What follows belongs to an exercise in optimizing a design on an open flow for small area, a short achievable clock period and few clock cycles; a production flow would make more cautious choices.
Only simulation tests tie the RTL to the original design; equivalence was not proved.
The series may have gaps, and a smaller design here may also do less where the tests do not look.

Run 1, wiring by layer:
Scale bar: 100 µm. Only two layers are drawn.
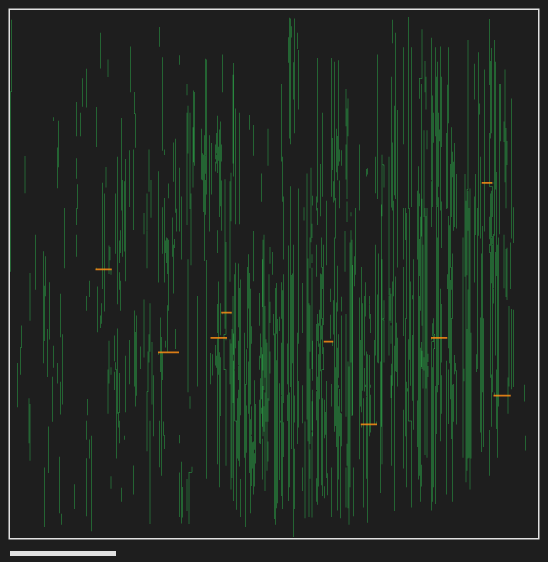
Run 1, clock network drawn from the DEF:
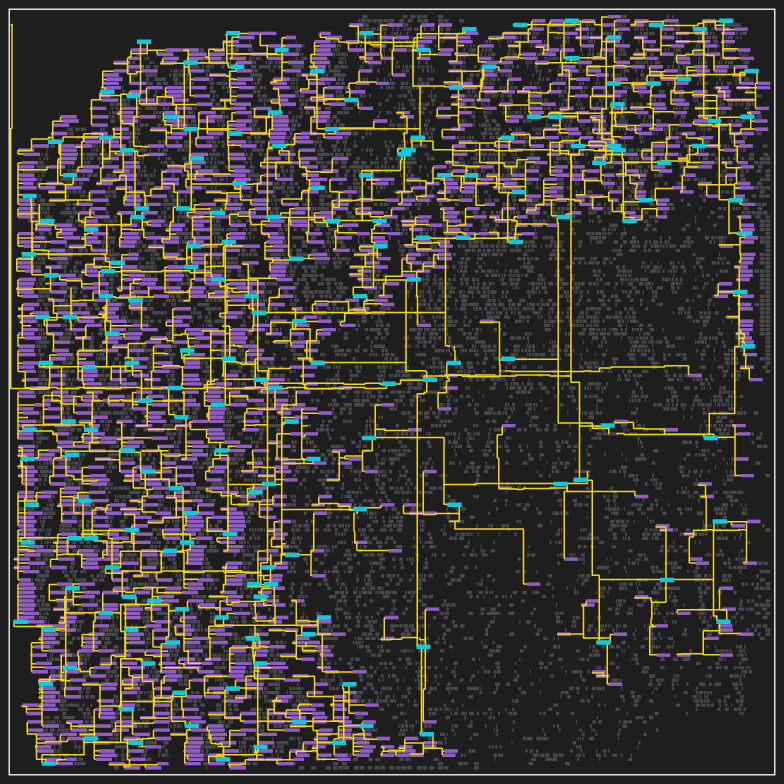
Run 1, the whole layout, all layers:
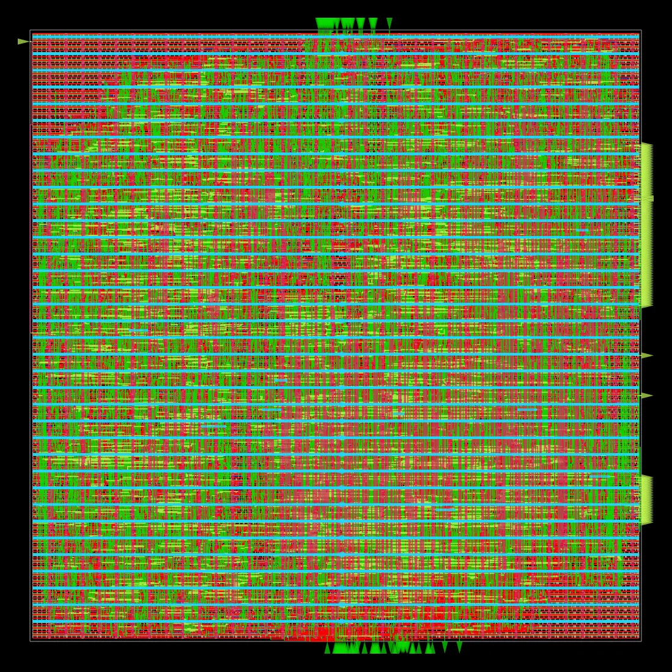
$ cat design.v
`default_nettype none
module alu (
    input wire [31:0] rs1,
    input wire [31:0] rs2,
    input wire [31:0] imm,
    input wire [ 5:0] instr_id,
    input wire [31:0] pc_input,
    output reg [31:0] ALUoutput
);
localparam [5:0] INSTR_ADD   = 6'h01;
localparam [5:0] INSTR_SUB   = 6'h02;
localparam [5:0] INSTR_XOR   = 6'h03;
localparam [5:0] INSTR_OR    = 6'h04;
localparam [5:0] INSTR_AND   = 6'h05;
localparam [5:0] INSTR_SLL   = 6'h06;
localparam [5:0] INSTR_SRL   = 6'h07;
localparam [5:0] INSTR_SRA   = 6'h08;
localparam [5:0] INSTR_SLT   = 6'h09;
localparam [5:0] INSTR_SLTU  = 6'h0A;
localparam [5:0] INSTR_ADDI  = 6'h0B;
localparam [5:0] INSTR_XORI  = 6'h0C;
localparam [5:0] INSTR_ORI   = 6'h0D;
localparam [5:0] INSTR_ANDI  = 6'h0E;
localparam [5:0] INSTR_SLLI  = 6'h0F;
localparam [5:0] INSTR_SRLI  = 6'h10;
localparam [5:0] INSTR_SRAI  = 6'h11;
localparam [5:0] INSTR_SLTI  = 6'h12;
localparam [5:0] INSTR_SLTIU = 6'h13;
localparam [5:0] INSTR_LB    = 6'h14;
localparam [5:0] INSTR_LH    = 6'h15;
localparam [5:0] INSTR_LW    = 6'h16;
localparam [5:0] INSTR_LBU   = 6'h17;
localparam [5:0] INSTR_LHU   = 6'h18;
localparam [5:0] INSTR_SB    = 6'h19;
localparam [5:0] INSTR_SH    = 6'h1A;
localparam [5:0] INSTR_SW    = 6'h1B;
localparam [5:0] INSTR_BEQ   = 6'h1C;
localparam [5:0] INSTR_BNE   = 6'h1D;
localparam [5:0] INSTR_BLT   = 6'h1E;
localparam [5:0] INSTR_BGE   = 6'h1F;
localparam [5:0] INSTR_BLTU  = 6'h20;
localparam [5:0] INSTR_BGEU  = 6'h21;
localparam [5:0] INSTR_JAL   = 6'h22;
localparam [5:0] INSTR_JALR  = 6'h23;
localparam [5:0] INSTR_LUI   = 6'h24;
localparam [5:0] INSTR_AUIPC = 6'h25;
localparam [5:0] INSTR_FENCE_I = 6'h26;
localparam [5:0] INSTR_CSRRW  = 6'h27;
localparam [5:0] INSTR_CSRRS  = 6'h28;
localparam [5:0] INSTR_CSRRC  = 6'h29;
localparam [5:0] INSTR_CSRRWI = 6'h2A;
localparam [5:0] INSTR_CSRRSI = 6'h2B;
localparam [5:0] INSTR_CSRRCI = 6'h2C;
localparam [5:0] INSTR_MRET    = 6'h2D;
localparam [5:0] INSTR_ECALL   = 6'h2E;
localparam [5:0] INSTR_EBREAK  = 6'h2F;
localparam [5:0] INSTR_INVALID = 6'h00;
    always @(*) begin
        case (instr_id)
            INSTR_ADD:   ALUoutput = $signed(rs1) + $signed(rs2);    
            INSTR_SUB:   ALUoutput = $signed(rs1) - $signed(rs2);    
            INSTR_XOR:   ALUoutput = rs1 ^ rs2;    
            INSTR_OR:    ALUoutput = rs1 | rs2;    
            INSTR_AND:   ALUoutput = rs1 & rs2;    
            INSTR_SLL:   ALUoutput = rs1 << rs2[4:0];   
            INSTR_SRL:   ALUoutput = rs1 >> rs2[4:0];   
            INSTR_SRA:   ALUoutput = $signed(rs1) >>> rs2[4:0];   
            INSTR_SLT:   ALUoutput = {31'b0, $signed(rs1) < $signed(rs2)};   
            INSTR_SLTU:  ALUoutput = {31'b0, rs1 < rs2};   
            INSTR_ADDI:  ALUoutput = $signed(rs1) + $signed(imm);   
            INSTR_XORI:  ALUoutput = rs1 ^ imm;   
            INSTR_ORI:   ALUoutput = rs1 | imm;   
            INSTR_ANDI:  ALUoutput = rs1 & imm;   
            INSTR_SLLI:  ALUoutput = rs1 << imm[4:0];   
            INSTR_SRLI:  ALUoutput = rs1 >> imm[4:0];   
            INSTR_SRAI:  ALUoutput = $signed(rs1) >>> imm[4:0];   
            INSTR_SLTI:  ALUoutput = {31'b0, $signed(rs1) < $signed(imm)};   
            INSTR_SLTIU: ALUoutput = {31'b0, rs1 < imm};   
            default:     ALUoutput = 0;   
        endcase
    end
endmodule
`default_nettype none
module csr_exec (
    input wire [5:0] instr_id,
    input wire [31:0] rs1_value,
    input wire [4:0] rs1_addr,      
    input wire [31:0] csr_read_data,
    output reg [31:0] csr_write_data,
    output reg csr_write_enable,
    output reg [31:0] rd_value
);
localparam [5:0] INSTR_ADD   = 6'h01;
localparam [5:0] INSTR_SUB   = 6'h02;
localparam [5:0] INSTR_XOR   = 6'h03;
localparam [5:0] INSTR_OR    = 6'h04;
localparam [5:0] INSTR_AND   = 6'h05;
localparam [5:0] INSTR_SLL   = 6'h06;
localparam [5:0] INSTR_SRL   = 6'h07;
localparam [5:0] INSTR_SRA   = 6'h08;
localparam [5:0] INSTR_SLT   = 6'h09;
localparam [5:0] INSTR_SLTU  = 6'h0A;
localparam [5:0] INSTR_ADDI  = 6'h0B;
localparam [5:0] INSTR_XORI  = 6'h0C;
localparam [5:0] INSTR_ORI   = 6'h0D;
localparam [5:0] INSTR_ANDI  = 6'h0E;
localparam [5:0] INSTR_SLLI  = 6'h0F;
localparam [5:0] INSTR_SRLI  = 6'h10;
localparam [5:0] INSTR_SRAI  = 6'h11;
localparam [5:0] INSTR_SLTI  = 6'h12;
localparam [5:0] INSTR_SLTIU = 6'h13;
localparam [5:0] INSTR_LB    = 6'h14;
localparam [5:0] INSTR_LH    = 6'h15;
localparam [5:0] INSTR_LW    = 6'h16;
localparam [5:0] INSTR_LBU   = 6'h17;
localparam [5:0] INSTR_LHU   = 6'h18;
localparam [5:0] INSTR_SB    = 6'h19;
localparam [5:0] INSTR_SH    = 6'h1A;
localparam [5:0] INSTR_SW    = 6'h1B;
localparam [5:0] INSTR_BEQ   = 6'h1C;
localparam [5:0] INSTR_BNE   = 6'h1D;
localparam [5:0] INSTR_BLT   = 6'h1E;
localparam [5:0] INSTR_BGE   = 6'h1F;
localparam [5:0] INSTR_BLTU  = 6'h20;
localparam [5:0] INSTR_BGEU  = 6'h21;
localparam [5:0] INSTR_JAL   = 6'h22;
localparam [5:0] INSTR_JALR  = 6'h23;
localparam [5:0] INSTR_LUI   = 6'h24;
localparam [5:0] INSTR_AUIPC = 6'h25;
localparam [5:0] INSTR_FENCE_I = 6'h26;
localparam [5:0] INSTR_CSRRW  = 6'h27;
localparam [5:0] INSTR_CSRRS  = 6'h28;
localparam [5:0] INSTR_CSRRC  = 6'h29;
localparam [5:0] INSTR_CSRRWI = 6'h2A;
localparam [5:0] INSTR_CSRRSI = 6'h2B;
localparam [5:0] INSTR_CSRRCI = 6'h2C;
localparam [5:0] INSTR_MRET    = 6'h2D;
localparam [5:0] INSTR_ECALL   = 6'h2E;
localparam [5:0] INSTR_EBREAK  = 6'h2F;
localparam [5:0] INSTR_INVALID = 6'h00;
    wire [31:0] uimm = {27'b0, rs1_addr};  
    always @(*) begin
        csr_write_data = 32'b0;
        csr_write_enable = 1'b0;
        rd_value = csr_read_data;  
        case (instr_id)
            INSTR_CSRRW: begin
                csr_write_data = rs1_value;
                csr_write_enable = 1'b1;
            end
            INSTR_CSRRS: begin
                csr_write_data = csr_read_data | rs1_value;
                csr_write_enable = (rs1_addr != 5'b0);  
            end
            INSTR_CSRRC: begin
                csr_write_data = csr_read_data & (~rs1_value);
                csr_write_enable = (rs1_addr != 5'b0);  
            end
            INSTR_CSRRWI: begin
                csr_write_data = uimm;
                csr_write_enable = 1'b1;
            end
            INSTR_CSRRSI: begin
                csr_write_data = csr_read_data | uimm;
                csr_write_enable = (rs1_addr != 5'b0);  
            end
            INSTR_CSRRCI: begin
                csr_write_data = csr_read_data & (~uimm);
                csr_write_enable = (rs1_addr != 5'b0);  
            end
            default: begin
                csr_write_data = 32'b0;  
                csr_write_enable = 1'b0;  
            end
        endcase
    end
endmodule
`default_nettype none
module csr_file (
    input wire clk,
    input wire rst,
    input wire [11:0] csr_addr,
    input wire [31:0] write_data,
    input wire write_enable,
    input wire read_enable,
    output reg [31:0] read_data,
    output wire csr_valid,
    input wire [31:0] exception_pc_in,
    input wire mret_instruction,
    input wire ecall_exception,
    input wire ebreak_exception,
    output wire [31:0] mtvec_out,
    output wire [31:0] mepc_out
);
    localparam CSR_MSTATUS   = 12'h300;
    localparam CSR_MISA      = 12'h301;
    localparam CSR_MIE       = 12'h304;
    localparam CSR_MTVEC     = 12'h305;
    localparam CSR_MSCRATCH  = 12'h340;
    localparam CSR_MEPC      = 12'h341;
    localparam CSR_MCAUSE    = 12'h342;
    localparam CSR_MTVAL     = 12'h343;
    localparam CSR_MIP       = 12'h344;
    reg [31:0] mstatus;
    reg [31:0] misa;
    reg [31:0] mie;
    reg [31:0] mtvec;
    reg [31:0] mscratch;
    reg [31:0] mepc;
    reg [31:0] mcause;
    reg [31:0] mtval;
    reg [31:0] mip;
    assign mtvec_out = mtvec;
    assign mepc_out = mepc;
    assign csr_valid = (csr_addr == CSR_MSTATUS) || (csr_addr == CSR_MISA) ||
                       (csr_addr == CSR_MIE) || (csr_addr == CSR_MTVEC) ||
                       (csr_addr == CSR_MSCRATCH) || (csr_addr == CSR_MEPC) ||
                       (csr_addr == CSR_MCAUSE) || (csr_addr == CSR_MTVAL) ||
                       (csr_addr == CSR_MIP);
    always @(posedge clk or posedge rst) begin
        if (rst) begin
            mstatus <= 32'h00001800;   
            misa <= 32'h40000100;      
            mie <= 32'h0;
            mtvec <= 32'h0;
            mscratch <= 32'h0;
            mepc <= 32'h0;
            mcause <= 32'h0;
            mtval <= 32'h0;
            mip <= 32'h0;
        end else begin
            if (mret_instruction) begin
                mstatus[3] <= mstatus[7];         
                mstatus[7] <= 1'b1;               
            end
            else if (ecall_exception) begin
                mepc <= exception_pc_in;          
                mcause <= 32'h0000000B;           
                mstatus[7] <= mstatus[3];         
                mstatus[3] <= 1'b0;               
            end
            else if (ebreak_exception) begin
                mepc <= exception_pc_in;          
                mcause <= 32'h00000003;           
                mstatus[7] <= mstatus[3];         
                mstatus[3] <= 1'b0;               
            end
            else if (write_enable && csr_valid) begin
                case (csr_addr)
                    CSR_MSTATUS:  mstatus <= write_data;
                    CSR_MIE:      mie <= write_data;
                    CSR_MTVEC:    mtvec <= write_data;
                    CSR_MSCRATCH: mscratch <= write_data;
                    CSR_MEPC:     mepc <= write_data;
                    CSR_MCAUSE:   mcause <= write_data;
                    CSR_MTVAL:    mtval <= write_data;
                    CSR_MIP:      mip <= (mip & 32'h888) | (write_data & 32'h777);
                    default: ;
                endcase
            end
        end
    end
    always @(*) begin
        if (read_enable && csr_valid) begin
            case (csr_addr)
                CSR_MSTATUS:  read_data = mstatus;
                CSR_MISA:     read_data = misa;
                CSR_MIE:      read_data = mie;
                CSR_MTVEC:    read_data = mtvec;
                CSR_MSCRATCH: read_data = mscratch;
                CSR_MEPC:     read_data = mepc;
                CSR_MCAUSE:   read_data = mcause;
                CSR_MTVAL:    read_data = mtval;
                CSR_MIP:      read_data = mip;
                default:      read_data = 32'h0;
            endcase
        end else begin
            read_data = 32'h0;
        end
    end
endmodule
`default_nettype none
module decoder (
    input  wire [31:0] instr,
    output wire [ 4:0] rs2,
    output wire [ 4:0] rs1,
    output wire [31:0] imm,
    output wire [ 4:0] rd,
    output wire rs1_valid,
    output wire rs2_valid,
    output wire rd_valid,
    output wire [6:0] opcode,
    output reg  [5:0] instr_id   
);
localparam [5:0] INSTR_ADD   = 6'h01;
localparam [5:0] INSTR_SUB   = 6'h02;
localparam [5:0] INSTR_XOR   = 6'h03;
localparam [5:0] INSTR_OR    = 6'h04;
localparam [5:0] INSTR_AND   = 6'h05;
localparam [5:0] INSTR_SLL   = 6'h06;
localparam [5:0] INSTR_SRL   = 6'h07;
localparam [5:0] INSTR_SRA   = 6'h08;
localparam [5:0] INSTR_SLT   = 6'h09;
localparam [5:0] INSTR_SLTU  = 6'h0A;
localparam [5:0] INSTR_ADDI  = 6'h0B;
localparam [5:0] INSTR_XORI  = 6'h0C;
localparam [5:0] INSTR_ORI   = 6'h0D;
localparam [5:0] INSTR_ANDI  = 6'h0E;
localparam [5:0] INSTR_SLLI  = 6'h0F;
localparam [5:0] INSTR_SRLI  = 6'h10;
localparam [5:0] INSTR_SRAI  = 6'h11;
localparam [5:0] INSTR_SLTI  = 6'h12;
localparam [5:0] INSTR_SLTIU = 6'h13;
localparam [5:0] INSTR_LB    = 6'h14;
localparam [5:0] INSTR_LH    = 6'h15;
localparam [5:0] INSTR_LW    = 6'h16;
localparam [5:0] INSTR_LBU   = 6'h17;
localparam [5:0] INSTR_LHU   = 6'h18;
localparam [5:0] INSTR_SB    = 6'h19;
localparam [5:0] INSTR_SH    = 6'h1A;
localparam [5:0] INSTR_SW    = 6'h1B;
localparam [5:0] INSTR_BEQ   = 6'h1C;
localparam [5:0] INSTR_BNE   = 6'h1D;
localparam [5:0] INSTR_BLT   = 6'h1E;
localparam [5:0] INSTR_BGE   = 6'h1F;
localparam [5:0] INSTR_BLTU  = 6'h20;
localparam [5:0] INSTR_BGEU  = 6'h21;
localparam [5:0] INSTR_JAL   = 6'h22;
localparam [5:0] INSTR_JALR  = 6'h23;
localparam [5:0] INSTR_LUI   = 6'h24;
localparam [5:0] INSTR_AUIPC = 6'h25;
localparam [5:0] INSTR_FENCE_I = 6'h26;
localparam [5:0] INSTR_CSRRW  = 6'h27;
localparam [5:0] INSTR_CSRRS  = 6'h28;
localparam [5:0] INSTR_CSRRC  = 6'h29;
localparam [5:0] INSTR_CSRRWI = 6'h2A;
localparam [5:0] INSTR_CSRRSI = 6'h2B;
localparam [5:0] INSTR_CSRRCI = 6'h2C;
localparam [5:0] INSTR_MRET    = 6'h2D;
localparam [5:0] INSTR_ECALL   = 6'h2E;
localparam [5:0] INSTR_EBREAK  = 6'h2F;
localparam [5:0] INSTR_INVALID = 6'h00;
    wire is_r_instr, is_u_instr, is_s_instr, is_b_instr, is_j_instr, is_i_instr, is_csr_instr;
    wire [2:0] func3;
    wire [6:0] func7;
    assign opcode = instr[6:0];
    assign is_i_instr = (opcode == 7'b0000011) || (opcode == 7'b0010011) || (opcode == 7'b1100111) ? 1'b1 : 1'b0;
    assign is_u_instr = (opcode == 7'b0010111) || (opcode == 7'b0110111) ? 1'b1 : 1'b0;
    assign is_b_instr = (opcode == 7'b1100011) ? 1'b1 : 1'b0;
    assign is_j_instr = (opcode == 7'b1101111) ? 1'b1 : 1'b0;
    assign is_s_instr = (opcode == 7'b0100011) ? 1'b1 : 1'b0;
    assign is_r_instr = (opcode == 7'b0110011) || (opcode == 7'b0100111) || (opcode == 7'b1010011) ? 1'b1 : 1'b0;
    assign is_csr_instr = (opcode == 7'b1110011) ? 1'b1 : 1'b0;   
    assign rs2 = (is_r_instr || is_s_instr || is_b_instr) ? instr[24:20] : 5'b0;
    assign rs1 = (is_r_instr || is_s_instr || is_b_instr || is_i_instr || is_csr_instr) ? instr[19:15] : 5'b0;
    assign rd = (is_r_instr || is_u_instr || is_j_instr || is_i_instr || is_csr_instr) ? instr[11:7] : 5'b0;
    assign func3 = instr[14:12];
    assign func7 = is_r_instr ? instr[31:25] : 7'b0;
    assign rs1_valid = is_r_instr || is_i_instr || is_s_instr || is_b_instr || 
                      (is_csr_instr && (func3[2] == 1'b0));   
    assign rs2_valid = is_r_instr || is_s_instr || is_b_instr;   
    assign rd_valid = is_r_instr || is_u_instr || is_j_instr || is_i_instr || is_csr_instr;   
    assign imm = 
        is_i_instr ? { {21{instr[31]}}, instr[30:20] } :
        is_s_instr ? { {21{instr[31]}}, instr[30:25], instr[11:7] } :
        is_b_instr ? { {20{instr[31]}}, instr[7], instr[30:25], instr[11:8], 1'b0 } :
        is_u_instr ? { instr[31:12], 12'b0 } :
        is_j_instr ? { {12{instr[31]}}, instr[19:12], instr[20], instr[30:25], instr[24:21], 1'b0 } :
        is_csr_instr ? { 20'b0, instr[31:20] } :   
        32'b0;
    always @(*) begin
        case (opcode)
            7'b0110011: begin   
                case ({
                    func7, func3
                })
                    {7'h00, 3'h0} : instr_id = INSTR_ADD;
                    {7'h20, 3'h0} : instr_id = INSTR_SUB;
                    {7'h00, 3'h4} : instr_id = INSTR_XOR;
                    {7'h00, 3'h6} : instr_id = INSTR_OR;
                    {7'h00, 3'h7} : instr_id = INSTR_AND;
                    {7'h00, 3'h1} : instr_id = INSTR_SLL;
                    {7'h00, 3'h5} : instr_id = INSTR_SRL;
                    {7'h20, 3'h5} : instr_id = INSTR_SRA;
                    {7'h00, 3'h2} : instr_id = INSTR_SLT;
                    {7'h00, 3'h3} : instr_id = INSTR_SLTU;
                    default:        instr_id = INSTR_INVALID;
                endcase
            end
            7'b0010011: begin   
                case (func3)
                    3'h0: instr_id = INSTR_ADDI;
                    3'h4: instr_id = INSTR_XORI;
                    3'h6: instr_id = INSTR_ORI;
                    3'h7: instr_id = INSTR_ANDI;
                    3'h1: instr_id = (imm[11:5] == 7'h00) ? INSTR_SLLI : INSTR_INVALID;
                    3'h5:
                    instr_id = (imm[11:5] == 7'h00) ? INSTR_SRLI : 
                              (imm[11:5] == 7'h20) ? INSTR_SRAI : INSTR_INVALID;
                    3'h2: instr_id = INSTR_SLTI;
                    3'h3: instr_id = INSTR_SLTIU;
                    default: instr_id = INSTR_INVALID;
                endcase
            end
            7'b0000011: begin   
                case (func3)
                    3'h0: instr_id = INSTR_LB;
                    3'h1: instr_id = INSTR_LH;
                    3'h2: instr_id = INSTR_LW;
                    3'h4: instr_id = INSTR_LBU;
                    3'h5: instr_id = INSTR_LHU;
                    default: instr_id = INSTR_INVALID;
                endcase
            end
            7'b0100011: begin   
                case (func3)
                    3'h0: instr_id = INSTR_SB;
                    3'h1: instr_id = INSTR_SH;
                    3'h2: instr_id = INSTR_SW;
                    default: instr_id = INSTR_INVALID;
                endcase
            end
            7'b1100011: begin   
                case (func3)
                    3'h0: instr_id = INSTR_BEQ;
                    3'h1: instr_id = INSTR_BNE;
                    3'h4: instr_id = INSTR_BLT;
                    3'h5: instr_id = INSTR_BGE;
                    3'h6: instr_id = INSTR_BLTU;
                    3'h7: instr_id = INSTR_BGEU;
                    default: instr_id = INSTR_INVALID;
                endcase
            end
            7'b1101111: instr_id = INSTR_JAL;
            7'b1100111: instr_id = INSTR_JALR;
            7'b0110111: instr_id = INSTR_LUI;
            7'b0010111: instr_id = INSTR_AUIPC;
            7'b0001111: begin
                case (func3)
                    3'h1: instr_id = INSTR_FENCE_I;
                    default: instr_id = INSTR_INVALID;
                endcase
            end
            7'b1110011: begin   
                if (instr == 32'h30200073) begin       
                    instr_id = INSTR_MRET;
                end else if (instr == 32'h00000073) begin   
                    instr_id = INSTR_ECALL;
                end else if (instr == 32'h00100073) begin   
                    instr_id = INSTR_EBREAK;
                end else begin
                    case (func3)
                        3'h1: instr_id = INSTR_CSRRW;
                        3'h2: instr_id = INSTR_CSRRS;
                        3'h3: instr_id = INSTR_CSRRC;
                        3'h5: instr_id = INSTR_CSRRWI;
                        3'h6: instr_id = INSTR_CSRRSI;
                        3'h7: instr_id = INSTR_CSRRCI;
                        default: instr_id = INSTR_INVALID;
                    endcase
                end
            end
            default:    instr_id = INSTR_INVALID;
        endcase
    end
endmodule
module pc(
   input clk,
   input rst,
   input j_signal,
   input stall,          
   input [31:0] jump,
   output[31:0] out
);
   reg [31:0] next_pc;
    always @ (posedge clk) begin
        if(rst)
            next_pc <= 32'b0;
        else if(j_signal) begin
            next_pc <= jump;
        end
        else if(stall) begin
            next_pc <= next_pc;
        end
        else begin
            next_pc <= next_pc + 32'h4;
        end
    end
    assign out = next_pc;
endmodule
module registerfile (
    input clk,
    input [4:0] rs1,
    input [4:0] rs2,
    input rs1_valid,
    input rs2_valid,
    input [4:0] rd,
    input wr_en,
    input [31:0] rd_value,
    output reg [31:0] rs1_value,
    output reg [31:0] rs2_value
);
    reg [31:0] register_file[31:0];
    always @(*) begin
        if (rs1_valid) begin
            if(rs1 == rd && wr_en && rd != 5'b0) begin
                rs1_value = rd_value;  
            end else begin
                rs1_value = register_file[rs1];
            end
        end else begin
            rs1_value = 32'b0;  
        end
        if (rs2_valid) begin
            if(rs2 == rd && wr_en && rd != 5'b0) begin
                rs2_value = rd_value;  
            end else begin
                rs2_value = register_file[rs2];
            end
        end else begin
            rs2_value = 32'b0;  
        end
    end
    always @(posedge clk) begin
        register_file[0] <= 0;
        if (wr_en && rd[4:0] != 0) begin
            register_file[rd[4:0]] <= rd_value;
        end
    end
endmodule
`default_nettype none
module execution_unit(
    input wire [31:0] rs1,
    input wire [31:0] rs2,
    input wire [31:0] imm,
    input wire [4:0] rs1_addr,
    input wire [4:0] rs2_addr,
    input wire [6:0] opcode,
    input wire [5:0] instr_id,
    input wire rs1_valid,
    input wire rs2_valid,
    input wire [31:0] pc_input,
    input wire [1:0] forward_a,
    input wire [1:0] forward_b,
    input wire [31:0] ex_mem_result,
    input wire [31:0] mem_wb_result,
    input wire [31:0] csr_read_data,
    input wire csr_valid,
    output wire [11:0] csr_addr,
    output wire csr_read_enable,
    output wire [31:0] csr_write_data,
    output wire csr_write_enable,
    output reg [31:0] exec_output,
    output reg jump_signal,
    output reg [31:0] jump_addr,
    output reg [31:0] mem_addr,
    output wire [31:0] rs1_value_out,
    output wire [31:0] rs2_value_out,
    output reg flush_pipeline,
    input wire [31:0] mtvec,
    input wire [31:0] mepc,
    output reg mret_instruction,
    output reg ecall_exception,
    output reg ebreak_exception
);
localparam [5:0] INSTR_ADD   = 6'h01;
localparam [5:0] INSTR_SUB   = 6'h02;
localparam [5:0] INSTR_XOR   = 6'h03;
localparam [5:0] INSTR_OR    = 6'h04;
localparam [5:0] INSTR_AND   = 6'h05;
localparam [5:0] INSTR_SLL   = 6'h06;
localparam [5:0] INSTR_SRL   = 6'h07;
localparam [5:0] INSTR_SRA   = 6'h08;
localparam [5:0] INSTR_SLT   = 6'h09;
localparam [5:0] INSTR_SLTU  = 6'h0A;
localparam [5:0] INSTR_ADDI  = 6'h0B;
localparam [5:0] INSTR_XORI  = 6'h0C;
localparam [5:0] INSTR_ORI   = 6'h0D;
localparam [5:0] INSTR_ANDI  = 6'h0E;
localparam [5:0] INSTR_SLLI  = 6'h0F;
localparam [5:0] INSTR_SRLI  = 6'h10;
localparam [5:0] INSTR_SRAI  = 6'h11;
localparam [5:0] INSTR_SLTI  = 6'h12;
localparam [5:0] INSTR_SLTIU = 6'h13;
localparam [5:0] INSTR_LB    = 6'h14;
localparam [5:0] INSTR_LH    = 6'h15;
localparam [5:0] INSTR_LW    = 6'h16;
localparam [5:0] INSTR_LBU   = 6'h17;
localparam [5:0] INSTR_LHU   = 6'h18;
localparam [5:0] INSTR_SB    = 6'h19;
localparam [5:0] INSTR_SH    = 6'h1A;
localparam [5:0] INSTR_SW    = 6'h1B;
localparam [5:0] INSTR_BEQ   = 6'h1C;
localparam [5:0] INSTR_BNE   = 6'h1D;
localparam [5:0] INSTR_BLT   = 6'h1E;
localparam [5:0] INSTR_BGE   = 6'h1F;
localparam [5:0] INSTR_BLTU  = 6'h20;
localparam [5:0] INSTR_BGEU  = 6'h21;
localparam [5:0] INSTR_JAL   = 6'h22;
localparam [5:0] INSTR_JALR  = 6'h23;
localparam [5:0] INSTR_LUI   = 6'h24;
localparam [5:0] INSTR_AUIPC = 6'h25;
localparam [5:0] INSTR_FENCE_I = 6'h26;
localparam [5:0] INSTR_CSRRW  = 6'h27;
localparam [5:0] INSTR_CSRRS  = 6'h28;
localparam [5:0] INSTR_CSRRC  = 6'h29;
localparam [5:0] INSTR_CSRRWI = 6'h2A;
localparam [5:0] INSTR_CSRRSI = 6'h2B;
localparam [5:0] INSTR_CSRRCI = 6'h2C;
localparam [5:0] INSTR_MRET    = 6'h2D;
localparam [5:0] INSTR_ECALL   = 6'h2E;
localparam [5:0] INSTR_EBREAK  = 6'h2F;
localparam [5:0] INSTR_INVALID = 6'h00;
reg [31:0] rs1_value;
reg [31:0] rs2_value;
assign rs1_value_out = rs1_value;
assign rs2_value_out = rs2_value;
localparam NO_FORWARDING = 2'b00;
localparam FORWARD_FROM_MEM = 2'b01;
localparam FORWARD_FROM_WB = 2'b10;
assign csr_addr = imm[11:0];   
assign csr_read_enable = (instr_id == INSTR_CSRRW) || (instr_id == INSTR_CSRRS) || 
                        (instr_id == INSTR_CSRRC) || (instr_id == INSTR_CSRRWI) || 
                        (instr_id == INSTR_CSRRSI) || (instr_id == INSTR_CSRRCI);
wire [31:0] csr_rd_value;
csr_exec csr_exec_inst (
    .instr_id(instr_id),
    .rs1_value(rs1_value),
    .rs1_addr(rs1_addr),
    .csr_read_data(csr_read_data),
    .csr_write_data(csr_write_data),
    .csr_write_enable(csr_write_enable),
    .rd_value(csr_rd_value)
);
always @(*) begin
    case (forward_a)
        NO_FORWARDING: rs1_value = rs1;
        FORWARD_FROM_MEM: rs1_value = ex_mem_result;
        FORWARD_FROM_WB: rs1_value = mem_wb_result;
        default: rs1_value = rs1;
    endcase
    case (forward_b)
        NO_FORWARDING: rs2_value = rs2;
        FORWARD_FROM_MEM: rs2_value = ex_mem_result;
        FORWARD_FROM_WB: rs2_value = mem_wb_result;
        default: rs2_value = rs2;
    endcase
end
wire [31:0] alu_output;
alu alu_inst(
    .rs1(rs1_value),
    .rs2(rs2_value),
    .imm(imm),
    .instr_id(instr_id),
    .pc_input(jump_addr),
    .ALUoutput(alu_output)
);
always @(*) begin
    exec_output = 0;
    jump_signal = 0;
    jump_addr = 0;
    mem_addr = 0;
    flush_pipeline = 0;
    mret_instruction = 0;
    ecall_exception = 0;
    ebreak_exception = 0;
    begin
        case (opcode)
            7'b0110011: begin  
            exec_output = alu_output;
            end
            7'b0010011: begin  
            exec_output = alu_output;
            end
            7'b0000011: begin  
            mem_addr = rs1_value + imm;
            end
            7'b0100011: begin  
            mem_addr = rs1_value + imm;
            end
            7'b1100011: begin  
            case (instr_id)
                6'h1C: begin  
                    if (rs1_value == rs2_value) begin
                        jump_signal = 1;
                        jump_addr = pc_input + imm;
                        flush_pipeline = 1;
                    end
                end
                6'h1D: begin  
                    if (rs1_value != rs2_value) begin
                        jump_signal = 1;
                        jump_addr = pc_input + imm;
                        flush_pipeline = 1;
                    end
                end
                6'h1E: begin  
                    if ($signed(rs1_value) < $signed(rs2_value)) begin
                        jump_signal = 1;
                        jump_addr = pc_input + imm;
                        flush_pipeline = 1;
                    end
                end
                6'h1F: begin  
                    if ($signed(rs1_value) >= $signed(rs2_value)) begin
                        jump_signal = 1;
                        jump_addr = pc_input + imm;
                        flush_pipeline = 1;
                    end
                end
                6'h20: begin  
                    if (rs1_value < rs2_value) begin
                        jump_signal = 1;
                        jump_addr = pc_input + imm;
                        flush_pipeline = 1;
                    end
                end
                6'h21: begin  
                    if (rs1_value >= rs2_value) begin
                        jump_signal = 1;
                        jump_addr = pc_input + imm;
                        flush_pipeline = 1;
                    end
                end
                default: begin
                end
            endcase
            end
            7'b1101111: begin  
            jump_signal = 1;
            jump_addr = pc_input + imm;
            exec_output = pc_input + 4;
            flush_pipeline = 1;
            end
            7'b1100111: begin  
            jump_signal = 1;
            jump_addr = (rs1_value + imm) & 32'hFFFFFFFE;
            exec_output = pc_input + 4;
            flush_pipeline = 1;
            end
            7'b0110111: begin  
            exec_output = imm;
            end
            7'b0010111: begin  
            exec_output = pc_input + imm;
            end
            7'b1110011: begin  
            case (instr_id)
                INSTR_MRET: begin
                    jump_signal = 1;
                    jump_addr = mepc;   
                    flush_pipeline = 1;
                    mret_instruction = 1;
                end
                INSTR_ECALL: begin
                    jump_signal = 1;
                    jump_addr = mtvec;   
                    flush_pipeline = 1;
                    ecall_exception = 1;
                end
                INSTR_EBREAK: begin
                    jump_signal = 1;
                    jump_addr = mtvec;   
                    flush_pipeline = 1;
                    ebreak_exception = 1;
                end
                default: begin
                    exec_output = csr_rd_value;   
                end
            endcase
            end
            7'b0001111: begin  
            end
            default: begin
            end
        endcase
    end
end
endmodule
`default_nettype none
module memory_unit (
    input wire [5:0] instr_id,
    input wire [31:0] rs2_value,
    input wire [31:0] mem_addr,
    output wire wr_enable,
    output wire read_enable,
    output wire [31:0] wr_data,
    output wire [31:0] read_addr,
    output wire [31:0] wr_addr,
    output wire [3:0] write_byte_enable,   
    output wire [2:0] load_type            
);
localparam [5:0] INSTR_ADD   = 6'h01;
localparam [5:0] INSTR_SUB   = 6'h02;
localparam [5:0] INSTR_XOR   = 6'h03;
localparam [5:0] INSTR_OR    = 6'h04;
localparam [5:0] INSTR_AND   = 6'h05;
localparam [5:0] INSTR_SLL   = 6'h06;
localparam [5:0] INSTR_SRL   = 6'h07;
localparam [5:0] INSTR_SRA   = 6'h08;
localparam [5:0] INSTR_SLT   = 6'h09;
localparam [5:0] INSTR_SLTU  = 6'h0A;
localparam [5:0] INSTR_ADDI  = 6'h0B;
localparam [5:0] INSTR_XORI  = 6'h0C;
localparam [5:0] INSTR_ORI   = 6'h0D;
localparam [5:0] INSTR_ANDI  = 6'h0E;
localparam [5:0] INSTR_SLLI  = 6'h0F;
localparam [5:0] INSTR_SRLI  = 6'h10;
localparam [5:0] INSTR_SRAI  = 6'h11;
localparam [5:0] INSTR_SLTI  = 6'h12;
localparam [5:0] INSTR_SLTIU = 6'h13;
localparam [5:0] INSTR_LB    = 6'h14;
localparam [5:0] INSTR_LH    = 6'h15;
localparam [5:0] INSTR_LW    = 6'h16;
localparam [5:0] INSTR_LBU   = 6'h17;
localparam [5:0] INSTR_LHU   = 6'h18;
localparam [5:0] INSTR_SB    = 6'h19;
localparam [5:0] INSTR_SH    = 6'h1A;
localparam [5:0] INSTR_SW    = 6'h1B;
localparam [5:0] INSTR_BEQ   = 6'h1C;
localparam [5:0] INSTR_BNE   = 6'h1D;
localparam [5:0] INSTR_BLT   = 6'h1E;
localparam [5:0] INSTR_BGE   = 6'h1F;
localparam [5:0] INSTR_BLTU  = 6'h20;
localparam [5:0] INSTR_BGEU  = 6'h21;
localparam [5:0] INSTR_JAL   = 6'h22;
localparam [5:0] INSTR_JALR  = 6'h23;
localparam [5:0] INSTR_LUI   = 6'h24;
localparam [5:0] INSTR_AUIPC = 6'h25;
localparam [5:0] INSTR_FENCE_I = 6'h26;
localparam [5:0] INSTR_CSRRW  = 6'h27;
localparam [5:0] INSTR_CSRRS  = 6'h28;
localparam [5:0] INSTR_CSRRC  = 6'h29;
localparam [5:0] INSTR_CSRRWI = 6'h2A;
localparam [5:0] INSTR_CSRRSI = 6'h2B;
localparam [5:0] INSTR_CSRRCI = 6'h2C;
localparam [5:0] INSTR_MRET    = 6'h2D;
localparam [5:0] INSTR_ECALL   = 6'h2E;
localparam [5:0] INSTR_EBREAK  = 6'h2F;
localparam [5:0] INSTR_INVALID = 6'h00;
assign read_enable = (instr_id == INSTR_LB) || (instr_id == INSTR_LH) || (instr_id == INSTR_LW) || (instr_id == INSTR_LBU) || (instr_id == INSTR_LHU) ? 1'b1 : 1'b0;
assign wr_enable = (instr_id == INSTR_SB) || (instr_id == INSTR_SH) || (instr_id == INSTR_SW) ? 1'b1 : 1'b0;
assign wr_addr = mem_addr;
assign read_addr = mem_addr;
assign write_byte_enable = 
    (instr_id == INSTR_SB) ? 4'b0001 :   
    (instr_id == INSTR_SH) ? (
        (mem_addr[0] == 1'b0) ? 4'b0011 : 4'b0000   
    ) :
    (instr_id == INSTR_SW) ? (
        (mem_addr[1:0] == 2'b00) ? 4'b1111 : 4'b0000   
    ) : 4'b0000;
assign load_type = 
    (instr_id == INSTR_LB)  ? 3'b000 :
    (instr_id == INSTR_LH)  ? 3'b001 :
    (instr_id == INSTR_LW)  ? 3'b010 :
    (instr_id == INSTR_LBU) ? 3'b100 :
    (instr_id == INSTR_LHU) ? 3'b101 :
    3'b111;
assign wr_data = 
    (instr_id == INSTR_SB) ? {24'b0, rs2_value[7:0]} :
    (instr_id == INSTR_SH) ? {16'b0, rs2_value[15:0]} :
    (instr_id == INSTR_SW) ? rs2_value :
    32'b0;
endmodule
`default_nettype none
module writeback (
    input wire rd_valid_in,
    input wire [4:0] rd_addr_in,
    input wire [31:0] rd_value_in,         
    input wire [31:0] mem_data_in,         
    input wire [5:0] instr_id_in,          
    output wire [4:0] rd_addr_out,
    output wire [31:0] rd_value_out,
    output wire wr_en_out
);
localparam [5:0] INSTR_ADD   = 6'h01;
localparam [5:0] INSTR_SUB   = 6'h02;
localparam [5:0] INSTR_XOR   = 6'h03;
localparam [5:0] INSTR_OR    = 6'h04;
localparam [5:0] INSTR_AND   = 6'h05;
localparam [5:0] INSTR_SLL   = 6'h06;
localparam [5:0] INSTR_SRL   = 6'h07;
localparam [5:0] INSTR_SRA   = 6'h08;
localparam [5:0] INSTR_SLT   = 6'h09;
localparam [5:0] INSTR_SLTU  = 6'h0A;
localparam [5:0] INSTR_ADDI  = 6'h0B;
localparam [5:0] INSTR_XORI  = 6'h0C;
localparam [5:0] INSTR_ORI   = 6'h0D;
localparam [5:0] INSTR_ANDI  = 6'h0E;
localparam [5:0] INSTR_SLLI  = 6'h0F;
localparam [5:0] INSTR_SRLI  = 6'h10;
localparam [5:0] INSTR_SRAI  = 6'h11;
localparam [5:0] INSTR_SLTI  = 6'h12;
localparam [5:0] INSTR_SLTIU = 6'h13;
localparam [5:0] INSTR_LB    = 6'h14;
localparam [5:0] INSTR_LH    = 6'h15;
localparam [5:0] INSTR_LW    = 6'h16;
localparam [5:0] INSTR_LBU   = 6'h17;
localparam [5:0] INSTR_LHU   = 6'h18;
localparam [5:0] INSTR_SB    = 6'h19;
localparam [5:0] INSTR_SH    = 6'h1A;
localparam [5:0] INSTR_SW    = 6'h1B;
localparam [5:0] INSTR_BEQ   = 6'h1C;
localparam [5:0] INSTR_BNE   = 6'h1D;
localparam [5:0] INSTR_BLT   = 6'h1E;
localparam [5:0] INSTR_BGE   = 6'h1F;
localparam [5:0] INSTR_BLTU  = 6'h20;
localparam [5:0] INSTR_BGEU  = 6'h21;
localparam [5:0] INSTR_JAL   = 6'h22;
localparam [5:0] INSTR_JALR  = 6'h23;
localparam [5:0] INSTR_LUI   = 6'h24;
localparam [5:0] INSTR_AUIPC = 6'h25;
localparam [5:0] INSTR_FENCE_I = 6'h26;
localparam [5:0] INSTR_CSRRW  = 6'h27;
localparam [5:0] INSTR_CSRRS  = 6'h28;
localparam [5:0] INSTR_CSRRC  = 6'h29;
localparam [5:0] INSTR_CSRRWI = 6'h2A;
localparam [5:0] INSTR_CSRRSI = 6'h2B;
localparam [5:0] INSTR_CSRRCI = 6'h2C;
localparam [5:0] INSTR_MRET    = 6'h2D;
localparam [5:0] INSTR_ECALL   = 6'h2E;
localparam [5:0] INSTR_EBREAK  = 6'h2F;
localparam [5:0] INSTR_INVALID = 6'h00;
    wire is_load_instr;
    assign is_load_instr = (instr_id_in == INSTR_LB) || 
                           (instr_id_in == INSTR_LH) || 
                           (instr_id_in == INSTR_LW) || 
                           (instr_id_in == INSTR_LBU) || 
                           (instr_id_in == INSTR_LHU);
    assign rd_addr_out = rd_addr_in;
    assign rd_value_out = is_load_instr ? mem_data_in : rd_value_in;
    assign wr_en_out = rd_valid_in;
endmodule
module EX_MEM (
    input wire clk,
    input wire rst,
    input wire [4:0] rs1_addr_in,
    input wire [4:0] rs2_addr_in,
    input wire [4:0] rd_addr_in,
    input wire [31:0] rs1_value_in,
    input wire [31:0] rs2_value_in,
    input wire [31:0] pc_in,
    input wire [31:0] mem_addr_in,
    input wire [31:0] exec_output_in,
    input wire jump_signal_in,
    input wire [31:0] jump_addr_in,
    input wire [5:0] instr_id_in,
    input wire rd_valid_in,
    output reg [4:0] rs1_addr_out,
    output reg [4:0] rs2_addr_out,
    output reg [4:0] rd_addr_out,
    output reg [31:0] rs1_value_out,
    output reg [31:0] rs2_value_out,
    output reg [31:0] pc_out,
    output reg [31:0] mem_addr_out,
    output reg [31:0] exec_output_out,
    output reg jump_signal_out,
    output reg [31:0] jump_addr_out,
    output reg [5:0] instr_id_out,
    output reg rd_valid_out
);
    always @(posedge clk or posedge rst) begin
        if (rst) begin
            rs1_addr_out <= 5'b0;
            rs2_addr_out <= 5'b0;
            rd_addr_out <= 5'b0;
            rs1_value_out <= 32'b0;
            rs2_value_out <= 32'b0;
            pc_out <= 32'b0;
            mem_addr_out <= 32'b0;
            exec_output_out <= 32'b0;
            jump_signal_out <= 1'b0;
            jump_addr_out <= 32'b0;
            instr_id_out <= 6'b0;
            rd_valid_out <= 1'b0;
        end else begin
            rs1_addr_out <= rs1_addr_in;
            rs2_addr_out <= rs2_addr_in;
            rd_addr_out <= rd_addr_in;
            rs1_value_out <= rs1_value_in;
            rs2_value_out <= rs2_value_in;
            pc_out <= pc_in;
            mem_addr_out <= mem_addr_in;
            exec_output_out <= exec_output_in;
            jump_signal_out <= jump_signal_in;
            jump_addr_out <= jump_addr_in;
            instr_id_out <= instr_id_in;    
            rd_valid_out <= rd_valid_in;   
        end
    end
endmodule
module ID_EX(
    input wire clk,
    input wire rst,
    input wire rs1_valid_in,
    input wire rs2_valid_in,
    input wire rd_valid_in,
    input wire [31:0] imm_in,
    input wire [4:0] rs1_addr_in,
    input wire [4:0] rs2_addr_in,
    input wire [4:0] rd_addr_in,
    input wire [6:0] opcode_in,
    input wire [5:0] instr_id_in,
    input wire [31:0] pc_in,
    input wire [31:0] rs1_value_in,
    input wire [31:0] rs2_value_in,
    input wire stall,                
    output reg rs1_valid_out,
    output reg rs2_valid_out,
    output reg rd_valid_out,
    output reg [31:0] imm_out,
    output reg [4:0] rs1_addr_out,
    output reg [4:0] rs2_addr_out,
    output reg [4:0] rd_addr_out,
    output reg [6:0] opcode_out,
    output reg [5:0] instr_id_out,
    output reg [31:0] pc_out,
    output reg [31:0] rs1_value_out,
    output reg [31:0] rs2_value_out
);
    always @(posedge clk or posedge rst) begin
        if (rst) begin
            rs1_valid_out <= 1'b0;
            rs2_valid_out <= 1'b0;
            rd_valid_out <= 1'b0;
            imm_out <= 32'b0;
            rs1_addr_out <= 5'b0;
            rs2_addr_out <= 5'b0;
            rd_addr_out <= 5'b0;
            opcode_out <= 7'b0;
            instr_id_out <= 6'b0;
            pc_out <= 32'b0;
            rs1_value_out <= 32'b0;
            rs2_value_out <= 32'b0;
        end else if (stall) begin
            rs1_valid_out <= 1'b0;
            rs2_valid_out <= 1'b0;
            rd_valid_out <= 1'b0;
            imm_out <= 32'b0;
            rs1_addr_out <= 5'b0;
            rs2_addr_out <= 5'b0;
            rd_addr_out <= 5'b0;
            opcode_out <= 7'b0;
            instr_id_out <= 6'b0;
            pc_out <= pc_in;         
            rs1_value_out <= 32'b0;
            rs2_value_out <= 32'b0;
        end else begin
            rs1_valid_out <= rs1_valid_in;
            rs2_valid_out <= rs2_valid_in;
            rd_valid_out <= rd_valid_in;
            imm_out <= imm_in;
            rs1_addr_out <= rs1_addr_in;
            rs2_addr_out <= rs2_addr_in;
            rd_addr_out <= rd_addr_in;
            opcode_out <= opcode_in;
            instr_id_out <= instr_id_in;
            pc_out <= pc_in;
            rs1_value_out <= rs1_value_in;
            rs2_value_out <= rs2_value_in;
        end
    end
endmodule
module IF_ID(
    input wire clk,
    input wire rst,
    input wire [31:0] pc_in,
    input wire [31:0] instruction_in,
    input wire stall,                    
    output reg [31:0] pc_out,
    output reg [31:0] instruction_out
);
    always @(posedge clk or posedge rst) begin
        if (rst) begin
            pc_out <= 32'b0;
            instruction_out <= 32'b0;
        end else if (stall) begin
            pc_out <= pc_out;
            instruction_out <= instruction_out;
        end else begin
            pc_out <= pc_in;
            instruction_out <= instruction_in;
        end
    end
endmodule
`default_nettype none
module MEM_WB (
    input wire clk,
    input wire rst,
    input wire [4:0] rs1_addr_in,
    input wire [4:0] rs2_addr_in,
    input wire [4:0] rd_addr_in,
    input wire [31:0] rs1_value_in,
    input wire [31:0] rs2_value_in,
    input wire [31:0] pc_in,
    input wire [31:0] mem_addr_in,
    input wire [31:0] exec_output_in,
    input wire jump_signal_in,
    input wire [31:0] jump_addr_in,
    input wire [5:0] instr_id_in,
    input wire rd_valid_in,
    input wire [31:0] mem_data_in,   
    input wire store_load_hazard,     
    input wire [31:0] store_data,     
    output reg [4:0] rs1_addr_out,
    output reg [4:0] rs2_addr_out,
    output reg [4:0] rd_addr_out,
    output reg [31:0] rs1_value_out,
    output reg [31:0] rs2_value_out,
    output reg [31:0] pc_out,
    output reg [31:0] mem_addr_out,
    output reg [31:0] exec_output_out,
    output reg jump_signal_out,
    output reg [31:0] jump_addr_out,
    output reg [5:0] instr_id_out,
    output reg rd_valid_out,
    output reg [31:0] mem_data_out    
);
    always @(posedge clk or posedge rst) begin
        if (rst) begin
            rs1_addr_out <= 5'b0;
            rs2_addr_out <= 5'b0;
            rd_addr_out <= 5'b0;
            rs1_value_out <= 32'b0;
            rs2_value_out <= 32'b0;
            pc_out <= 32'b0;
            mem_addr_out <= 32'b0;
            exec_output_out <= 32'b0;
            jump_signal_out <= 1'b0;
            jump_addr_out <= 32'b0;
            instr_id_out <= 6'b0;
            rd_valid_out <= 1'b0;
            mem_data_out <= 32'b0;
        end
        else begin
            rs1_addr_out <= rs1_addr_in;
            rs2_addr_out <= rs2_addr_in;
            rd_addr_out <= rd_addr_in;
            rs1_value_out <= rs1_value_in;
            rs2_value_out <= rs2_value_in;
            pc_out <= pc_in;
            mem_addr_out <= mem_addr_in;
            exec_output_out <= exec_output_in;
            jump_signal_out <= jump_signal_in;
            jump_addr_out <= jump_addr_in;
            instr_id_out <= instr_id_in;
            rd_valid_out <= rd_valid_in;
            mem_data_out <= store_load_hazard ? store_data : mem_data_in;
        end
    end
endmodule
`default_nettype none
module forwarding_unit (
    input wire [4:0] rs1_addr_ex,
    input wire [4:0] rs2_addr_ex,
    input wire rs1_valid_ex,
    input wire rs2_valid_ex,
    input wire [4:0] rd_addr_mem,
    input wire rd_valid_mem,
    input wire [5:0] instr_id_mem,
    input wire [4:0] rd_addr_wb,
    input wire rd_valid_wb,
    input wire wr_en_wb,
    output reg [1:0] forward_a,  
    output reg [1:0] forward_b   
);
localparam [5:0] INSTR_ADD   = 6'h01;
localparam [5:0] INSTR_SUB   = 6'h02;
localparam [5:0] INSTR_XOR   = 6'h03;
localparam [5:0] INSTR_OR    = 6'h04;
localparam [5:0] INSTR_AND   = 6'h05;
localparam [5:0] INSTR_SLL   = 6'h06;
localparam [5:0] INSTR_SRL   = 6'h07;
localparam [5:0] INSTR_SRA   = 6'h08;
localparam [5:0] INSTR_SLT   = 6'h09;
localparam [5:0] INSTR_SLTU  = 6'h0A;
localparam [5:0] INSTR_ADDI  = 6'h0B;
localparam [5:0] INSTR_XORI  = 6'h0C;
localparam [5:0] INSTR_ORI   = 6'h0D;
localparam [5:0] INSTR_ANDI  = 6'h0E;
localparam [5:0] INSTR_SLLI  = 6'h0F;
localparam [5:0] INSTR_SRLI  = 6'h10;
localparam [5:0] INSTR_SRAI  = 6'h11;
localparam [5:0] INSTR_SLTI  = 6'h12;
localparam [5:0] INSTR_SLTIU = 6'h13;
localparam [5:0] INSTR_LB    = 6'h14;
localparam [5:0] INSTR_LH    = 6'h15;
localparam [5:0] INSTR_LW    = 6'h16;
localparam [5:0] INSTR_LBU   = 6'h17;
localparam [5:0] INSTR_LHU   = 6'h18;
localparam [5:0] INSTR_SB    = 6'h19;
localparam [5:0] INSTR_SH    = 6'h1A;
localparam [5:0] INSTR_SW    = 6'h1B;
localparam [5:0] INSTR_BEQ   = 6'h1C;
localparam [5:0] INSTR_BNE   = 6'h1D;
localparam [5:0] INSTR_BLT   = 6'h1E;
localparam [5:0] INSTR_BGE   = 6'h1F;
localparam [5:0] INSTR_BLTU  = 6'h20;
localparam [5:0] INSTR_BGEU  = 6'h21;
localparam [5:0] INSTR_JAL   = 6'h22;
localparam [5:0] INSTR_JALR  = 6'h23;
localparam [5:0] INSTR_LUI   = 6'h24;
localparam [5:0] INSTR_AUIPC = 6'h25;
localparam [5:0] INSTR_FENCE_I = 6'h26;
localparam [5:0] INSTR_CSRRW  = 6'h27;
localparam [5:0] INSTR_CSRRS  = 6'h28;
localparam [5:0] INSTR_CSRRC  = 6'h29;
localparam [5:0] INSTR_CSRRWI = 6'h2A;
localparam [5:0] INSTR_CSRRSI = 6'h2B;
localparam [5:0] INSTR_CSRRCI = 6'h2C;
localparam [5:0] INSTR_MRET    = 6'h2D;
localparam [5:0] INSTR_ECALL   = 6'h2E;
localparam [5:0] INSTR_EBREAK  = 6'h2F;
localparam [5:0] INSTR_INVALID = 6'h00;
    localparam NO_FORWARDING = 2'b00;    
    localparam FORWARD_FROM_MEM = 2'b01;  
    localparam FORWARD_FROM_WB = 2'b10;   
    wire is_mem_load;
    assign is_mem_load = (instr_id_mem == INSTR_LB) || 
                         (instr_id_mem == INSTR_LH) || 
                         (instr_id_mem == INSTR_LW) || 
                         (instr_id_mem == INSTR_LBU) || 
                         (instr_id_mem == INSTR_LHU);
    always @(*) begin
        forward_a = NO_FORWARDING;
        forward_b = NO_FORWARDING;
        if (rs1_valid_ex) begin
            if (rd_valid_mem && (rd_addr_mem != 5'b0) && (rd_addr_mem == rs1_addr_ex) && !is_mem_load) begin
                forward_a = FORWARD_FROM_MEM;
            end
            else if (rd_valid_wb && wr_en_wb && (rd_addr_wb != 5'b0) && (rd_addr_wb == rs1_addr_ex)) begin
                forward_a = FORWARD_FROM_WB;
            end
        end
        if (rs2_valid_ex) begin
            if (rd_valid_mem && (rd_addr_mem != 5'b0) && (rd_addr_mem == rs2_addr_ex) && !is_mem_load) begin
                forward_b = FORWARD_FROM_MEM;
            end
            else if (rd_valid_wb && wr_en_wb && (rd_addr_wb != 5'b0) && (rd_addr_wb == rs2_addr_ex)) begin
                forward_b = FORWARD_FROM_WB;
            end
        end
    end
endmodule
`default_nettype none
module load_use_detector (
    input wire [4:0] rs1_id,
    input wire [4:0] rs2_id,
    input wire rs1_valid_id,
    input wire rs2_valid_id,
    input wire [5:0] instr_id_ex,
    input wire [4:0] rd_ex,
    input wire rd_valid_ex,
    output reg stall_pipeline
);
localparam [5:0] INSTR_ADD   = 6'h01;
localparam [5:0] INSTR_SUB   = 6'h02;
localparam [5:0] INSTR_XOR   = 6'h03;
localparam [5:0] INSTR_OR    = 6'h04;
localparam [5:0] INSTR_AND   = 6'h05;
localparam [5:0] INSTR_SLL   = 6'h06;
localparam [5:0] INSTR_SRL   = 6'h07;
localparam [5:0] INSTR_SRA   = 6'h08;
localparam [5:0] INSTR_SLT   = 6'h09;
localparam [5:0] INSTR_SLTU  = 6'h0A;
localparam [5:0] INSTR_ADDI  = 6'h0B;
localparam [5:0] INSTR_XORI  = 6'h0C;
localparam [5:0] INSTR_ORI   = 6'h0D;
localparam [5:0] INSTR_ANDI  = 6'h0E;
localparam [5:0] INSTR_SLLI  = 6'h0F;
localparam [5:0] INSTR_SRLI  = 6'h10;
localparam [5:0] INSTR_SRAI  = 6'h11;
localparam [5:0] INSTR_SLTI  = 6'h12;
localparam [5:0] INSTR_SLTIU = 6'h13;
localparam [5:0] INSTR_LB    = 6'h14;
localparam [5:0] INSTR_LH    = 6'h15;
localparam [5:0] INSTR_LW    = 6'h16;
localparam [5:0] INSTR_LBU   = 6'h17;
localparam [5:0] INSTR_LHU   = 6'h18;
localparam [5:0] INSTR_SB    = 6'h19;
localparam [5:0] INSTR_SH    = 6'h1A;
localparam [5:0] INSTR_SW    = 6'h1B;
localparam [5:0] INSTR_BEQ   = 6'h1C;
localparam [5:0] INSTR_BNE   = 6'h1D;
localparam [5:0] INSTR_BLT   = 6'h1E;
localparam [5:0] INSTR_BGE   = 6'h1F;
localparam [5:0] INSTR_BLTU  = 6'h20;
localparam [5:0] INSTR_BGEU  = 6'h21;
localparam [5:0] INSTR_JAL   = 6'h22;
localparam [5:0] INSTR_JALR  = 6'h23;
localparam [5:0] INSTR_LUI   = 6'h24;
localparam [5:0] INSTR_AUIPC = 6'h25;
localparam [5:0] INSTR_FENCE_I = 6'h26;
localparam [5:0] INSTR_CSRRW  = 6'h27;
localparam [5:0] INSTR_CSRRS  = 6'h28;
localparam [5:0] INSTR_CSRRC  = 6'h29;
localparam [5:0] INSTR_CSRRWI = 6'h2A;
localparam [5:0] INSTR_CSRRSI = 6'h2B;
localparam [5:0] INSTR_CSRRCI = 6'h2C;
localparam [5:0] INSTR_MRET    = 6'h2D;
localparam [5:0] INSTR_ECALL   = 6'h2E;
localparam [5:0] INSTR_EBREAK  = 6'h2F;
localparam [5:0] INSTR_INVALID = 6'h00;
    wire is_load_in_ex;
    assign is_load_in_ex = (instr_id_ex == INSTR_LB) || 
                           (instr_id_ex == INSTR_LH) || 
                           (instr_id_ex == INSTR_LW) || 
                           (instr_id_ex == INSTR_LBU) || 
                           (instr_id_ex == INSTR_LHU);
    always @(*) begin
        stall_pipeline = 1'b0;
        if (is_load_in_ex && rd_valid_ex && (rd_ex != 5'b0)) begin
            if ((rs1_valid_id && (rs1_id == rd_ex)) || 
                (rs2_valid_id && (rs2_id == rd_ex))) begin
                stall_pipeline = 1'b1;
            end
        end
    end
endmodule
`default_nettype none
module riscv_cpu (
    input wire clk,
    input wire rst,
    input wire [31:0] module_instr_in,
    input wire [31:0] module_read_data_in,
    output wire [31:0] module_pc_out,
    output wire [31:0] module_wr_data_out,
    output wire module_mem_wr_en,
    output wire module_mem_rd_en,
    output wire [31:0] module_read_addr,
    output wire [31:0] module_write_addr,
    output wire [3:0] module_write_byte_enable,   
    output wire [2:0] module_load_type            
);
    wire [31:0] pc_inst0_out;
    wire pc_inst0_j_signal;
    wire [31:0] pc_inst0_jump;
    wire stall_pipeline;  
    assign pc_inst0_j_signal = ex_inst0_jump_signal_out;
    assign pc_inst0_jump = ex_inst0_jump_addr_out;
    pc pc_inst0 (
        .clk(clk),
        .rst(rst),
        .j_signal(pc_inst0_j_signal),
        .jump(pc_inst0_jump),
        .stall(stall_pipeline),  
        .out(pc_inst0_out)
    );
    assign module_pc_out = pc_inst0_out;
    wire [31:0] if_id_pc_out;
    wire [31:0] if_id_instr_out;
    wire branch_flush;
    assign branch_flush = ex_inst0_jump_signal_out;  
    IF_ID if_id_inst0 (
        .clk(clk),
        .rst(rst),
        .pc_in(pc_inst0_out),
        .instruction_in(branch_flush ? 32'h13 : module_instr_in),
        .stall(stall_pipeline),  
        .pc_out(if_id_pc_out),
        .instruction_out(if_id_instr_out)
    );
    wire [4:0] decoder_inst0_rs1_out;
    wire [4:0] decoder_inst0_rs2_out;
    wire [4:0] decoder_inst0_rd_out;
    wire [31:0] decoder_inst0_imm_out;
    wire decoder_inst0_rs1_valid_out;
    wire decoder_inst0_rs2_valid_out;
    wire decoder_inst0_rd_valid_out;
    wire [6:0] decoder_inst0_opcode_out;
    wire [5:0] decoder_inst0_instr_id_out;
    decoder decoder_inst0 (
        .instr(if_id_instr_out),
        .rs2(decoder_inst0_rs2_out),
        .rs1(decoder_inst0_rs1_out),
        .imm(decoder_inst0_imm_out),
        .rd(decoder_inst0_rd_out),
        .rs1_valid(decoder_inst0_rs1_valid_out),
        .rs2_valid(decoder_inst0_rs2_valid_out),
        .rd_valid(decoder_inst0_rd_valid_out),
        .opcode(decoder_inst0_opcode_out),
        .instr_id(decoder_inst0_instr_id_out)
    );
    load_use_detector load_use_detector_inst0 (
        .rs1_id(decoder_inst0_rs1_out),
        .rs2_id(decoder_inst0_rs2_out),
        .rs1_valid_id(decoder_inst0_rs1_valid_out),
        .rs2_valid_id(decoder_inst0_rs2_valid_out),
        .instr_id_ex(id_ex_inst0_instr_id_out),
        .rd_ex(id_ex_inst0_rd_addr_out),
        .rd_valid_ex(id_ex_inst0_rd_valid_out),
        .stall_pipeline(stall_pipeline)
    );
    wire [31:0] rf_inst0_rs1_value_out;
    wire [31:0] rf_inst0_rs2_value_out;
    wire [4:0] rf_inst0_rd_in;
    wire rf_inst0_wr_en;
    wire [31:0] rf_inst0_rd_value_in;
    registerfile rf_inst0 (
        .clk(clk),
        .rs1(decoder_inst0_rs1_out),
        .rs2(decoder_inst0_rs2_out),
        .rs1_valid(decoder_inst0_rs1_valid_out),
        .rs2_valid(decoder_inst0_rs2_valid_out),
        .rd(rf_inst0_rd_in),
        .wr_en(rf_inst0_wr_en),
        .rd_value(rf_inst0_rd_value_in),
        .rs1_value(rf_inst0_rs1_value_out),
        .rs2_value(rf_inst0_rs2_value_out)
    );
    wire id_ex_inst0_rs1_valid_out;
    wire id_ex_inst0_rs2_valid_out;
    wire id_ex_inst0_rd_valid_out;
    wire [31:0] id_ex_inst0_imm_out;
    wire [4:0] id_ex_inst0_rs1_addr_out;
    wire [4:0] id_ex_inst0_rs2_addr_out;
    wire [4:0] id_ex_inst0_rd_addr_out;
    wire [6:0] id_ex_inst0_opcode_out;
    wire [5:0] id_ex_inst0_instr_id_out;
    wire [31:0] id_ex_inst0_pc_out;
    wire [31:0] id_ex_inst0_rs1_value_out;
    wire [31:0] id_ex_inst0_rs2_value_out;
    wire execution_flush;
    wire pipeline_flush;
    assign pipeline_flush = branch_flush || execution_flush;
    ID_EX id_ex_inst0 (
        .clk(clk),
        .rst(rst),
        .rs1_valid_in(decoder_inst0_rs1_valid_out),
        .rs2_valid_in(decoder_inst0_rs2_valid_out),
        .rd_valid_in(decoder_inst0_rd_valid_out),
        .imm_in(decoder_inst0_imm_out),
        .rs1_addr_in(decoder_inst0_rs1_out),
        .rs2_addr_in(decoder_inst0_rs2_out),
        .rd_addr_in(decoder_inst0_rd_out),
        .opcode_in(decoder_inst0_opcode_out),
        .instr_id_in(decoder_inst0_instr_id_out),
        .pc_in(if_id_pc_out),
        .rs1_value_in(rf_inst0_rs1_value_out),
        .rs2_value_in(rf_inst0_rs2_value_out),
        .stall(pipeline_flush || stall_pipeline),  
        .rs1_valid_out(id_ex_inst0_rs1_valid_out),
        .rs2_valid_out(id_ex_inst0_rs2_valid_out),
        .rd_valid_out(id_ex_inst0_rd_valid_out),
        .imm_out(id_ex_inst0_imm_out),
        .rs1_addr_out(id_ex_inst0_rs1_addr_out),
        .rs2_addr_out(id_ex_inst0_rs2_addr_out),
        .rd_addr_out(id_ex_inst0_rd_addr_out),
        .opcode_out(id_ex_inst0_opcode_out),
        .instr_id_out(id_ex_inst0_instr_id_out),
        .pc_out(id_ex_inst0_pc_out),
        .rs1_value_out(id_ex_inst0_rs1_value_out),
        .rs2_value_out(id_ex_inst0_rs2_value_out)
    );
    wire [31:0] ex_inst0_exec_output_out;
    wire ex_inst0_jump_signal_out;
    wire [31:0] ex_inst0_jump_addr_out;
    wire [31:0] ex_inst0_mem_addr_out;
    wire [31:0] ex_inst0_rs1_value_out;
    wire [31:0] ex_inst0_rs2_value_out;
    wire [1:0] forward_a;
    wire [1:0] forward_b;
    forwarding_unit forwarding_unit_inst0 (
        .rs1_addr_ex(id_ex_inst0_rs1_addr_out),
        .rs2_addr_ex(id_ex_inst0_rs2_addr_out),
        .rs1_valid_ex(id_ex_inst0_rs1_valid_out),
        .rs2_valid_ex(id_ex_inst0_rs2_valid_out),
        .rd_addr_mem(ex_mem_inst0_rd_addr_out),
        .rd_valid_mem(ex_mem_inst0_rd_valid_out),
        .instr_id_mem(ex_mem_inst0_instr_id_out),
        .rd_addr_wb(mem_wb_inst0_rd_addr_out),
        .rd_valid_wb(mem_wb_inst0_rd_valid_out),
        .wr_en_wb(wb_inst0_wr_en_out),
        .forward_a(forward_a),
        .forward_b(forward_b)
    );
    wire [11:0] csr_addr;
    wire [31:0] csr_read_data;
    wire [31:0] csr_write_data;
    wire csr_write_enable;
    wire csr_read_enable;
    wire csr_valid;
    wire mret_instruction;
    wire ecall_exception;
    wire ebreak_exception;
    wire [31:0] csr_mtvec;
    wire [31:0] csr_mepc;
    csr_file csr_file_inst (
        .clk(clk),
        .rst(rst),
        .csr_addr(csr_addr),
        .write_data(csr_write_data),
        .write_enable(csr_write_enable),
        .read_enable(csr_read_enable),
        .read_data(csr_read_data),
        .csr_valid(csr_valid),
        .exception_pc_in(id_ex_inst0_pc_out),
        .mret_instruction(mret_instruction),
        .ecall_exception(ecall_exception),
        .ebreak_exception(ebreak_exception),
        .mtvec_out(csr_mtvec),
        .mepc_out(csr_mepc)
    );
    execution_unit ex_unit_inst0 (
        .rs1(id_ex_inst0_rs1_value_out),
        .rs2(id_ex_inst0_rs2_value_out),
        .imm(id_ex_inst0_imm_out),
        .rs1_addr(id_ex_inst0_rs1_addr_out),
        .rs2_addr(id_ex_inst0_rs2_addr_out),
        .opcode(id_ex_inst0_opcode_out),
        .instr_id(id_ex_inst0_instr_id_out),
        .rs1_valid(id_ex_inst0_rs1_valid_out),
        .rs2_valid(id_ex_inst0_rs2_valid_out),
        .pc_input(id_ex_inst0_pc_out),
        .forward_a(forward_a),
        .forward_b(forward_b),
        .ex_mem_result(ex_mem_inst0_exec_output_out),
        .mem_wb_result(wb_inst0_rd_value_out),
        .csr_read_data(csr_read_data),
        .csr_valid(csr_valid),
        .csr_addr(csr_addr),
        .csr_read_enable(csr_read_enable),
        .csr_write_data(csr_write_data),
        .csr_write_enable(csr_write_enable),
        .exec_output(ex_inst0_exec_output_out),
        .jump_signal(ex_inst0_jump_signal_out),
        .jump_addr(ex_inst0_jump_addr_out),
        .mem_addr(ex_inst0_mem_addr_out),
        .rs1_value_out(ex_inst0_rs1_value_out),
        .rs2_value_out(ex_inst0_rs2_value_out),
        .flush_pipeline(execution_flush),
        .mtvec(csr_mtvec),
        .mepc(csr_mepc),
        .mret_instruction(mret_instruction),
        .ecall_exception(ecall_exception),
        .ebreak_exception(ebreak_exception)
    );
    wire [4:0] ex_mem_inst0_rs1_addr_out;
    wire [4:0] ex_mem_inst0_rs2_addr_out;
    wire [4:0] ex_mem_inst0_rd_addr_out;
    wire [31:0] ex_mem_inst0_rs1_value_out;
    wire [31:0] ex_mem_inst0_rs2_value_out;
    wire [31:0] ex_mem_inst0_pc_out;
    wire [31:0] ex_mem_inst0_mem_addr_out;
    wire [31:0] ex_mem_inst0_exec_output_out;
    wire ex_mem_inst0_jump_signal_out;
    wire [31:0] ex_mem_inst0_jump_addr_out;
    wire [5:0] ex_mem_inst0_instr_id_out;
    wire ex_mem_inst0_rd_valid_out;
    EX_MEM ex_mem_inst0 (
        .clk(clk),
        .rst(rst),
        .rs1_addr_in(id_ex_inst0_rs1_addr_out),
        .rs2_addr_in(id_ex_inst0_rs2_addr_out),
        .rd_addr_in(id_ex_inst0_rd_addr_out),
        .rs1_value_in(ex_inst0_rs1_value_out),
        .rs2_value_in(ex_inst0_rs2_value_out),
        .pc_in(id_ex_inst0_pc_out),
        .mem_addr_in(ex_inst0_mem_addr_out),
        .exec_output_in(ex_inst0_exec_output_out),
        .jump_signal_in(ex_inst0_jump_signal_out),
        .jump_addr_in(ex_inst0_jump_addr_out),
        .instr_id_in(id_ex_inst0_instr_id_out),
        .rd_valid_in(id_ex_inst0_rd_valid_out),
        .rs1_addr_out(ex_mem_inst0_rs1_addr_out),
        .rs2_addr_out(ex_mem_inst0_rs2_addr_out),
        .rd_addr_out(ex_mem_inst0_rd_addr_out),
        .rs1_value_out(ex_mem_inst0_rs1_value_out),
        .rs2_value_out(ex_mem_inst0_rs2_value_out),
        .pc_out(ex_mem_inst0_pc_out),
        .mem_addr_out(ex_mem_inst0_mem_addr_out),
        .exec_output_out(ex_mem_inst0_exec_output_out),
        .jump_signal_out(ex_mem_inst0_jump_signal_out),
        .jump_addr_out(ex_mem_inst0_jump_addr_out),
        .instr_id_out(ex_mem_inst0_instr_id_out),
        .rd_valid_out(ex_mem_inst0_rd_valid_out)
    );
    wire mem_unit_inst0_wr_enable_out;
    wire mem_unit_inst0_read_enable_out;
    wire [31:0] mem_unit_inst0_wr_data_out;
    wire [31:0] mem_unit_inst0_read_addr_out;
    wire [31:0] mem_unit_inst0_wr_addr_out;
    wire [3:0] mem_unit_inst0_write_byte_enable_out;   
    wire [2:0] mem_unit_inst0_load_type_out;           
    assign module_mem_wr_en = mem_unit_inst0_wr_enable_out;
    assign module_mem_rd_en = mem_unit_inst0_read_enable_out;
    assign module_write_addr = mem_unit_inst0_wr_addr_out;
    assign module_read_addr = mem_unit_inst0_read_addr_out;
    assign module_wr_data_out = mem_unit_inst0_wr_data_out;
    assign module_write_byte_enable = mem_unit_inst0_write_byte_enable_out;
    assign module_load_type = mem_unit_inst0_load_type_out;
    memory_unit mem_unit_inst0 (
        .instr_id(ex_mem_inst0_instr_id_out),
        .rs2_value(ex_mem_inst0_rs2_value_out),
        .mem_addr(ex_mem_inst0_mem_addr_out),
        .wr_enable(mem_unit_inst0_wr_enable_out),
        .read_enable(mem_unit_inst0_read_enable_out),
        .wr_data(mem_unit_inst0_wr_data_out),
        .read_addr(mem_unit_inst0_read_addr_out),
        .wr_addr(mem_unit_inst0_wr_addr_out),
        .write_byte_enable(mem_unit_inst0_write_byte_enable_out),
        .load_type(mem_unit_inst0_load_type_out)
    );
    wire [4:0] mem_wb_inst0_rs1_addr_out;
    wire [4:0] mem_wb_inst0_rs2_addr_out;
    wire [4:0] mem_wb_inst0_rd_addr_out;
    wire [31:0] mem_wb_inst0_rs1_value_out;
    wire [31:0] mem_wb_inst0_rs2_value_out;
    wire [31:0] mem_wb_inst0_pc_out;
    wire [31:0] mem_wb_inst0_mem_addr_out;
    wire [31:0] mem_wb_inst0_exec_output_out;
    wire mem_wb_inst0_jump_signal_out;
    wire [31:0] mem_wb_inst0_jump_addr_out;
    wire [5:0] mem_wb_inst0_instr_id_out;
    wire mem_wb_inst0_rd_valid_out;
    wire [31:0] mem_wb_inst0_mem_data_out;
    wire store_load_hazard = 1'b0;
    wire [31:0] forwarded_store_data = 32'b0;
    MEM_WB mem_wb_inst0 (
        .clk(clk),
        .rst(rst),
        .rs1_addr_in(ex_mem_inst0_rs1_addr_out),
        .rs2_addr_in(ex_mem_inst0_rs2_addr_out),
        .rd_addr_in(ex_mem_inst0_rd_addr_out),
        .rs1_value_in(ex_mem_inst0_rs1_value_out),
        .rs2_value_in(ex_mem_inst0_rs2_value_out),
        .pc_in(ex_mem_inst0_pc_out),
        .mem_addr_in(ex_mem_inst0_mem_addr_out),
        .exec_output_in(ex_mem_inst0_exec_output_out),
        .jump_signal_in(ex_mem_inst0_jump_signal_out),
        .jump_addr_in(ex_mem_inst0_jump_addr_out),
        .instr_id_in(ex_mem_inst0_instr_id_out),
        .rd_valid_in(ex_mem_inst0_rd_valid_out),
        .mem_data_in(module_read_data_in),   
        .store_load_hazard(store_load_hazard),
        .store_data(forwarded_store_data),
        .rs1_addr_out(mem_wb_inst0_rs1_addr_out),
        .rs2_addr_out(mem_wb_inst0_rs2_addr_out),
        .rd_addr_out(mem_wb_inst0_rd_addr_out),
        .rs1_value_out(mem_wb_inst0_rs1_value_out),
        .rs2_value_out(mem_wb_inst0_rs2_value_out),
        .pc_out(mem_wb_inst0_pc_out),
        .mem_addr_out(mem_wb_inst0_mem_addr_out),
        .exec_output_out(mem_wb_inst0_exec_output_out),
        .jump_signal_out(mem_wb_inst0_jump_signal_out),
        .jump_addr_out(mem_wb_inst0_jump_addr_out),
        .instr_id_out(mem_wb_inst0_instr_id_out),
        .rd_valid_out(mem_wb_inst0_rd_valid_out),
        .mem_data_out(mem_wb_inst0_mem_data_out)   
    );
    wire wb_inst0_wr_en_out;
    wire [4:0] wb_inst0_rd_addr_out;
    wire [31:0] wb_inst0_rd_value_out;
    assign rf_inst0_rd_in = wb_inst0_rd_addr_out;
    assign rf_inst0_wr_en = wb_inst0_wr_en_out;
    assign rf_inst0_rd_value_in = wb_inst0_rd_value_out;
    writeback wb_inst0 (
        .rd_valid_in(mem_wb_inst0_rd_valid_out),
        .rd_addr_in(mem_wb_inst0_rd_addr_out),
        .rd_value_in(mem_wb_inst0_exec_output_out),
        .mem_data_in(mem_wb_inst0_mem_data_out),   
        .instr_id_in(mem_wb_inst0_instr_id_out),
        .rd_addr_out(wb_inst0_rd_addr_out),
        .rd_value_out(wb_inst0_rd_value_out),
        .wr_en_out(wb_inst0_wr_en_out)
    );
endmodule
localparam [5:0] INSTR_ADD   = 6'h01;
localparam [5:0] INSTR_SUB   = 6'h02;
localparam [5:0] INSTR_XOR   = 6'h03;
localparam [5:0] INSTR_OR    = 6'h04;
localparam [5:0] INSTR_AND   = 6'h05;
localparam [5:0] INSTR_SLL   = 6'h06;
localparam [5:0] INSTR_SRL   = 6'h07;
localparam [5:0] INSTR_SRA   = 6'h08;
localparam [5:0] INSTR_SLT   = 6'h09;
localparam [5:0] INSTR_SLTU  = 6'h0A;
localparam [5:0] INSTR_ADDI  = 6'h0B;
localparam [5:0] INSTR_XORI  = 6'h0C;
localparam [5:0] INSTR_ORI   = 6'h0D;
localparam [5:0] INSTR_ANDI  = 6'h0E;
localparam [5:0] INSTR_SLLI  = 6'h0F;
localparam [5:0] INSTR_SRLI  = 6'h10;
localparam [5:0] INSTR_SRAI  = 6'h11;
localparam [5:0] INSTR_SLTI  = 6'h12;
localparam [5:0] INSTR_SLTIU = 6'h13;
localparam [5:0] INSTR_LB    = 6'h14;
localparam [5:0] INSTR_LH    = 6'h15;
localparam [5:0] INSTR_LW    = 6'h16;
localparam [5:0] INSTR_LBU   = 6'h17;
localparam [5:0] INSTR_LHU   = 6'h18;
localparam [5:0] INSTR_SB    = 6'h19;
localparam [5:0] INSTR_SH    = 6'h1A;
localparam [5:0] INSTR_SW    = 6'h1B;
localparam [5:0] INSTR_BEQ   = 6'h1C;
localparam [5:0] INSTR_BNE   = 6'h1D;
localparam [5:0] INSTR_BLT   = 6'h1E;
localparam [5:0] INSTR_BGE   = 6'h1F;
localparam [5:0] INSTR_BLTU  = 6'h20;
localparam [5:0] INSTR_BGEU  = 6'h21;
localparam [5:0] INSTR_JAL   = 6'h22;
localparam [5:0] INSTR_JALR  = 6'h23;
localparam [5:0] INSTR_LUI   = 6'h24;
localparam [5:0] INSTR_AUIPC = 6'h25;
localparam [5:0] INSTR_FENCE_I = 6'h26;
localparam [5:0] INSTR_CSRRW  = 6'h27;
localparam [5:0] INSTR_CSRRS  = 6'h28;
localparam [5:0] INSTR_CSRRC  = 6'h29;
localparam [5:0] INSTR_CSRRWI = 6'h2A;
localparam [5:0] INSTR_CSRRSI = 6'h2B;
localparam [5:0] INSTR_CSRRCI = 6'h2C;
localparam [5:0] INSTR_MRET    = 6'h2D;
localparam [5:0] INSTR_ECALL   = 6'h2E;
localparam [5:0] INSTR_EBREAK  = 6'h2F;
localparam [5:0] INSTR_INVALID = 6'h00;
$ cat run.sh
#!/bin/bash
# synth_recipe.tcl (not shown) runs the flow's synth.tcl, then flattens the netlist and writes it again
# the make line also repeats each setting of config.mk as NAME=value (left out here)
make -C /OpenROAD-flow-scripts/flow DESIGN_CONFIG=/design/flow/config.mk WORK_HOME=/design/flow/orfs CLKGATE_MAP_FILE= SYNTH_SCRIPT=/design/flow/synth_recipe.tcl finish
$ cat config.mk
export PLATFORM = sky130hd
export DESIGN_NAME = riscv_cpu
export DESIGN_NICKNAME = riscv_cpu
export VERILOG_FILES = /design/flow/design.v
export SDC_FILE = /design/flow/constraint.sdc
export NUM_CORES = 4
export LEC_CHECK = 0
export CAP_MARGIN = 20
export CORE_MARGIN = 2
export CORE_UTILIZATION = 40
export SLEW_MARGIN = 20
$ cat constraint.sdc
create_clock -name core_clock -period 11.0 [get_ports {clk}]
set_input_delay 2.2000 -clock core_clock [delete_from_list [all_inputs] [get_ports {clk}]]
set_output_delay 2.2000 -clock core_clock [all_outputs]
set_load 0.01 [all_outputs]
==> summary.md, run 1 <==
| Metric | Value |
|---|---|
| Status | timing/DRC/antenna clean |
| First-pass GRT wire length | roughly 670,000 µm |
| CTS Buffer Depth | 3 |
| Count of non-CTS buffers in the layout | around 540 |
| CTS tree | done |
| Clock transition at the registers of the reported paths | approximately 0.060 ns |
| Share of cells above drive strength 1 | between 10% and 20% |
| Met3 wire length | ~41,000 µm |
| #MultiIn Comb | roughly 6,900 |
| Total gr overflow | 0 |
| Fin. Hold Viols | 0 |
| Tap cells | ~3,200 |
| M3 GR Usage | 6.93% |
| CP Depth | 25 |
| Clock buffer count | roughly 250 |
| Max cap viols | 0 |
| Synth cell types | between 100 and 150 |
| Period utilization | between 80 and 90% |
| Number of synthesized flops with an enable pin | between 900 and 1,000 |
| Core area | about 240,000 µm² |
| Register area | 47,100 µm² |
| Final setup viols | 0 |
| Met1 WL | around 190,000 µm |
| Xor/xnor share of the synthesized area | around 1.9% |
| F_max | 105 MHz |
| M2 GR Usage | between 50% and 60% |
| Post-synthesis simple-gate area fraction | a little over an eighth |
| Max FO, Critical Path | 63 |
| Largest net degree at the start of global routing | roughly 170 |
| Pre-CTS setup slack | approximately 1.7 ns |
| Bufs and invs on worst path | 3 |
| Crit Path Category | reg2reg |
| Max-slew violations | 0 |
| IO Port Bufs | 202 |
| Post-Place Cells | around 13,000 |
Testbench counts for the RTL of run 1, summed over its fixed seeds: cycles 68,030.
About 'wiring by layer':
Key: met4 = green [wire length 40.5 mm]; met5 = orange [wire length 112 µm]
WL final: 489,000 µm
routed via count: 86,027
GRT Util Overall: 38.2%

About 'clock network drawn from the DEF':
Key: cells driving clock nets = cyan [count 185]; flip-flops = purple [count 1,696]; clock wires = yellow [length 23.3 mm]
Position of the flops: widely spread. There are 186 routed clock nets.
clk latency of the worst-skew pair: 0.87 ns
clk_skew: 0.0664 ns

About 'the whole layout, all layers':
Finished Layout Cells: 12,912
Horiz. Die Dim: 498 µm
die area: 248,000 µm²

Run 1, nets reached from selected ports:
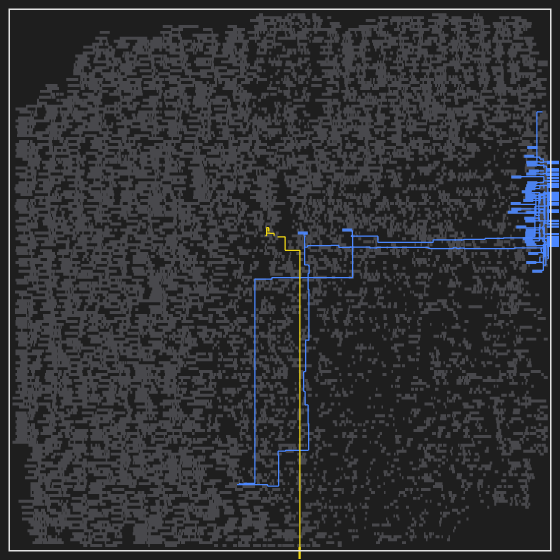

## Run 2: files that changed since run 1, shown whole
==> design.v <==
`default_nettype none
module riscv_cpu (
    input wire clk,
    input wire rst,
    input wire [31:0] module_instr_in,
    input wire [31:0] module_read_data_in,
    output wire [31:0] module_pc_out,
    output wire [31:0] module_wr_data_out,
    output wire module_mem_wr_en,
    output wire module_mem_rd_en,
    output wire [31:0] module_read_addr,
    output wire [31:0] module_write_addr,
    output wire [3:0] module_write_byte_enable,
    output wire [2:0] module_load_type
);
    reg        d_valid;
    reg [31:0] d_ins;
    reg [31:2] d_pc;
    reg [31:2] f_pc;      
    reg [31:0] e_a;       
    reg [31:0] e_b;       
    reg [11:0] e_imm;     
    reg [31:2] e_aux;     
    reg [4:0]  e_rd;
    reg        e_wen;     
    reg        e_load, e_store, e_branch, e_jalr, e_trap, e_mret, e_csr;
    reg        e_pred;    
    reg        e_ebreak;
    reg        e_auxres;  
    reg        e_alt;     
    reg        e_csr_nz;  
    reg [2:0]  e_f3;
    reg [31:0] mstatus, mie, mtvec, mscratch, mepc, mcause, mtval;
    reg [10:0] mip_r;
    reg [31:0] rf [1:31];
    wire [31:0] imm_x = {{20{e_imm[11]}}, e_imm};
    wire [31:0] addr = e_a + imm_x;
    wire eq   = (e_a == e_b);
    wire lt_s = ($signed(e_a) < $signed(e_b));
    wire lt_u = (e_a < e_b);
    wire cond = e_f3[2] ? (e_f3[1] ? lt_u : lt_s) : eq;
    wire taken = cond ^ e_f3[0];
    wire br_redirect = e_branch & (taken ^ e_pred);
    wire ex_redirect = br_redirect | e_jalr | e_trap | e_mret;
    wire [31:2] ex_target = e_jalr ? addr[31:2] :
                            e_trap ? mtvec[31:2] :
                            e_mret ? mepc[31:2] : e_aux;
    wire [31:0] addsub = e_alt ? (e_a - e_b) : (e_a + e_b);
    wire [31:0] sll = e_a << e_b[4:0];
    wire [32:0] srx_w = $signed({e_alt & e_a[31], e_a}) >>> e_b[4:0];
    wire [31:0] srx = srx_w[31:0];
    reg  [31:0] alu;
    always @(*) begin
        case (e_f3)
            3'd0: alu = addsub;
            3'd1: alu = sll;
            3'd2: alu = {31'b0, lt_s};
            3'd3: alu = {31'b0, lt_u};
            3'd4: alu = e_a ^ e_b;
            3'd5: alu = srx;
            3'd6: alu = e_a | e_b;
            default: alu = e_a & e_b;
        endcase
    end
    reg [31:0] csr_rd;
    always @(*) begin
        case (e_imm)
            12'h300: csr_rd = mstatus;
            12'h301: csr_rd = 32'h40000100;
            12'h304: csr_rd = mie;
            12'h305: csr_rd = mtvec;
            12'h340: csr_rd = mscratch;
            12'h341: csr_rd = mepc;
            12'h342: csr_rd = mcause;
            12'h343: csr_rd = mtval;
            12'h344: csr_rd = {21'b0, mip_r};
            default: csr_rd = 32'b0;
        endcase
    end
    wire [31:0] csr_wd = (e_f3[1:0] == 2'b01) ? e_a :
                         (e_f3[1:0] == 2'b10) ? (csr_rd | e_a) : (csr_rd & ~e_a);
    wire csr_we = e_csr & ((e_f3[1:0] == 2'b01) | e_csr_nz);
    wire [31:0] ex_result = e_load ? module_read_data_in :
                            e_csr ? csr_rd :
                            e_auxres ? {e_aux, 2'b00} : alu;
    assign module_mem_rd_en = e_load;
    assign module_mem_wr_en = e_store;
    assign module_read_addr = addr;
    assign module_write_addr = addr;
    assign module_load_type = e_f3;
    assign module_wr_data_out = e_b;
    assign module_write_byte_enable =
        (e_f3[1:0] == 2'b00) ? 4'b0001 :
        (e_f3[1:0] == 2'b01) ? (addr[0] ? 4'b0000 : 4'b0011) :
        ((addr[1:0] == 2'b00) ? 4'b1111 : 4'b0000);
    wire [4:0] op = d_ins[6:2];
    wire [2:0] f3 = d_ins[14:12];
    wire [4:0] rs1 = d_ins[19:15];
    wire [4:0] rs2 = d_ins[24:20];
    wire [4:0] rd  = d_ins[11:7];
    wire is_load   = (op == 5'b00000);
    wire is_store  = (op == 5'b01000);
    wire is_branch = (op == 5'b11000);
    wire is_jalr   = (op == 5'b11001);
    wire is_jal    = (op == 5'b11011);
    wire is_opimm  = (op == 5'b00100);
    wire is_op     = (op == 5'b01100);
    wire is_lui    = (op == 5'b01101);
    wire is_auipc  = (op == 5'b00101);
    wire is_sys    = (op == 5'b11100);
    wire is_priv   = is_sys & (f3 == 3'b000);
    wire is_csr    = is_sys & (f3 != 3'b000);
    wire [31:0] imm_i = {{20{d_ins[31]}}, d_ins[31:20]};
    wire [11:0] imm_s = {d_ins[31:25], d_ins[11:7]};
    wire [31:2] imm_b = {{20{d_ins[31]}}, d_ins[7], d_ins[30:25], d_ins[11:9]};
    wire [31:2] imm_j = {{12{d_ins[31]}}, d_ins[19:12], d_ins[20], d_ins[30:22]};
    wire [31:2] imm_u = {d_ins[31:12], 10'b0};
    wire [31:2] id_target = d_pc + (is_jal ? imm_j : is_branch ? imm_b : imm_u);
    wire id_pred = d_valid & (is_jal | (is_branch & d_ins[31]));
    wire id_wen = (rd != 5'b0) & (is_op | is_opimm | is_load | is_lui | is_auipc |
                                  is_jal | is_jalr | is_csr);
    wire [31:0] rf1 = (rs1 == 5'b0) ? 32'b0 : rf[rs1];
    wire [31:0] rf2 = (rs2 == 5'b0) ? 32'b0 : rf[rs2];
    wire byp1 = e_wen & (e_rd == rs1);
    wire byp2 = e_wen & (e_rd == rs2);
    wire [31:0] id_a = (is_csr & f3[2]) ? {27'b0, rs1} : byp1 ? ex_result : rf1;
    wire [31:0] id_b = (is_opimm | is_load) ? imm_i : byp2 ? ex_result : rf2;
    wire id_go = d_valid & ~ex_redirect;
    wire [31:2] next_pc = ex_redirect ? ex_target : id_pred ? id_target : f_pc;
    assign module_pc_out = {next_pc, 2'b00};
    always @(posedge clk or posedge rst) begin
        if (rst) begin
            d_valid <= 1'b0;
            f_pc <= 30'b0;
        end else begin
            d_valid <= 1'b1;
            f_pc <= next_pc + 30'd1;
        end
    end
    always @(posedge clk) begin
        d_ins <= module_instr_in;
        d_pc <= next_pc;
    end
    always @(posedge clk or posedge rst) begin
        if (rst) begin
            e_wen <= 1'b0;
            e_load <= 1'b0;
            e_store <= 1'b0;
            e_branch <= 1'b0;
            e_jalr <= 1'b0;
            e_trap <= 1'b0;
            e_mret <= 1'b0;
            e_csr <= 1'b0;
        end else begin
            e_wen <= id_go & id_wen;
            e_load <= id_go & is_load;
            e_store <= id_go & is_store;
            e_branch <= id_go & is_branch;
            e_jalr <= id_go & is_jalr;
            e_trap <= id_go & is_priv & ~d_ins[29];
            e_mret <= id_go & is_priv & d_ins[29];
            e_csr <= id_go & is_csr;
        end
    end
    always @(posedge clk) begin
        e_a <= id_a;
        e_b <= id_b;
        e_imm <= is_store ? imm_s : imm_i[11:0];
        e_rd <= rd;
        e_pred <= d_ins[31];
        e_ebreak <= d_ins[20];
        e_auxres <= is_lui | is_auipc | is_jal | is_jalr;
        e_alt <= d_ins[30] & (is_op | (f3 == 3'b101));
        e_csr_nz <= (rs1 != 5'b0);
        e_f3 <= f3;
        e_aux <= is_lui ? imm_u :
                 is_auipc ? id_target :
                 is_branch ? (d_ins[31] ? f_pc : id_target) :
                 is_priv ? d_pc : f_pc;
    end
    always @(posedge clk) begin
        if (e_wen)
            rf[e_rd] <= ex_result;
    end
    always @(posedge clk or posedge rst) begin
        if (rst) begin
            mstatus <= 32'h00001800;
            mie <= 32'b0;
            mtvec <= 32'b0;
            mscratch <= 32'b0;
            mepc <= 32'b0;
            mcause <= 32'b0;
            mtval <= 32'b0;
            mip_r <= 11'b0;
        end else if (e_mret) begin
            mstatus[3] <= mstatus[7];
            mstatus[7] <= 1'b1;
        end else if (e_trap) begin
            mepc <= {e_aux, 2'b00};
            mcause <= e_ebreak ? 32'd3 : 32'd11;
            mstatus[7] <= mstatus[3];
            mstatus[3] <= 1'b0;
        end else if (csr_we) begin
            case (e_imm)
                12'h300: mstatus <= csr_wd;
                12'h304: mie <= csr_wd;
                12'h305: mtvec <= csr_wd;
                12'h340: mscratch <= csr_wd;
                12'h341: mepc <= csr_wd;
                12'h342: mcause <= csr_wd;
                12'h343: mtval <= csr_wd;
                12'h344: mip_r <= csr_wd[10:0] & 11'h777;
                default: ;
            endcase
        end
    end
endmodule
Run 2, nets reached from selected ports:
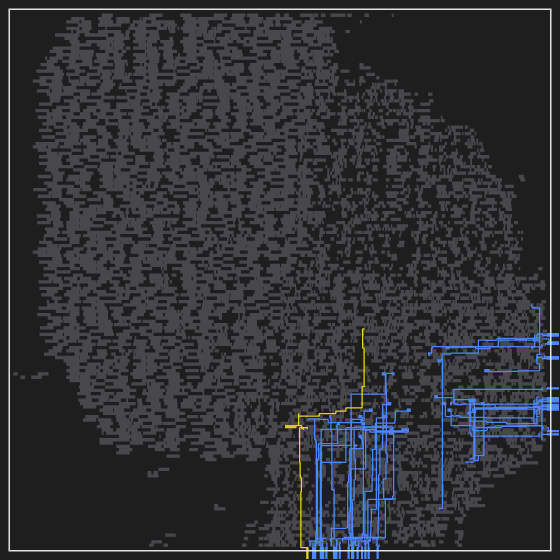
Key: module_write_addr = blue [bits 32, direction output, end cells 32, buffers 32, wire 4,110 µm]; module_mem_rd_en = yellow [bits 1, direction output, end cells 1, buffers 1, wire 266 µm]

==> run 2 against run 1 <==
Effect of this change:
- still clean on timing, DRC and antenna
- worst setup slack improved by 0.34 ns
- critical path depth decreased by 13
- global-route usage decreased by 9.7 points
- sequential share of layout area increased by 2.8 points
- critical endpoint is now module_pc_out[18]
==> summary.md, run 2 <==
| Metric | Value |
|---|---|
| Post-Place Cells | 8,565 (was 12,535) |
| Non-clock buffer share | 3.85% (was 4.25%) |
| Max FO, Critical Path | 35 (was 63) |
| CP Depth | 12 (was 25) |
| Synth cell types | 100 (was 118) |
| Fin Hold WS | 0.450 ns (was 0.343 ns) |
| Xor/xnor share of the synthesized area | 1.62% (was 1.87%) |
| First-pass GRT wire length | 407,000 µm (was 668,000 µm) |
| IO Port Bufs | 198 (was 202) |
| Routed via count | 57,606 (was 86,027) |
| Die area | 199,000 µm² (was 248,000 µm²) |
| WL final | 288,000 µm (was 489,000 µm) |
| Crit Path Category | reg2out (was reg2reg) |
| Max-slew violations | 0 (unchanged) |
| Count of non-CTS buffers in the layout | 376 (was 541) |
| Clk_skew | 0.0541 ns (was 0.0664 ns) |
| CP Data Arrival Time | 7.00 ns (was 10.29 ns) |
| M3 GR Usage | 5.15% (was 6.93%) |
| Fin. Hold Viols | 0 (unchanged) |
| Max cap viols | 0 (unchanged) |
| CTS Sinks | 1,442 (was 1,696) |
| Met1 WL | 110,000 µm (was 188,000 µm) |
| Total gr overflow | 0 (unchanged) |
| CTS tree | done (unchanged) |
| Final setup viols | 0 (unchanged) |
| Register area | 40,200 µm² (was 47,100 µm²) |
| Clock buffer count | 207 (was 249) |
| #MultiIn Comb | 4,067 (was 6,919) |
| Horiz. Die Dim | 446 µm (was 498 µm) |
| Clock transition at the registers of the reported paths | 0.06 ns (about the same) |
| Finished Layout Cells | 8,864 (was 12,912) |
| Share of cells above drive strength 1 | 19.2% (was 12.1%) |
| Crit Reg-Reg Endpoint | f_pc[18] (was id_ex_inst0.rd_addr_out[4]) |
| Hold Crit Start | d_ins[8] (was if_id_inst0.pc_out[12]) |
| Clk latency of the worst-skew pair | 0.84 ns (was 0.87 ns) |
| Post-synthesis simple-gate area fraction | 7.60% (was 13.0%) |
| Number of synthesized flops with an enable pin | 992 (unchanged) |
| CTS Buffer Depth | 3 (unchanged) |
| GRT Util Overall | 28.5% (was 38.2%) |
| Bufs and invs on worst path | 3 (unchanged) |
| Period utilization | 83.6% (was 86.7%) |
| Status | timing/DRC/antenna clean (unchanged) |
Testbench counts for the RTL of run 2, summed over its fixed seeds: cycles 49,076.
Run 2, cell placement:
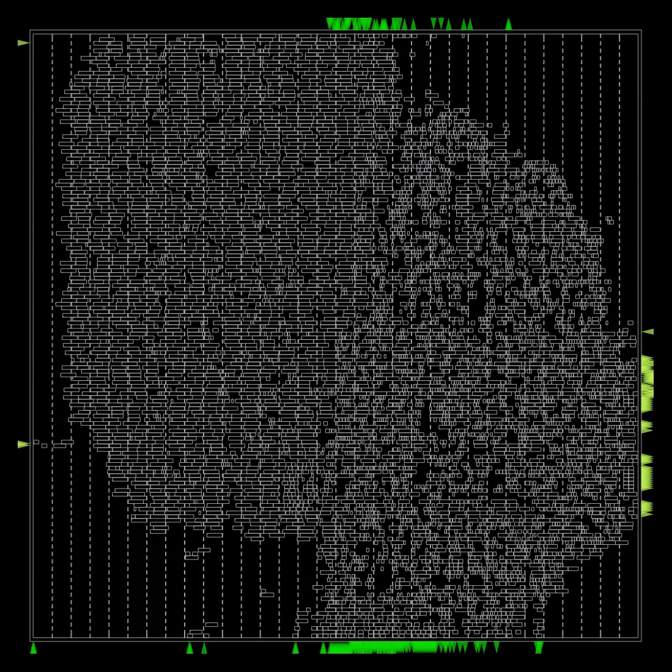
sequential share of cell area: 45.4%
core area: 195,000 µm²
Seq cells: 1,442
Final Core Density: 45.5%
tap cells: 2,542

Run 2, the whole layout, all layers:
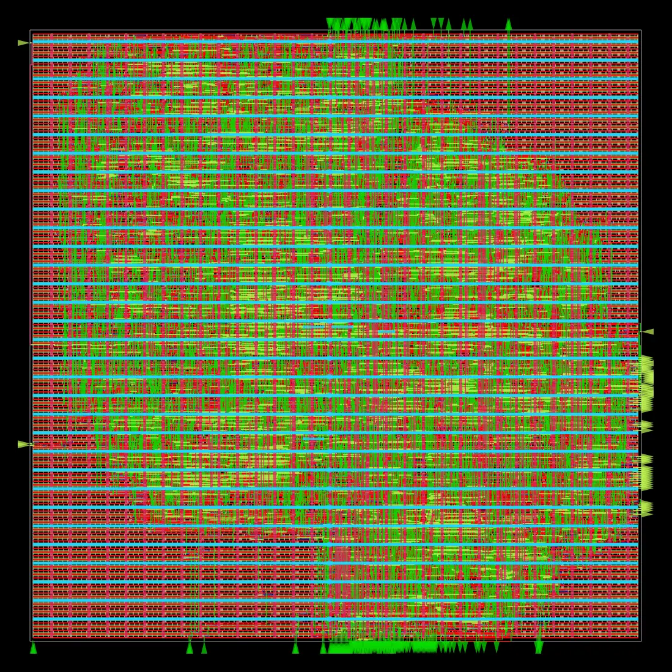

==> run 3: a larger rewrite; changed files in full <==
==> design.v <==
`default_nettype none
module riscv_cpu (
    input wire clk,
    input wire rst,
    input wire [31:0] module_instr_in,
    input wire [31:0] module_read_data_in,
    output wire [31:0] module_pc_out,
    output wire [31:0] module_wr_data_out,
    output wire module_mem_wr_en,
    output wire module_mem_rd_en,
    output wire [31:0] module_read_addr,
    output wire [31:0] module_write_addr,
    output wire [3:0] module_write_byte_enable,
    output wire [2:0] module_load_type
);
    reg [31:2] pc;
    reg        d_valid;
    reg [31:0] d_ins;
    reg [31:2] d_pc;
    reg [31:2] d_tgt;     
    reg        d_pred;    
    reg [31:0] e_a;       
    reg [31:0] e_b;       
    reg        e_fa, e_fb;  
    reg [11:0] e_imm;     
    reg [31:2] e_aux;     
    reg [4:0]  e_rd;
    reg        e_wen;     
    reg        e_load, e_store, e_branch, e_jalr, e_trap, e_mret, e_csr;
    reg        e_pred;    
    reg        e_ebreak;
    reg        e_auxres;  
    reg        e_alt;     
    reg        e_csr_nz;  
    reg [2:0]  e_f3;
    reg        m_load, m_store, m_wen;
    reg [4:0]  m_rd;
    reg [31:0] m_res;
    reg [31:0] m_addr;
    reg [31:0] m_wdata;
    reg [3:0]  m_be;
    reg [2:0]  m_lt;
    reg [31:0] mstatus, mie, mtvec, mscratch, mepc, mcause, mtval;
    reg [10:0] mip_r;
    reg [31:0] rf [1:31];
    assign module_mem_rd_en = m_load;
    assign module_mem_wr_en = m_store;
    assign module_read_addr = m_addr;
    assign module_write_addr = m_addr;
    assign module_load_type = m_lt;
    assign module_wr_data_out = m_wdata;
    assign module_write_byte_enable = m_be;
    wire [31:0] mem_result = m_load ? module_read_data_in : m_res;
    always @(posedge clk) begin
        if (m_wen)
            rf[m_rd] <= mem_result;
    end
    wire [31:0] a = e_fa ? module_read_data_in : e_a;
    wire [31:0] b = e_fb ? module_read_data_in : e_b;
    wire [31:0] addr = a + {{20{e_imm[11]}}, e_imm};
    wire eq   = (a == b);
    wire lt_s = ($signed(a) < $signed(b));
    wire lt_u = (a < b);
    wire cond = e_f3[2] ? (e_f3[1] ? lt_u : lt_s) : eq;
    wire taken = cond ^ e_f3[0];
    wire br_redirect = e_branch & (taken ^ e_pred);
    wire ex_redirect = br_redirect | e_jalr | e_trap | e_mret;
    wire [31:2] ex_target = e_jalr ? addr[31:2] :
                            e_trap ? mtvec[31:2] :
                            e_mret ? mepc[31:2] : e_aux;
    wire [31:0] addsub = e_alt ? (a - b) : (a + b);
    wire [31:0] sll = a << b[4:0];
    wire [32:0] srx_w = $signed({e_alt & a[31], a}) >>> b[4:0];
    wire [31:0] srx = srx_w[31:0];
    reg  [31:0] alu;
    always @(*) begin
        case (e_f3)
            3'd0: alu = addsub;
            3'd1: alu = sll;
            3'd2: alu = {31'b0, lt_s};
            3'd3: alu = {31'b0, lt_u};
            3'd4: alu = a ^ b;
            3'd5: alu = srx;
            3'd6: alu = a | b;
            default: alu = a & b;
        endcase
    end
    reg [31:0] csr_rd;
    always @(*) begin
        case (e_imm)
            12'h300: csr_rd = mstatus;
            12'h301: csr_rd = 32'h40000100;
            12'h304: csr_rd = mie;
            12'h305: csr_rd = mtvec;
            12'h340: csr_rd = mscratch;
            12'h341: csr_rd = mepc;
            12'h342: csr_rd = mcause;
            12'h343: csr_rd = mtval;
            12'h344: csr_rd = {21'b0, mip_r};
            default: csr_rd = 32'b0;
        endcase
    end
    wire [31:0] csr_wd = (e_f3[1:0] == 2'b01) ? a :
                         (e_f3[1:0] == 2'b10) ? (csr_rd | a) : (csr_rd & ~a);
    wire csr_we = e_csr & ((e_f3[1:0] == 2'b01) | e_csr_nz);
    wire [31:0] ex_result = e_csr ? csr_rd :
                            e_auxres ? {e_aux, 2'b00} : alu;
    wire [3:0] ex_be =
        (e_f3[1:0] == 2'b00) ? 4'b0001 :
        (e_f3[1:0] == 2'b01) ? (addr[0] ? 4'b0000 : 4'b0011) :
        ((addr[1:0] == 2'b00) ? 4'b1111 : 4'b0000);
    always @(posedge clk or posedge rst) begin
        if (rst) begin
            m_load <= 1'b0;
            m_store <= 1'b0;
            m_wen <= 1'b0;
        end else begin
            m_load <= e_load;
            m_store <= e_store;
            m_wen <= e_wen;
        end
    end
    always @(posedge clk) begin
        m_rd <= e_rd;
        m_res <= ex_result;
        m_addr <= addr;
        m_wdata <= b;
        m_be <= ex_be;
        m_lt <= e_f3;
    end
    wire [4:0] op = d_ins[6:2];
    wire [2:0] f3 = d_ins[14:12];
    wire [4:0] rs1 = d_ins[19:15];
    wire [4:0] rs2 = d_ins[24:20];
    wire [4:0] rd  = d_ins[11:7];
    wire is_load   = (op == 5'b00000);
    wire is_store  = (op == 5'b01000);
    wire is_branch = (op == 5'b11000);
    wire is_jalr   = (op == 5'b11001);
    wire is_jal    = (op == 5'b11011);
    wire is_opimm  = (op == 5'b00100);
    wire is_op     = (op == 5'b01100);
    wire is_lui    = (op == 5'b01101);
    wire is_auipc  = (op == 5'b00101);
    wire is_sys    = (op == 5'b11100);
    wire is_priv   = is_sys & (f3 == 3'b000);
    wire is_csr    = is_sys & (f3 != 3'b000);
    wire [31:0] imm_i = {{20{d_ins[31]}}, d_ins[31:20]};
    wire [11:0] imm_s = {d_ins[31:25], d_ins[11:7]};
    wire [31:2] imm_u = {d_ins[31:12], 10'b0};
    wire id_wen = (rd != 5'b0) & (is_op | is_opimm | is_load | is_lui | is_auipc |
                                  is_jal | is_jalr | is_csr);
    wire uses_rs2 = is_op | is_store | is_branch;
    wire [31:2] d_pc1 = d_pc + 30'd1;
    reg [31:0] rf1, rf2;
    integer k;
    always @(*) begin
        rf1 = 32'b0;
        rf2 = 32'b0;
        for (k = 1; k < 32; k = k + 1) begin
            rf1 = rf1 | (rf[k] & {32{rs1 == k[4:0]}});
            rf2 = rf2 | (rf[k] & {32{rs2 == k[4:0]}});
        end
    end
    wire ex1 = e_wen & (e_rd == rs1);
    wire ex2 = e_wen & (e_rd == rs2);
    wire mem1 = m_wen & (m_rd == rs1);
    wire mem2 = m_wen & (m_rd == rs2);
    wire [31:0] id_a = (is_csr & f3[2]) ? {27'b0, rs1} :
                       ex1 ? ex_result : mem1 ? mem_result : rf1;
    wire [31:0] id_b = (is_opimm | is_load) ? imm_i :
                       ex2 ? ex_result : mem2 ? mem_result : rf2;
    wire id_go = d_valid & ~ex_redirect;
    always @(posedge clk or posedge rst) begin
        if (rst) begin
            e_wen <= 1'b0;
            e_load <= 1'b0;
            e_store <= 1'b0;
            e_branch <= 1'b0;
            e_jalr <= 1'b0;
            e_trap <= 1'b0;
            e_mret <= 1'b0;
            e_csr <= 1'b0;
        end else begin
            e_wen <= id_go & id_wen;
            e_load <= id_go & is_load;
            e_store <= id_go & is_store;
            e_branch <= id_go & is_branch;
            e_jalr <= id_go & is_jalr;
            e_trap <= id_go & is_priv & ~d_ins[29];
            e_mret <= id_go & is_priv & d_ins[29];
            e_csr <= id_go & is_csr;
        end
    end
    always @(posedge clk) begin
        e_a <= id_a;
        e_b <= id_b;
        e_fa <= e_load & ex1 & ~(is_csr & f3[2]);
        e_fb <= e_load & ex2 & uses_rs2;
        e_imm <= is_store ? imm_s : imm_i[11:0];
        e_rd <= rd;
        e_pred <= d_pred;
        e_ebreak <= d_ins[20];
        e_auxres <= is_lui | is_auipc | is_jal | is_jalr;
        e_alt <= d_ins[30] & (is_op | (f3 == 3'b101));
        e_csr_nz <= (rs1 != 5'b0);
        e_f3 <= f3;
        e_aux <= is_lui ? imm_u :
                 is_auipc ? d_tgt :
                 is_branch ? (d_pred ? d_pc1 : d_tgt) :
                 is_priv ? d_pc : d_pc1;
    end
    assign module_pc_out = {pc, 2'b00};
    wire [31:0] fi = module_instr_in;
    wire [4:0]  f_op = fi[6:2];
    wire f_jal = (f_op == 5'b11011);
    wire f_br  = (f_op == 5'b11000);
    wire [31:2] f_imm_b = {{20{fi[31]}}, fi[7], fi[30:25], fi[11:9]};
    wire [31:2] f_imm_j = {{12{fi[31]}}, fi[19:12], fi[20], fi[30:22]};
    wire [31:2] f_imm_u = {fi[31:12], 10'b0};
    wire [31:2] f_tgt = pc + (f_jal ? f_imm_j : f_br ? f_imm_b : f_imm_u);
    wire f_pred = f_jal | (f_br & fi[31]);
    always @(posedge clk or posedge rst) begin
        if (rst) begin
            pc <= 30'b0;
            d_valid <= 1'b0;
        end else begin
            pc <= ex_redirect ? ex_target : f_pred ? f_tgt : pc + 30'd1;
            d_valid <= ~ex_redirect;
        end
    end
    always @(posedge clk) begin
        d_ins <= fi;
        d_pc <= pc;
        d_tgt <= f_tgt;
        d_pred <= f_pred;
    end
    always @(posedge clk or posedge rst) begin
        if (rst) begin
            mstatus <= 32'h00001800;
            mie <= 32'b0;
            mtvec <= 32'b0;
            mscratch <= 32'b0;
            mepc <= 32'b0;
            mcause <= 32'b0;
            mtval <= 32'b0;
            mip_r <= 11'b0;
        end else if (e_mret) begin
            mstatus[3] <= mstatus[7];
            mstatus[7] <= 1'b1;
        end else if (e_trap) begin
            mepc <= {e_aux, 2'b00};
            mcause <= e_ebreak ? 32'd3 : 32'd11;
            mstatus[7] <= mstatus[3];
            mstatus[3] <= 1'b0;
        end else if (csr_we) begin
            case (e_imm)
                12'h300: mstatus <= csr_wd;
                12'h304: mie <= csr_wd;
                12'h305: mtvec <= csr_wd;
                12'h340: mscratch <= csr_wd;
                12'h341: mepc <= csr_wd;
                12'h342: mcause <= csr_wd;
                12'h343: mtval <= csr_wd;
                12'h344: mip_r <= csr_wd[10:0] & 11'h777;
                default: ;
            endcase
        end
    end
endmodule
==> config.mk <==
export PLATFORM = sky130hd
export DESIGN_NAME = riscv_cpu
export DESIGN_NICKNAME = riscv_cpu
export VERILOG_FILES = /design/flow/design.v
export SDC_FILE = /design/flow/constraint.sdc
export NUM_CORES = 4
export LEC_CHECK = 0
export ABC_CLOCK_PERIOD_IN_PS = 4000
export CAP_MARGIN = 20
export CORE_MARGIN = 2
export CORE_UTILIZATION = 40
export SETUP_SLACK_MARGIN = 5
export SLEW_MARGIN = 20
Run 3, the whole layout, all layers:
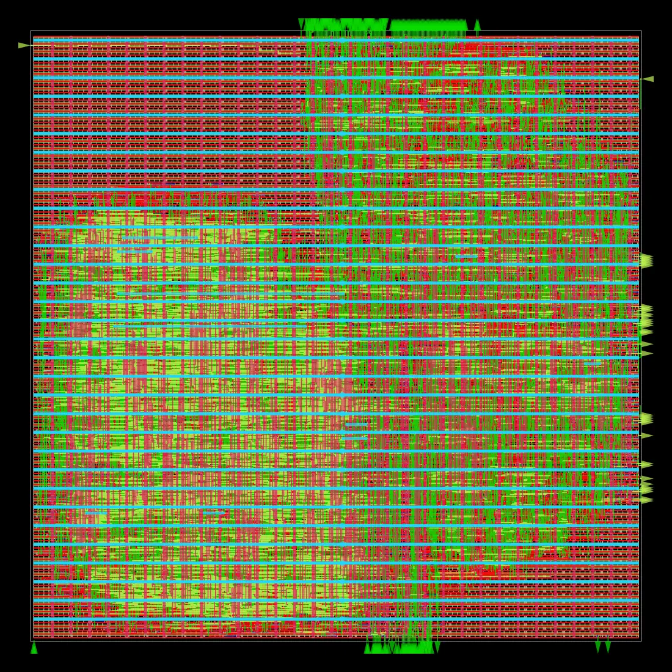
Finished Layout Cells: 9,781
Die Y: 445 µm
io pins: 203
die area: 198,000 µm²
cell area after layout: 89,800 µm²

==> run 3 against run 2 <==
Effect of this change:
- first-iteration DRC count up 75%
- synthesized cell count up 14%
- critical path type is now in2reg
- largest cell class unchanged
- area after synthesis down 0.60%
- highest routed layer unchanged
==> summary.md, run 3 <==
| Metric | Value |
|---|---|
| F_max | 166 MHz (was 109 MHz) |
| Routed via count | 69,369 (was 57,606) |
| Post-synthesis simple-gate area fraction | 9.98% (was 7.60%) |
| M3 GR Usage | 13.9% (was 5.15%) |
| Seq cells | 1,586 (was 1,442) |
| WL final | 383,000 µm (was 288,000 µm) |
| Post-Place Cells | 9,427 (was 8,565) |
| Final Core Density | 46.5% (was 45.5%) |
| Core area | 193,000 µm² (was 195,000 µm²) |
| Sequential share of cell area | 48.0% (was 45.4%) |
| Max-slew violations | 0 (unchanged) |
| M2 GR Usage | 54.1% (was 45.4%) |
| Status | timing/DRC/antenna clean (unchanged) |
| Bufs and invs on worst path | 5 (was 3) |
| CTS Sinks | 1,586 (was 1,442) |
| GRT Util Overall | 37.3% (was 28.5%) |
| Final setup viols | 0 (unchanged) |
| #MultiIn Comb | 4,741 (was 4,067) |
| Synth cell types | 101 (was 100) |
| CP Data Arrival Time | 6.78 ns (was 7.00 ns) |
| Share of cells above drive strength 1 | 12.1% (was 19.2%) |
| Total gr overflow | 0 (unchanged) |
| Non-clock buffer share | 4.39% (was 3.85%) |
| Clock buffer count | 229 (was 207) |
| Pre-CTS setup slack | 2.87 ns (was 2.78 ns) |
| Clk latency of the worst-skew pair | 0.88 ns (was 0.84 ns) |
| Fin. Hold Viols | 0 (unchanged) |
| Tap cells | 2,526 (was 2,542) |
| Max cap viols | 0 (unchanged) |
| Crit Path Category | in2reg (was reg2out) |
| Clk_skew | 0.0807 ns (was 0.0541 ns) |
| CTS tree | done (unchanged) |
| Crit Reg-Reg Endpoint | e_b[12] (was f_pc[18]) |
| Xor/xnor share of the synthesized area | 2.13% (was 1.62%) |
| First-pass GRT wire length | 520,000 µm (was 407,000 µm) |
| IO Port Bufs | 198 (unchanged) |
| Register area | 43,100 µm² (was 40,200 µm²) |
| Hold Crit Start | d_pred (was d_ins[8]) |
| Count of non-CTS buffers in the layout | 453 (was 376) |
| CTS Buffer Depth | 3 (unchanged) |
Testbench counts for the RTL of run 3, summed over its fixed seeds: cycles 51,898.
Run 3, wiring by layer:
Scale bar: 100 µm. Only two layers are drawn.
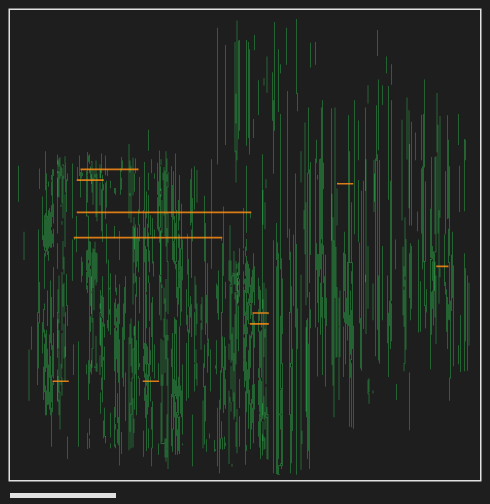
Key: met5 = orange [wire length 462 µm]; met4 = green [wire length 34.1 mm]

Run 3, clock network drawn from the DEF:
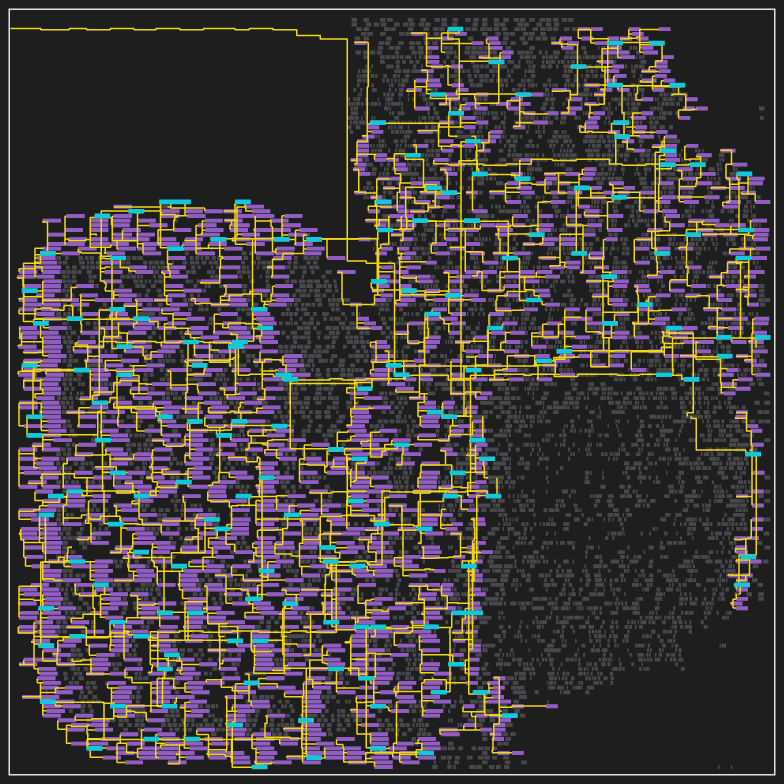

## Run 4: files that changed since run 3, shown whole
removed: run.sh
==> design.v <==
`default_nettype none
module riscv_cpu (
    input wire clk,
    input wire rst,
    input wire [31:0] module_instr_in,
    input wire [31:0] module_read_data_in,
    output wire [31:0] module_pc_out,
    output wire [31:0] module_wr_data_out,
    output wire module_mem_wr_en,
    output wire module_mem_rd_en,
    output wire [31:0] module_read_addr,
    output wire [31:0] module_write_addr,
    output wire [3:0] module_write_byte_enable,
    output wire [2:0] module_load_type
);
    reg [31:2] pc;
    reg        d_valid;
    reg [31:0] d_ins;
    reg [31:2] d_alt;     
    reg        d_pred;    
    reg [31:0] e_a;       
    reg [31:0] e_b;       
    reg        e_fsd;     
    reg [11:0] e_imm;     
    reg [31:2] e_aux;     
    reg [4:0]  e_rd;
    reg        e_wen_q;   
    reg        e_load_q, e_store_q, e_branch_q, e_jalr_q, e_trap_q, e_mret_q, e_csr_q;
    reg        e_kill;
    wire e_wen    = e_wen_q & ~e_kill;
    wire e_load   = e_load_q & ~e_kill;
    wire e_store  = e_store_q & ~e_kill;
    wire e_branch = e_branch_q & ~e_kill;
    wire e_jalr   = e_jalr_q & ~e_kill;
    wire e_trap   = e_trap_q & ~e_kill;
    wire e_mret   = e_mret_q & ~e_kill;
    wire e_csr    = e_csr_q & ~e_kill;
    reg        e_pred;    
    reg        e_skip1;   
    reg        e_ebreak;
    reg        e_auxres;  
    reg        e_alt;     
    reg        e_csr_nz;  
    reg [2:0]  e_f3;
    reg        m_load, m_store, m_wen;
    reg [4:0]  m_rd;
    reg [31:0] m_res;     
    reg [31:0] m_wdata;
    reg [3:0]  m_be;
    reg [2:0]  m_lt;
    reg [31:0] mstatus, mie, mtvec, mscratch, mepc, mcause, mtval;
    reg [10:0] mip_r;
    reg [31:0] rf [1:31];
    assign module_mem_rd_en = m_load;
    assign module_mem_wr_en = m_store;
    assign module_read_addr = m_res;
    assign module_write_addr = m_res;
    assign module_load_type = m_lt;
    assign module_wr_data_out = m_wdata;
    assign module_write_byte_enable = m_be;
    wire [31:0] mem_result = m_load ? module_read_data_in : m_res;
    always @(posedge clk) begin
        if (m_wen)
            rf[m_rd] <= mem_result;
    end
    wire [31:0] a = e_a;
    wire [31:0] b = e_b;
    wire [31:0] addr = a + {{20{e_imm[11]}}, e_imm};
    wire eq   = (a == b);
    wire lt_s = ($signed(a) < $signed(b));
    wire lt_u = (a < b);
    wire cond = e_f3[2] ? (e_f3[1] ? lt_u : lt_s) : eq;
    wire taken = cond ^ e_f3[0];
    wire skip_ok = e_skip1 & ~d_pred;
    wire br_redirect = e_branch & (taken ^ e_pred) & ~skip_ok;
    wire skip_null = e_branch & taken & skip_ok;
    wire ex_redirect = br_redirect | e_jalr | e_trap | e_mret;
    wire [31:2] ex_target = e_jalr ? addr[31:2] :
                            e_trap ? mtvec[31:2] : mepc[31:2];
    wire [31:0] addsub = e_alt ? (a - b) : (a + b);
    wire [31:0] sll = a << b[4:0];
    wire [32:0] srx_w = $signed({e_alt & a[31], a}) >>> b[4:0];
    wire [31:0] srx = srx_w[31:0];
    reg  [31:0] alu;
    always @(*) begin
        case (e_f3)
            3'd0: alu = addsub;
            3'd1: alu = sll;
            3'd2: alu = {31'b0, lt_s};
            3'd3: alu = {31'b0, lt_u};
            3'd4: alu = a ^ b;
            3'd5: alu = srx;
            3'd6: alu = a | b;
            default: alu = a & b;
        endcase
    end
    reg [31:0] csr_rd;
    always @(*) begin
        case (e_imm)
            12'h300: csr_rd = mstatus;
            12'h301: csr_rd = 32'h40000100;
            12'h304: csr_rd = mie;
            12'h305: csr_rd = mtvec;
            12'h340: csr_rd = mscratch;
            12'h341: csr_rd = mepc;
            12'h342: csr_rd = mcause;
            12'h343: csr_rd = mtval;
            12'h344: csr_rd = {21'b0, mip_r};
            default: csr_rd = 32'b0;
        endcase
    end
    wire [31:0] csr_wd = (e_f3[1:0] == 2'b01) ? a :
                         (e_f3[1:0] == 2'b10) ? (csr_rd | a) : (csr_rd & ~a);
    wire csr_we = e_csr & ((e_f3[1:0] == 2'b01) | e_csr_nz);
    wire [31:0] ex_result = e_csr ? csr_rd :
                            e_auxres ? {e_aux, 2'b00} : alu;
    wire [3:0] ex_be =
        (e_f3[1:0] == 2'b00) ? 4'b0001 :
        (e_f3[1:0] == 2'b01) ? (addr[0] ? 4'b0000 : 4'b0011) :
        ((addr[1:0] == 2'b00) ? 4'b1111 : 4'b0000);
    always @(posedge clk or posedge rst) begin
        if (rst) begin
            m_load <= 1'b0;
            m_store <= 1'b0;
            m_wen <= 1'b0;
        end else begin
            m_load <= e_load;
            m_store <= e_store;
            m_wen <= e_wen;
        end
    end
    always @(posedge clk) begin
        m_rd <= e_rd;
        m_res <= (e_load_q | e_store_q) ? addr : ex_result;
        m_wdata <= e_fsd ? module_read_data_in : b;
        m_be <= ex_be;
        m_lt <= e_f3;
    end
    wire [4:0] op = d_ins[6:2];
    wire [2:0] f3 = d_ins[14:12];
    wire [4:0] rs1 = d_ins[19:15];
    wire [4:0] rs2 = d_ins[24:20];
    wire [4:0] rd  = d_ins[11:7];
    wire is_load   = (op == 5'b00000);
    wire is_store  = (op == 5'b01000);
    wire is_branch = (op == 5'b11000);
    wire is_jalr   = (op == 5'b11001);
    wire is_jal    = (op == 5'b11011);
    wire is_opimm  = (op == 5'b00100);
    wire is_op     = (op == 5'b01100);
    wire is_lui    = (op == 5'b01101);
    wire is_auipc  = (op == 5'b00101);
    wire is_sys    = (op == 5'b11100);
    wire is_priv   = is_sys & (f3 == 3'b000);
    wire is_csr    = is_sys & (f3 != 3'b000);
    wire [31:0] imm_i = {{20{d_ins[31]}}, d_ins[31:20]};
    wire [11:0] imm_s = {d_ins[31:25], d_ins[11:7]};
    wire [31:2] imm_u = {d_ins[31:12], 10'b0};
    wire id_wen = (rd != 5'b0) & (is_op | is_opimm | is_load | is_lui | is_auipc |
                                  is_jal | is_jalr | is_csr);
    wire uses_rs1 = ~(is_lui | is_auipc | is_jal | (is_csr & f3[2]));
    wire uses_rs2 = is_op | is_branch;    
    wire stall = e_load & ((ex1 & uses_rs1) | (ex2 & uses_rs2));
    reg [31:0] rf1, rf2;
    integer k;
    always @(*) begin
        rf1 = 32'b0;
        rf2 = 32'b0;
        for (k = 1; k < 32; k = k + 1) begin
            rf1 = rf1 | (rf[k] & {32{rs1 == k[4:0]}});
            rf2 = rf2 | (rf[k] & {32{rs2 == k[4:0]}});
        end
    end
    wire ex1 = e_wen & (e_rd == rs1);
    wire ex2 = e_wen & (e_rd == rs2);
    wire mem1 = m_wen & (m_rd == rs1);
    wire mem2 = m_wen & (m_rd == rs2);
    wire [31:0] id_a = (is_csr & f3[2]) ? {27'b0, rs1} :
                       ex1 ? ex_result : mem1 ? mem_result : rf1;
    wire [31:0] id_b = (is_opimm | is_load) ? imm_i :
                       ex2 ? ex_result : mem2 ? mem_result : rf2;
    wire id_ok = d_valid & ~stall;
    always @(posedge clk or posedge rst) begin
        if (rst) begin
            e_kill <= 1'b0;
            e_wen_q <= 1'b0;
            e_load_q <= 1'b0;
            e_store_q <= 1'b0;
            e_branch_q <= 1'b0;
            e_jalr_q <= 1'b0;
            e_trap_q <= 1'b0;
            e_mret_q <= 1'b0;
            e_csr_q <= 1'b0;
        end else begin
            e_kill <= ex_redirect | skip_null;
            e_wen_q <= id_ok & id_wen;
            e_load_q <= id_ok & is_load;
            e_store_q <= id_ok & is_store;
            e_branch_q <= id_ok & is_branch;
            e_jalr_q <= id_ok & is_jalr;
            e_trap_q <= id_ok & is_priv & ~d_ins[29];
            e_mret_q <= id_ok & is_priv & d_ins[29];
            e_csr_q <= id_ok & is_csr;
        end
    end
    always @(posedge clk) begin
        e_a <= id_a;
        e_b <= id_b;
        e_fsd <= e_load & ex2 & is_store;
        e_imm <= is_store ? imm_s : imm_i[11:0];
        e_rd <= rd;
        e_pred <= d_pred;
        e_skip1 <= (d_ins[31:25] == 7'b0) & (d_ins[11:7] == 5'b01000);
        e_ebreak <= d_ins[20];
        e_auxres <= is_lui | is_auipc | is_jal | is_jalr;
        e_alt <= d_ins[30] & (is_op | (f3 == 3'b101));
        e_csr_nz <= (rs1 != 5'b0);
        e_f3 <= f3;
        e_aux <= is_lui ? imm_u : d_alt;
    end
    assign module_pc_out = {pc, 2'b00};
    wire [31:0] fi = module_instr_in;
    wire [4:0]  f_op = fi[6:2];
    wire f_jal = (f_op == 5'b11011);
    wire f_br  = (f_op == 5'b11000);
    wire [31:2] f_imm_b = {{20{fi[31]}}, fi[7], fi[30:25], fi[11:9]};
    wire [31:2] f_imm_j = {{12{fi[31]}}, fi[19:12], fi[20], fi[30:22]};
    wire [31:2] f_imm_u = {fi[31:12], 10'b0};
    wire f_jalr = (f_op == 5'b11001);
    wire f_sys  = (f_op == 5'b11100);
    wire [31:2] f_tgt_b = pc + f_imm_b;
    wire [31:2] f_tgt_j = pc + f_imm_j;
    wire [31:2] f_tgt_o = pc + (f_jalr ? 30'd1 : f_sys ? 30'd0 : f_imm_u);
    wire [31:2] f_tgt = f_jal ? f_tgt_j : f_tgt_b;
    wire [31:2] pc1 = pc + 30'd1;
    wire f_pred = f_jal | (f_br & fi[31]);
    always @(posedge clk or posedge rst) begin
        if (rst) begin
            pc <= 30'b0;
            d_valid <= 1'b0;
        end else begin
            pc <= br_redirect ? e_aux :
                  (e_jalr | e_trap | e_mret) ? ex_target :
                  stall ? pc : f_pred ? f_tgt : pc1;
            if (!stall)
                d_valid <= ~ex_redirect;
        end
    end
    always @(posedge clk) begin
        if (!stall) begin
            d_ins <= fi;
            d_alt <= f_pred ? pc1 : f_br ? f_tgt_b : f_tgt_o;
            d_pred <= f_pred;
        end
    end
    always @(posedge clk or posedge rst) begin
        if (rst) begin
            mstatus <= 32'h00001800;
            mie <= 32'b0;
            mtvec <= 32'b0;
            mscratch <= 32'b0;
            mepc <= 32'b0;
            mcause <= 32'b0;
            mtval <= 32'b0;
            mip_r <= 11'b0;
        end else if (e_mret) begin
            mstatus[3] <= mstatus[7];
            mstatus[7] <= 1'b1;
        end else if (e_trap) begin
            mepc <= {e_aux, 2'b00};
            mcause <= e_ebreak ? 32'd3 : 32'd11;
            mstatus[7] <= mstatus[3];
            mstatus[3] <= 1'b0;
        end else if (csr_we) begin
            case (e_imm)
                12'h300: mstatus <= csr_wd;
                12'h304: mie <= csr_wd;
                12'h305: mtvec <= csr_wd;
                12'h340: mscratch <= csr_wd;
                12'h341: mepc <= csr_wd;
                12'h342: mcause <= csr_wd;
                12'h343: mtval <= csr_wd;
                12'h344: mip_r <= csr_wd[10:0] & 11'h777;
                default: ;
            endcase
        end
    end
endmodule
==> flow/run.sh <==
#!/bin/bash
set -euo pipefail
bash standard.sh SETUP_SLACK_MARGIN=7.5 finish > standard_flow.log 2>&1
==> standard.sh <==
#!/bin/bash
# synth_recipe.tcl (not shown) runs the flow's synth.tcl, then flattens the netlist and writes it again
# the make line also repeats each setting of config.mk as NAME=value (left out here)
make -C /OpenROAD-flow-scripts/flow DESIGN_CONFIG=/design/flow/config.mk WORK_HOME=/design/flow/orfs CLKGATE_MAP_FILE= SYNTH_SCRIPT=/design/flow/synth_recipe.tcl "${@:-finish}"
==> config.mk <==
export PLATFORM = sky130hd
export DESIGN_NAME = riscv_cpu
export DESIGN_NICKNAME = riscv_cpu
export VERILOG_FILES = /design/flow/design.v
export SDC_FILE = /design/flow/constraint.sdc
export NUM_CORES = 4
export LEC_CHECK = 0
export ABC_CLOCK_PERIOD_IN_PS = 4000
export CAP_MARGIN = 20
export CORE_MARGIN = 2
export CORE_UTILIZATION = 60
export SLEW_MARGIN = 20
export TNS_END_PERCENT = 5
Run 4, clock network drawn from the DEF:
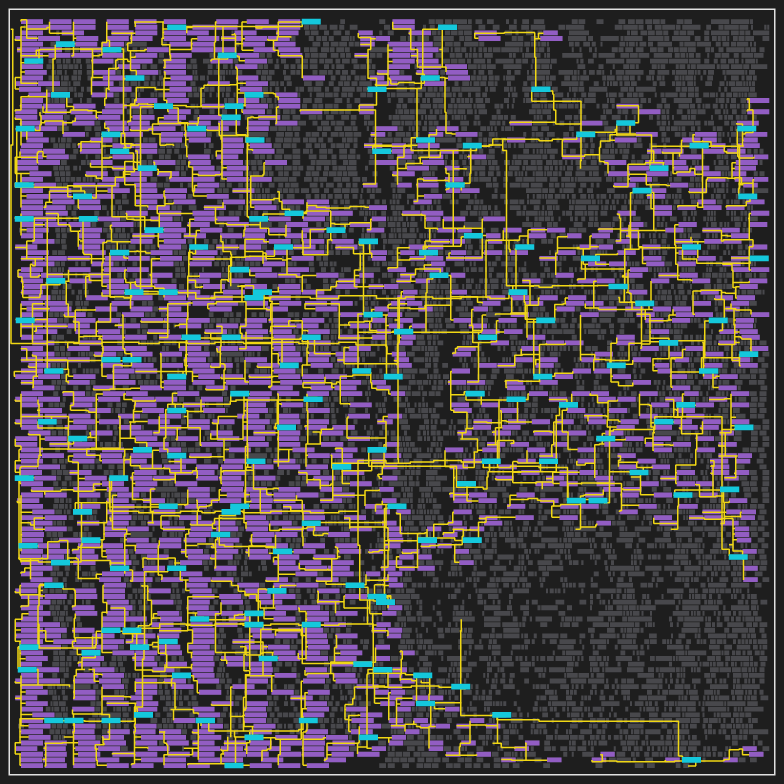
Key: cells driving clock nets = cyan [count 160]; flip-flops = purple [count 1,525]; clock wires = yellow [length 17,900 µm]
Position of the flops: widely spread.

==> run 4 against run 3 <==
Effect of this change:
- final cell count decreased by 2.6%
- hold slack improved by 0.034 ns
- die area decreased by 31%
- utilization increased by 25 points
- final area increased by 5.1%
- first-iteration DRC count increased by 41%
- global-route usage increased by 20 points
- critical path depth decreased by 2
- highest routed layer unchanged
==> summary.md, run 4 <==
| Metric | Value |
|---|---|
| Status | timing/DRC/antenna clean (unchanged) |
| Share of cells above drive strength 1 | 17.3% (was 12.1%) |
| F_max | 217 MHz (was 166 MHz) |
| Total gr overflow | 0 (unchanged) |
| WL final | 397,000 µm (was 383,000 µm) |
| Seq cells | 1,525 (was 1,586) |
| Routed via count | 77,467 (was 69,369) |
| CTS tree | done (unchanged) |
| CTS Buffer Depth | 3 (unchanged) |
| Crit Path Category | reg2reg (was in2reg) |
| Register area | 42,500 µm² (was 43,100 µm²) |
| CP Depth | 15 (was 17) |
| Fin Hold WS | 0.388 ns (was 0.354 ns) |
| Max cap viols | 0 (unchanged) |
| Worst Max-Slew Pin Slew | 1.31 ns (was 1.22 ns) |
| Finished Layout Cells | 9,527 (was 9,781) |
| Bufs and invs on worst path | 3 (was 5) |
| Horiz. Die Dim | 369 µm (was 445 µm) |
| Final setup viols | 0 (unchanged) |
| Final Core Density | 71.6% (was 46.5%) |
| Non-clock buffer share | 6.42% (was 4.39%) |
| Xor/xnor share of the synthesized area | 2.12% (was 2.13%) |
| Post-Place Cells | 8,993 (was 9,427) |
| M2 GR Usage | 75.2% (was 54.1%) |
| Crit Reg-Reg Endpoint | e_b[6] (was e_b[12]) |
| Post-synthesis simple-gate area fraction | 11.5% (was 9.98%) |
| Fin. Hold Viols | 0 (unchanged) |
| Synth cell types | 105 (was 101) |
| Max-slew violations | 0 (unchanged) |
| Synth Area in Adders | 3.12% (was 2.66%) |
| Met1 WL | 123,000 µm (was 134,000 µm) |
| Setup_tns | 0 ns (unchanged) |
| IO Port Bufs | 198 (unchanged) |
| Io pins | 203 (unchanged) |
| Clk_skew | 0.0541 ns (was 0.0807 ns) |
| Max FO, Critical Path | 3 (was 54) |
| Clock transition at the registers of the reported paths | 0.07 ns (was 0.06 ns) |
| #MultiIn Comb | 5,145 (was 4,741) |
| Number of synthesized flops with an enable pin | 1,053 (was 992) |
| Core area | 132,000 µm² (was 193,000 µm²) |
| Hold Crit Start | d_pred (unchanged) |
| Die area | 136,000 µm² (was 198,000 µm²) |
| Count of non-CTS buffers in the layout | 624 (was 453) |
| Pre-CTS setup slack | 4.33 ns (was 2.87 ns) |
Testbench counts for the RTL of run 4, summed over its fixed seeds: cycles 54,020.
Run 4, drive-strength map:
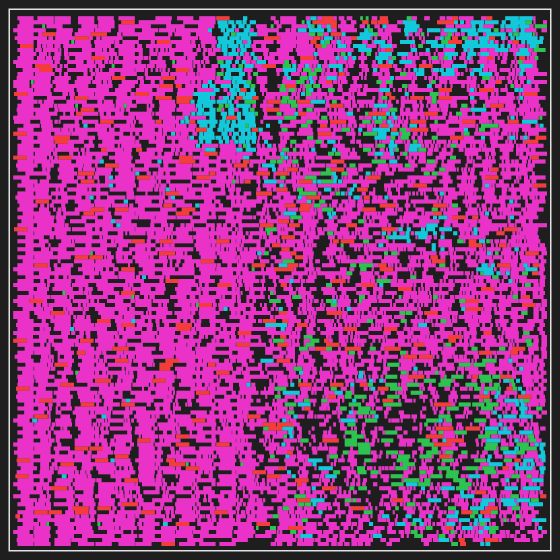
Key: drive 6 and up = red [cells 327, most used clkbuf_16]; drive 2 = green [cells 397, most used mux2_2]; drive 1 or less = magenta [cells 6,409, most used edfxtp_1]; drive 3 to 4 = cyan [cells 613, most used buf_4]

==> port drivers added, routing unchanged <==
The flow's constraints put no driver on any port. The routed layouts listed below were extracted and timed again, unchanged, in two steps.
Step 1 sets driving cells, clkbuf_16 on the clock port and buf_2 on the other inputs (assumed; they add their load-dependent delay and slew).
Step 2 moves the port delays by t, midway between the first and last clock arrival at a register: inputs arrive t later, outputs are due t later. That takes back most of the time a late clock gives input paths.
Three values: no drivers, after step 1, after step 2; two values: the first two.
run	t, ns	slack for setup (ns)	clock arrival spread, ns
run 1	0.939	1.463 / 1.463 / 1.463	0.084 / 0.084
run 2	0.901	1.799 / 1.714 / 2.615	0.056 / 0.056
run 3	0.919	4.964 / 5.023 / 4.104	0.082 / 0.082
run 4	0.926	6.391 / 6.391 / 5.601	0.057 / 0.057
After both steps every run listed still meets setup and hold. For run 3, which loses most, drivers alone change the setup slack by +0.059 ns; drivers and shift together by -0.860 ns.
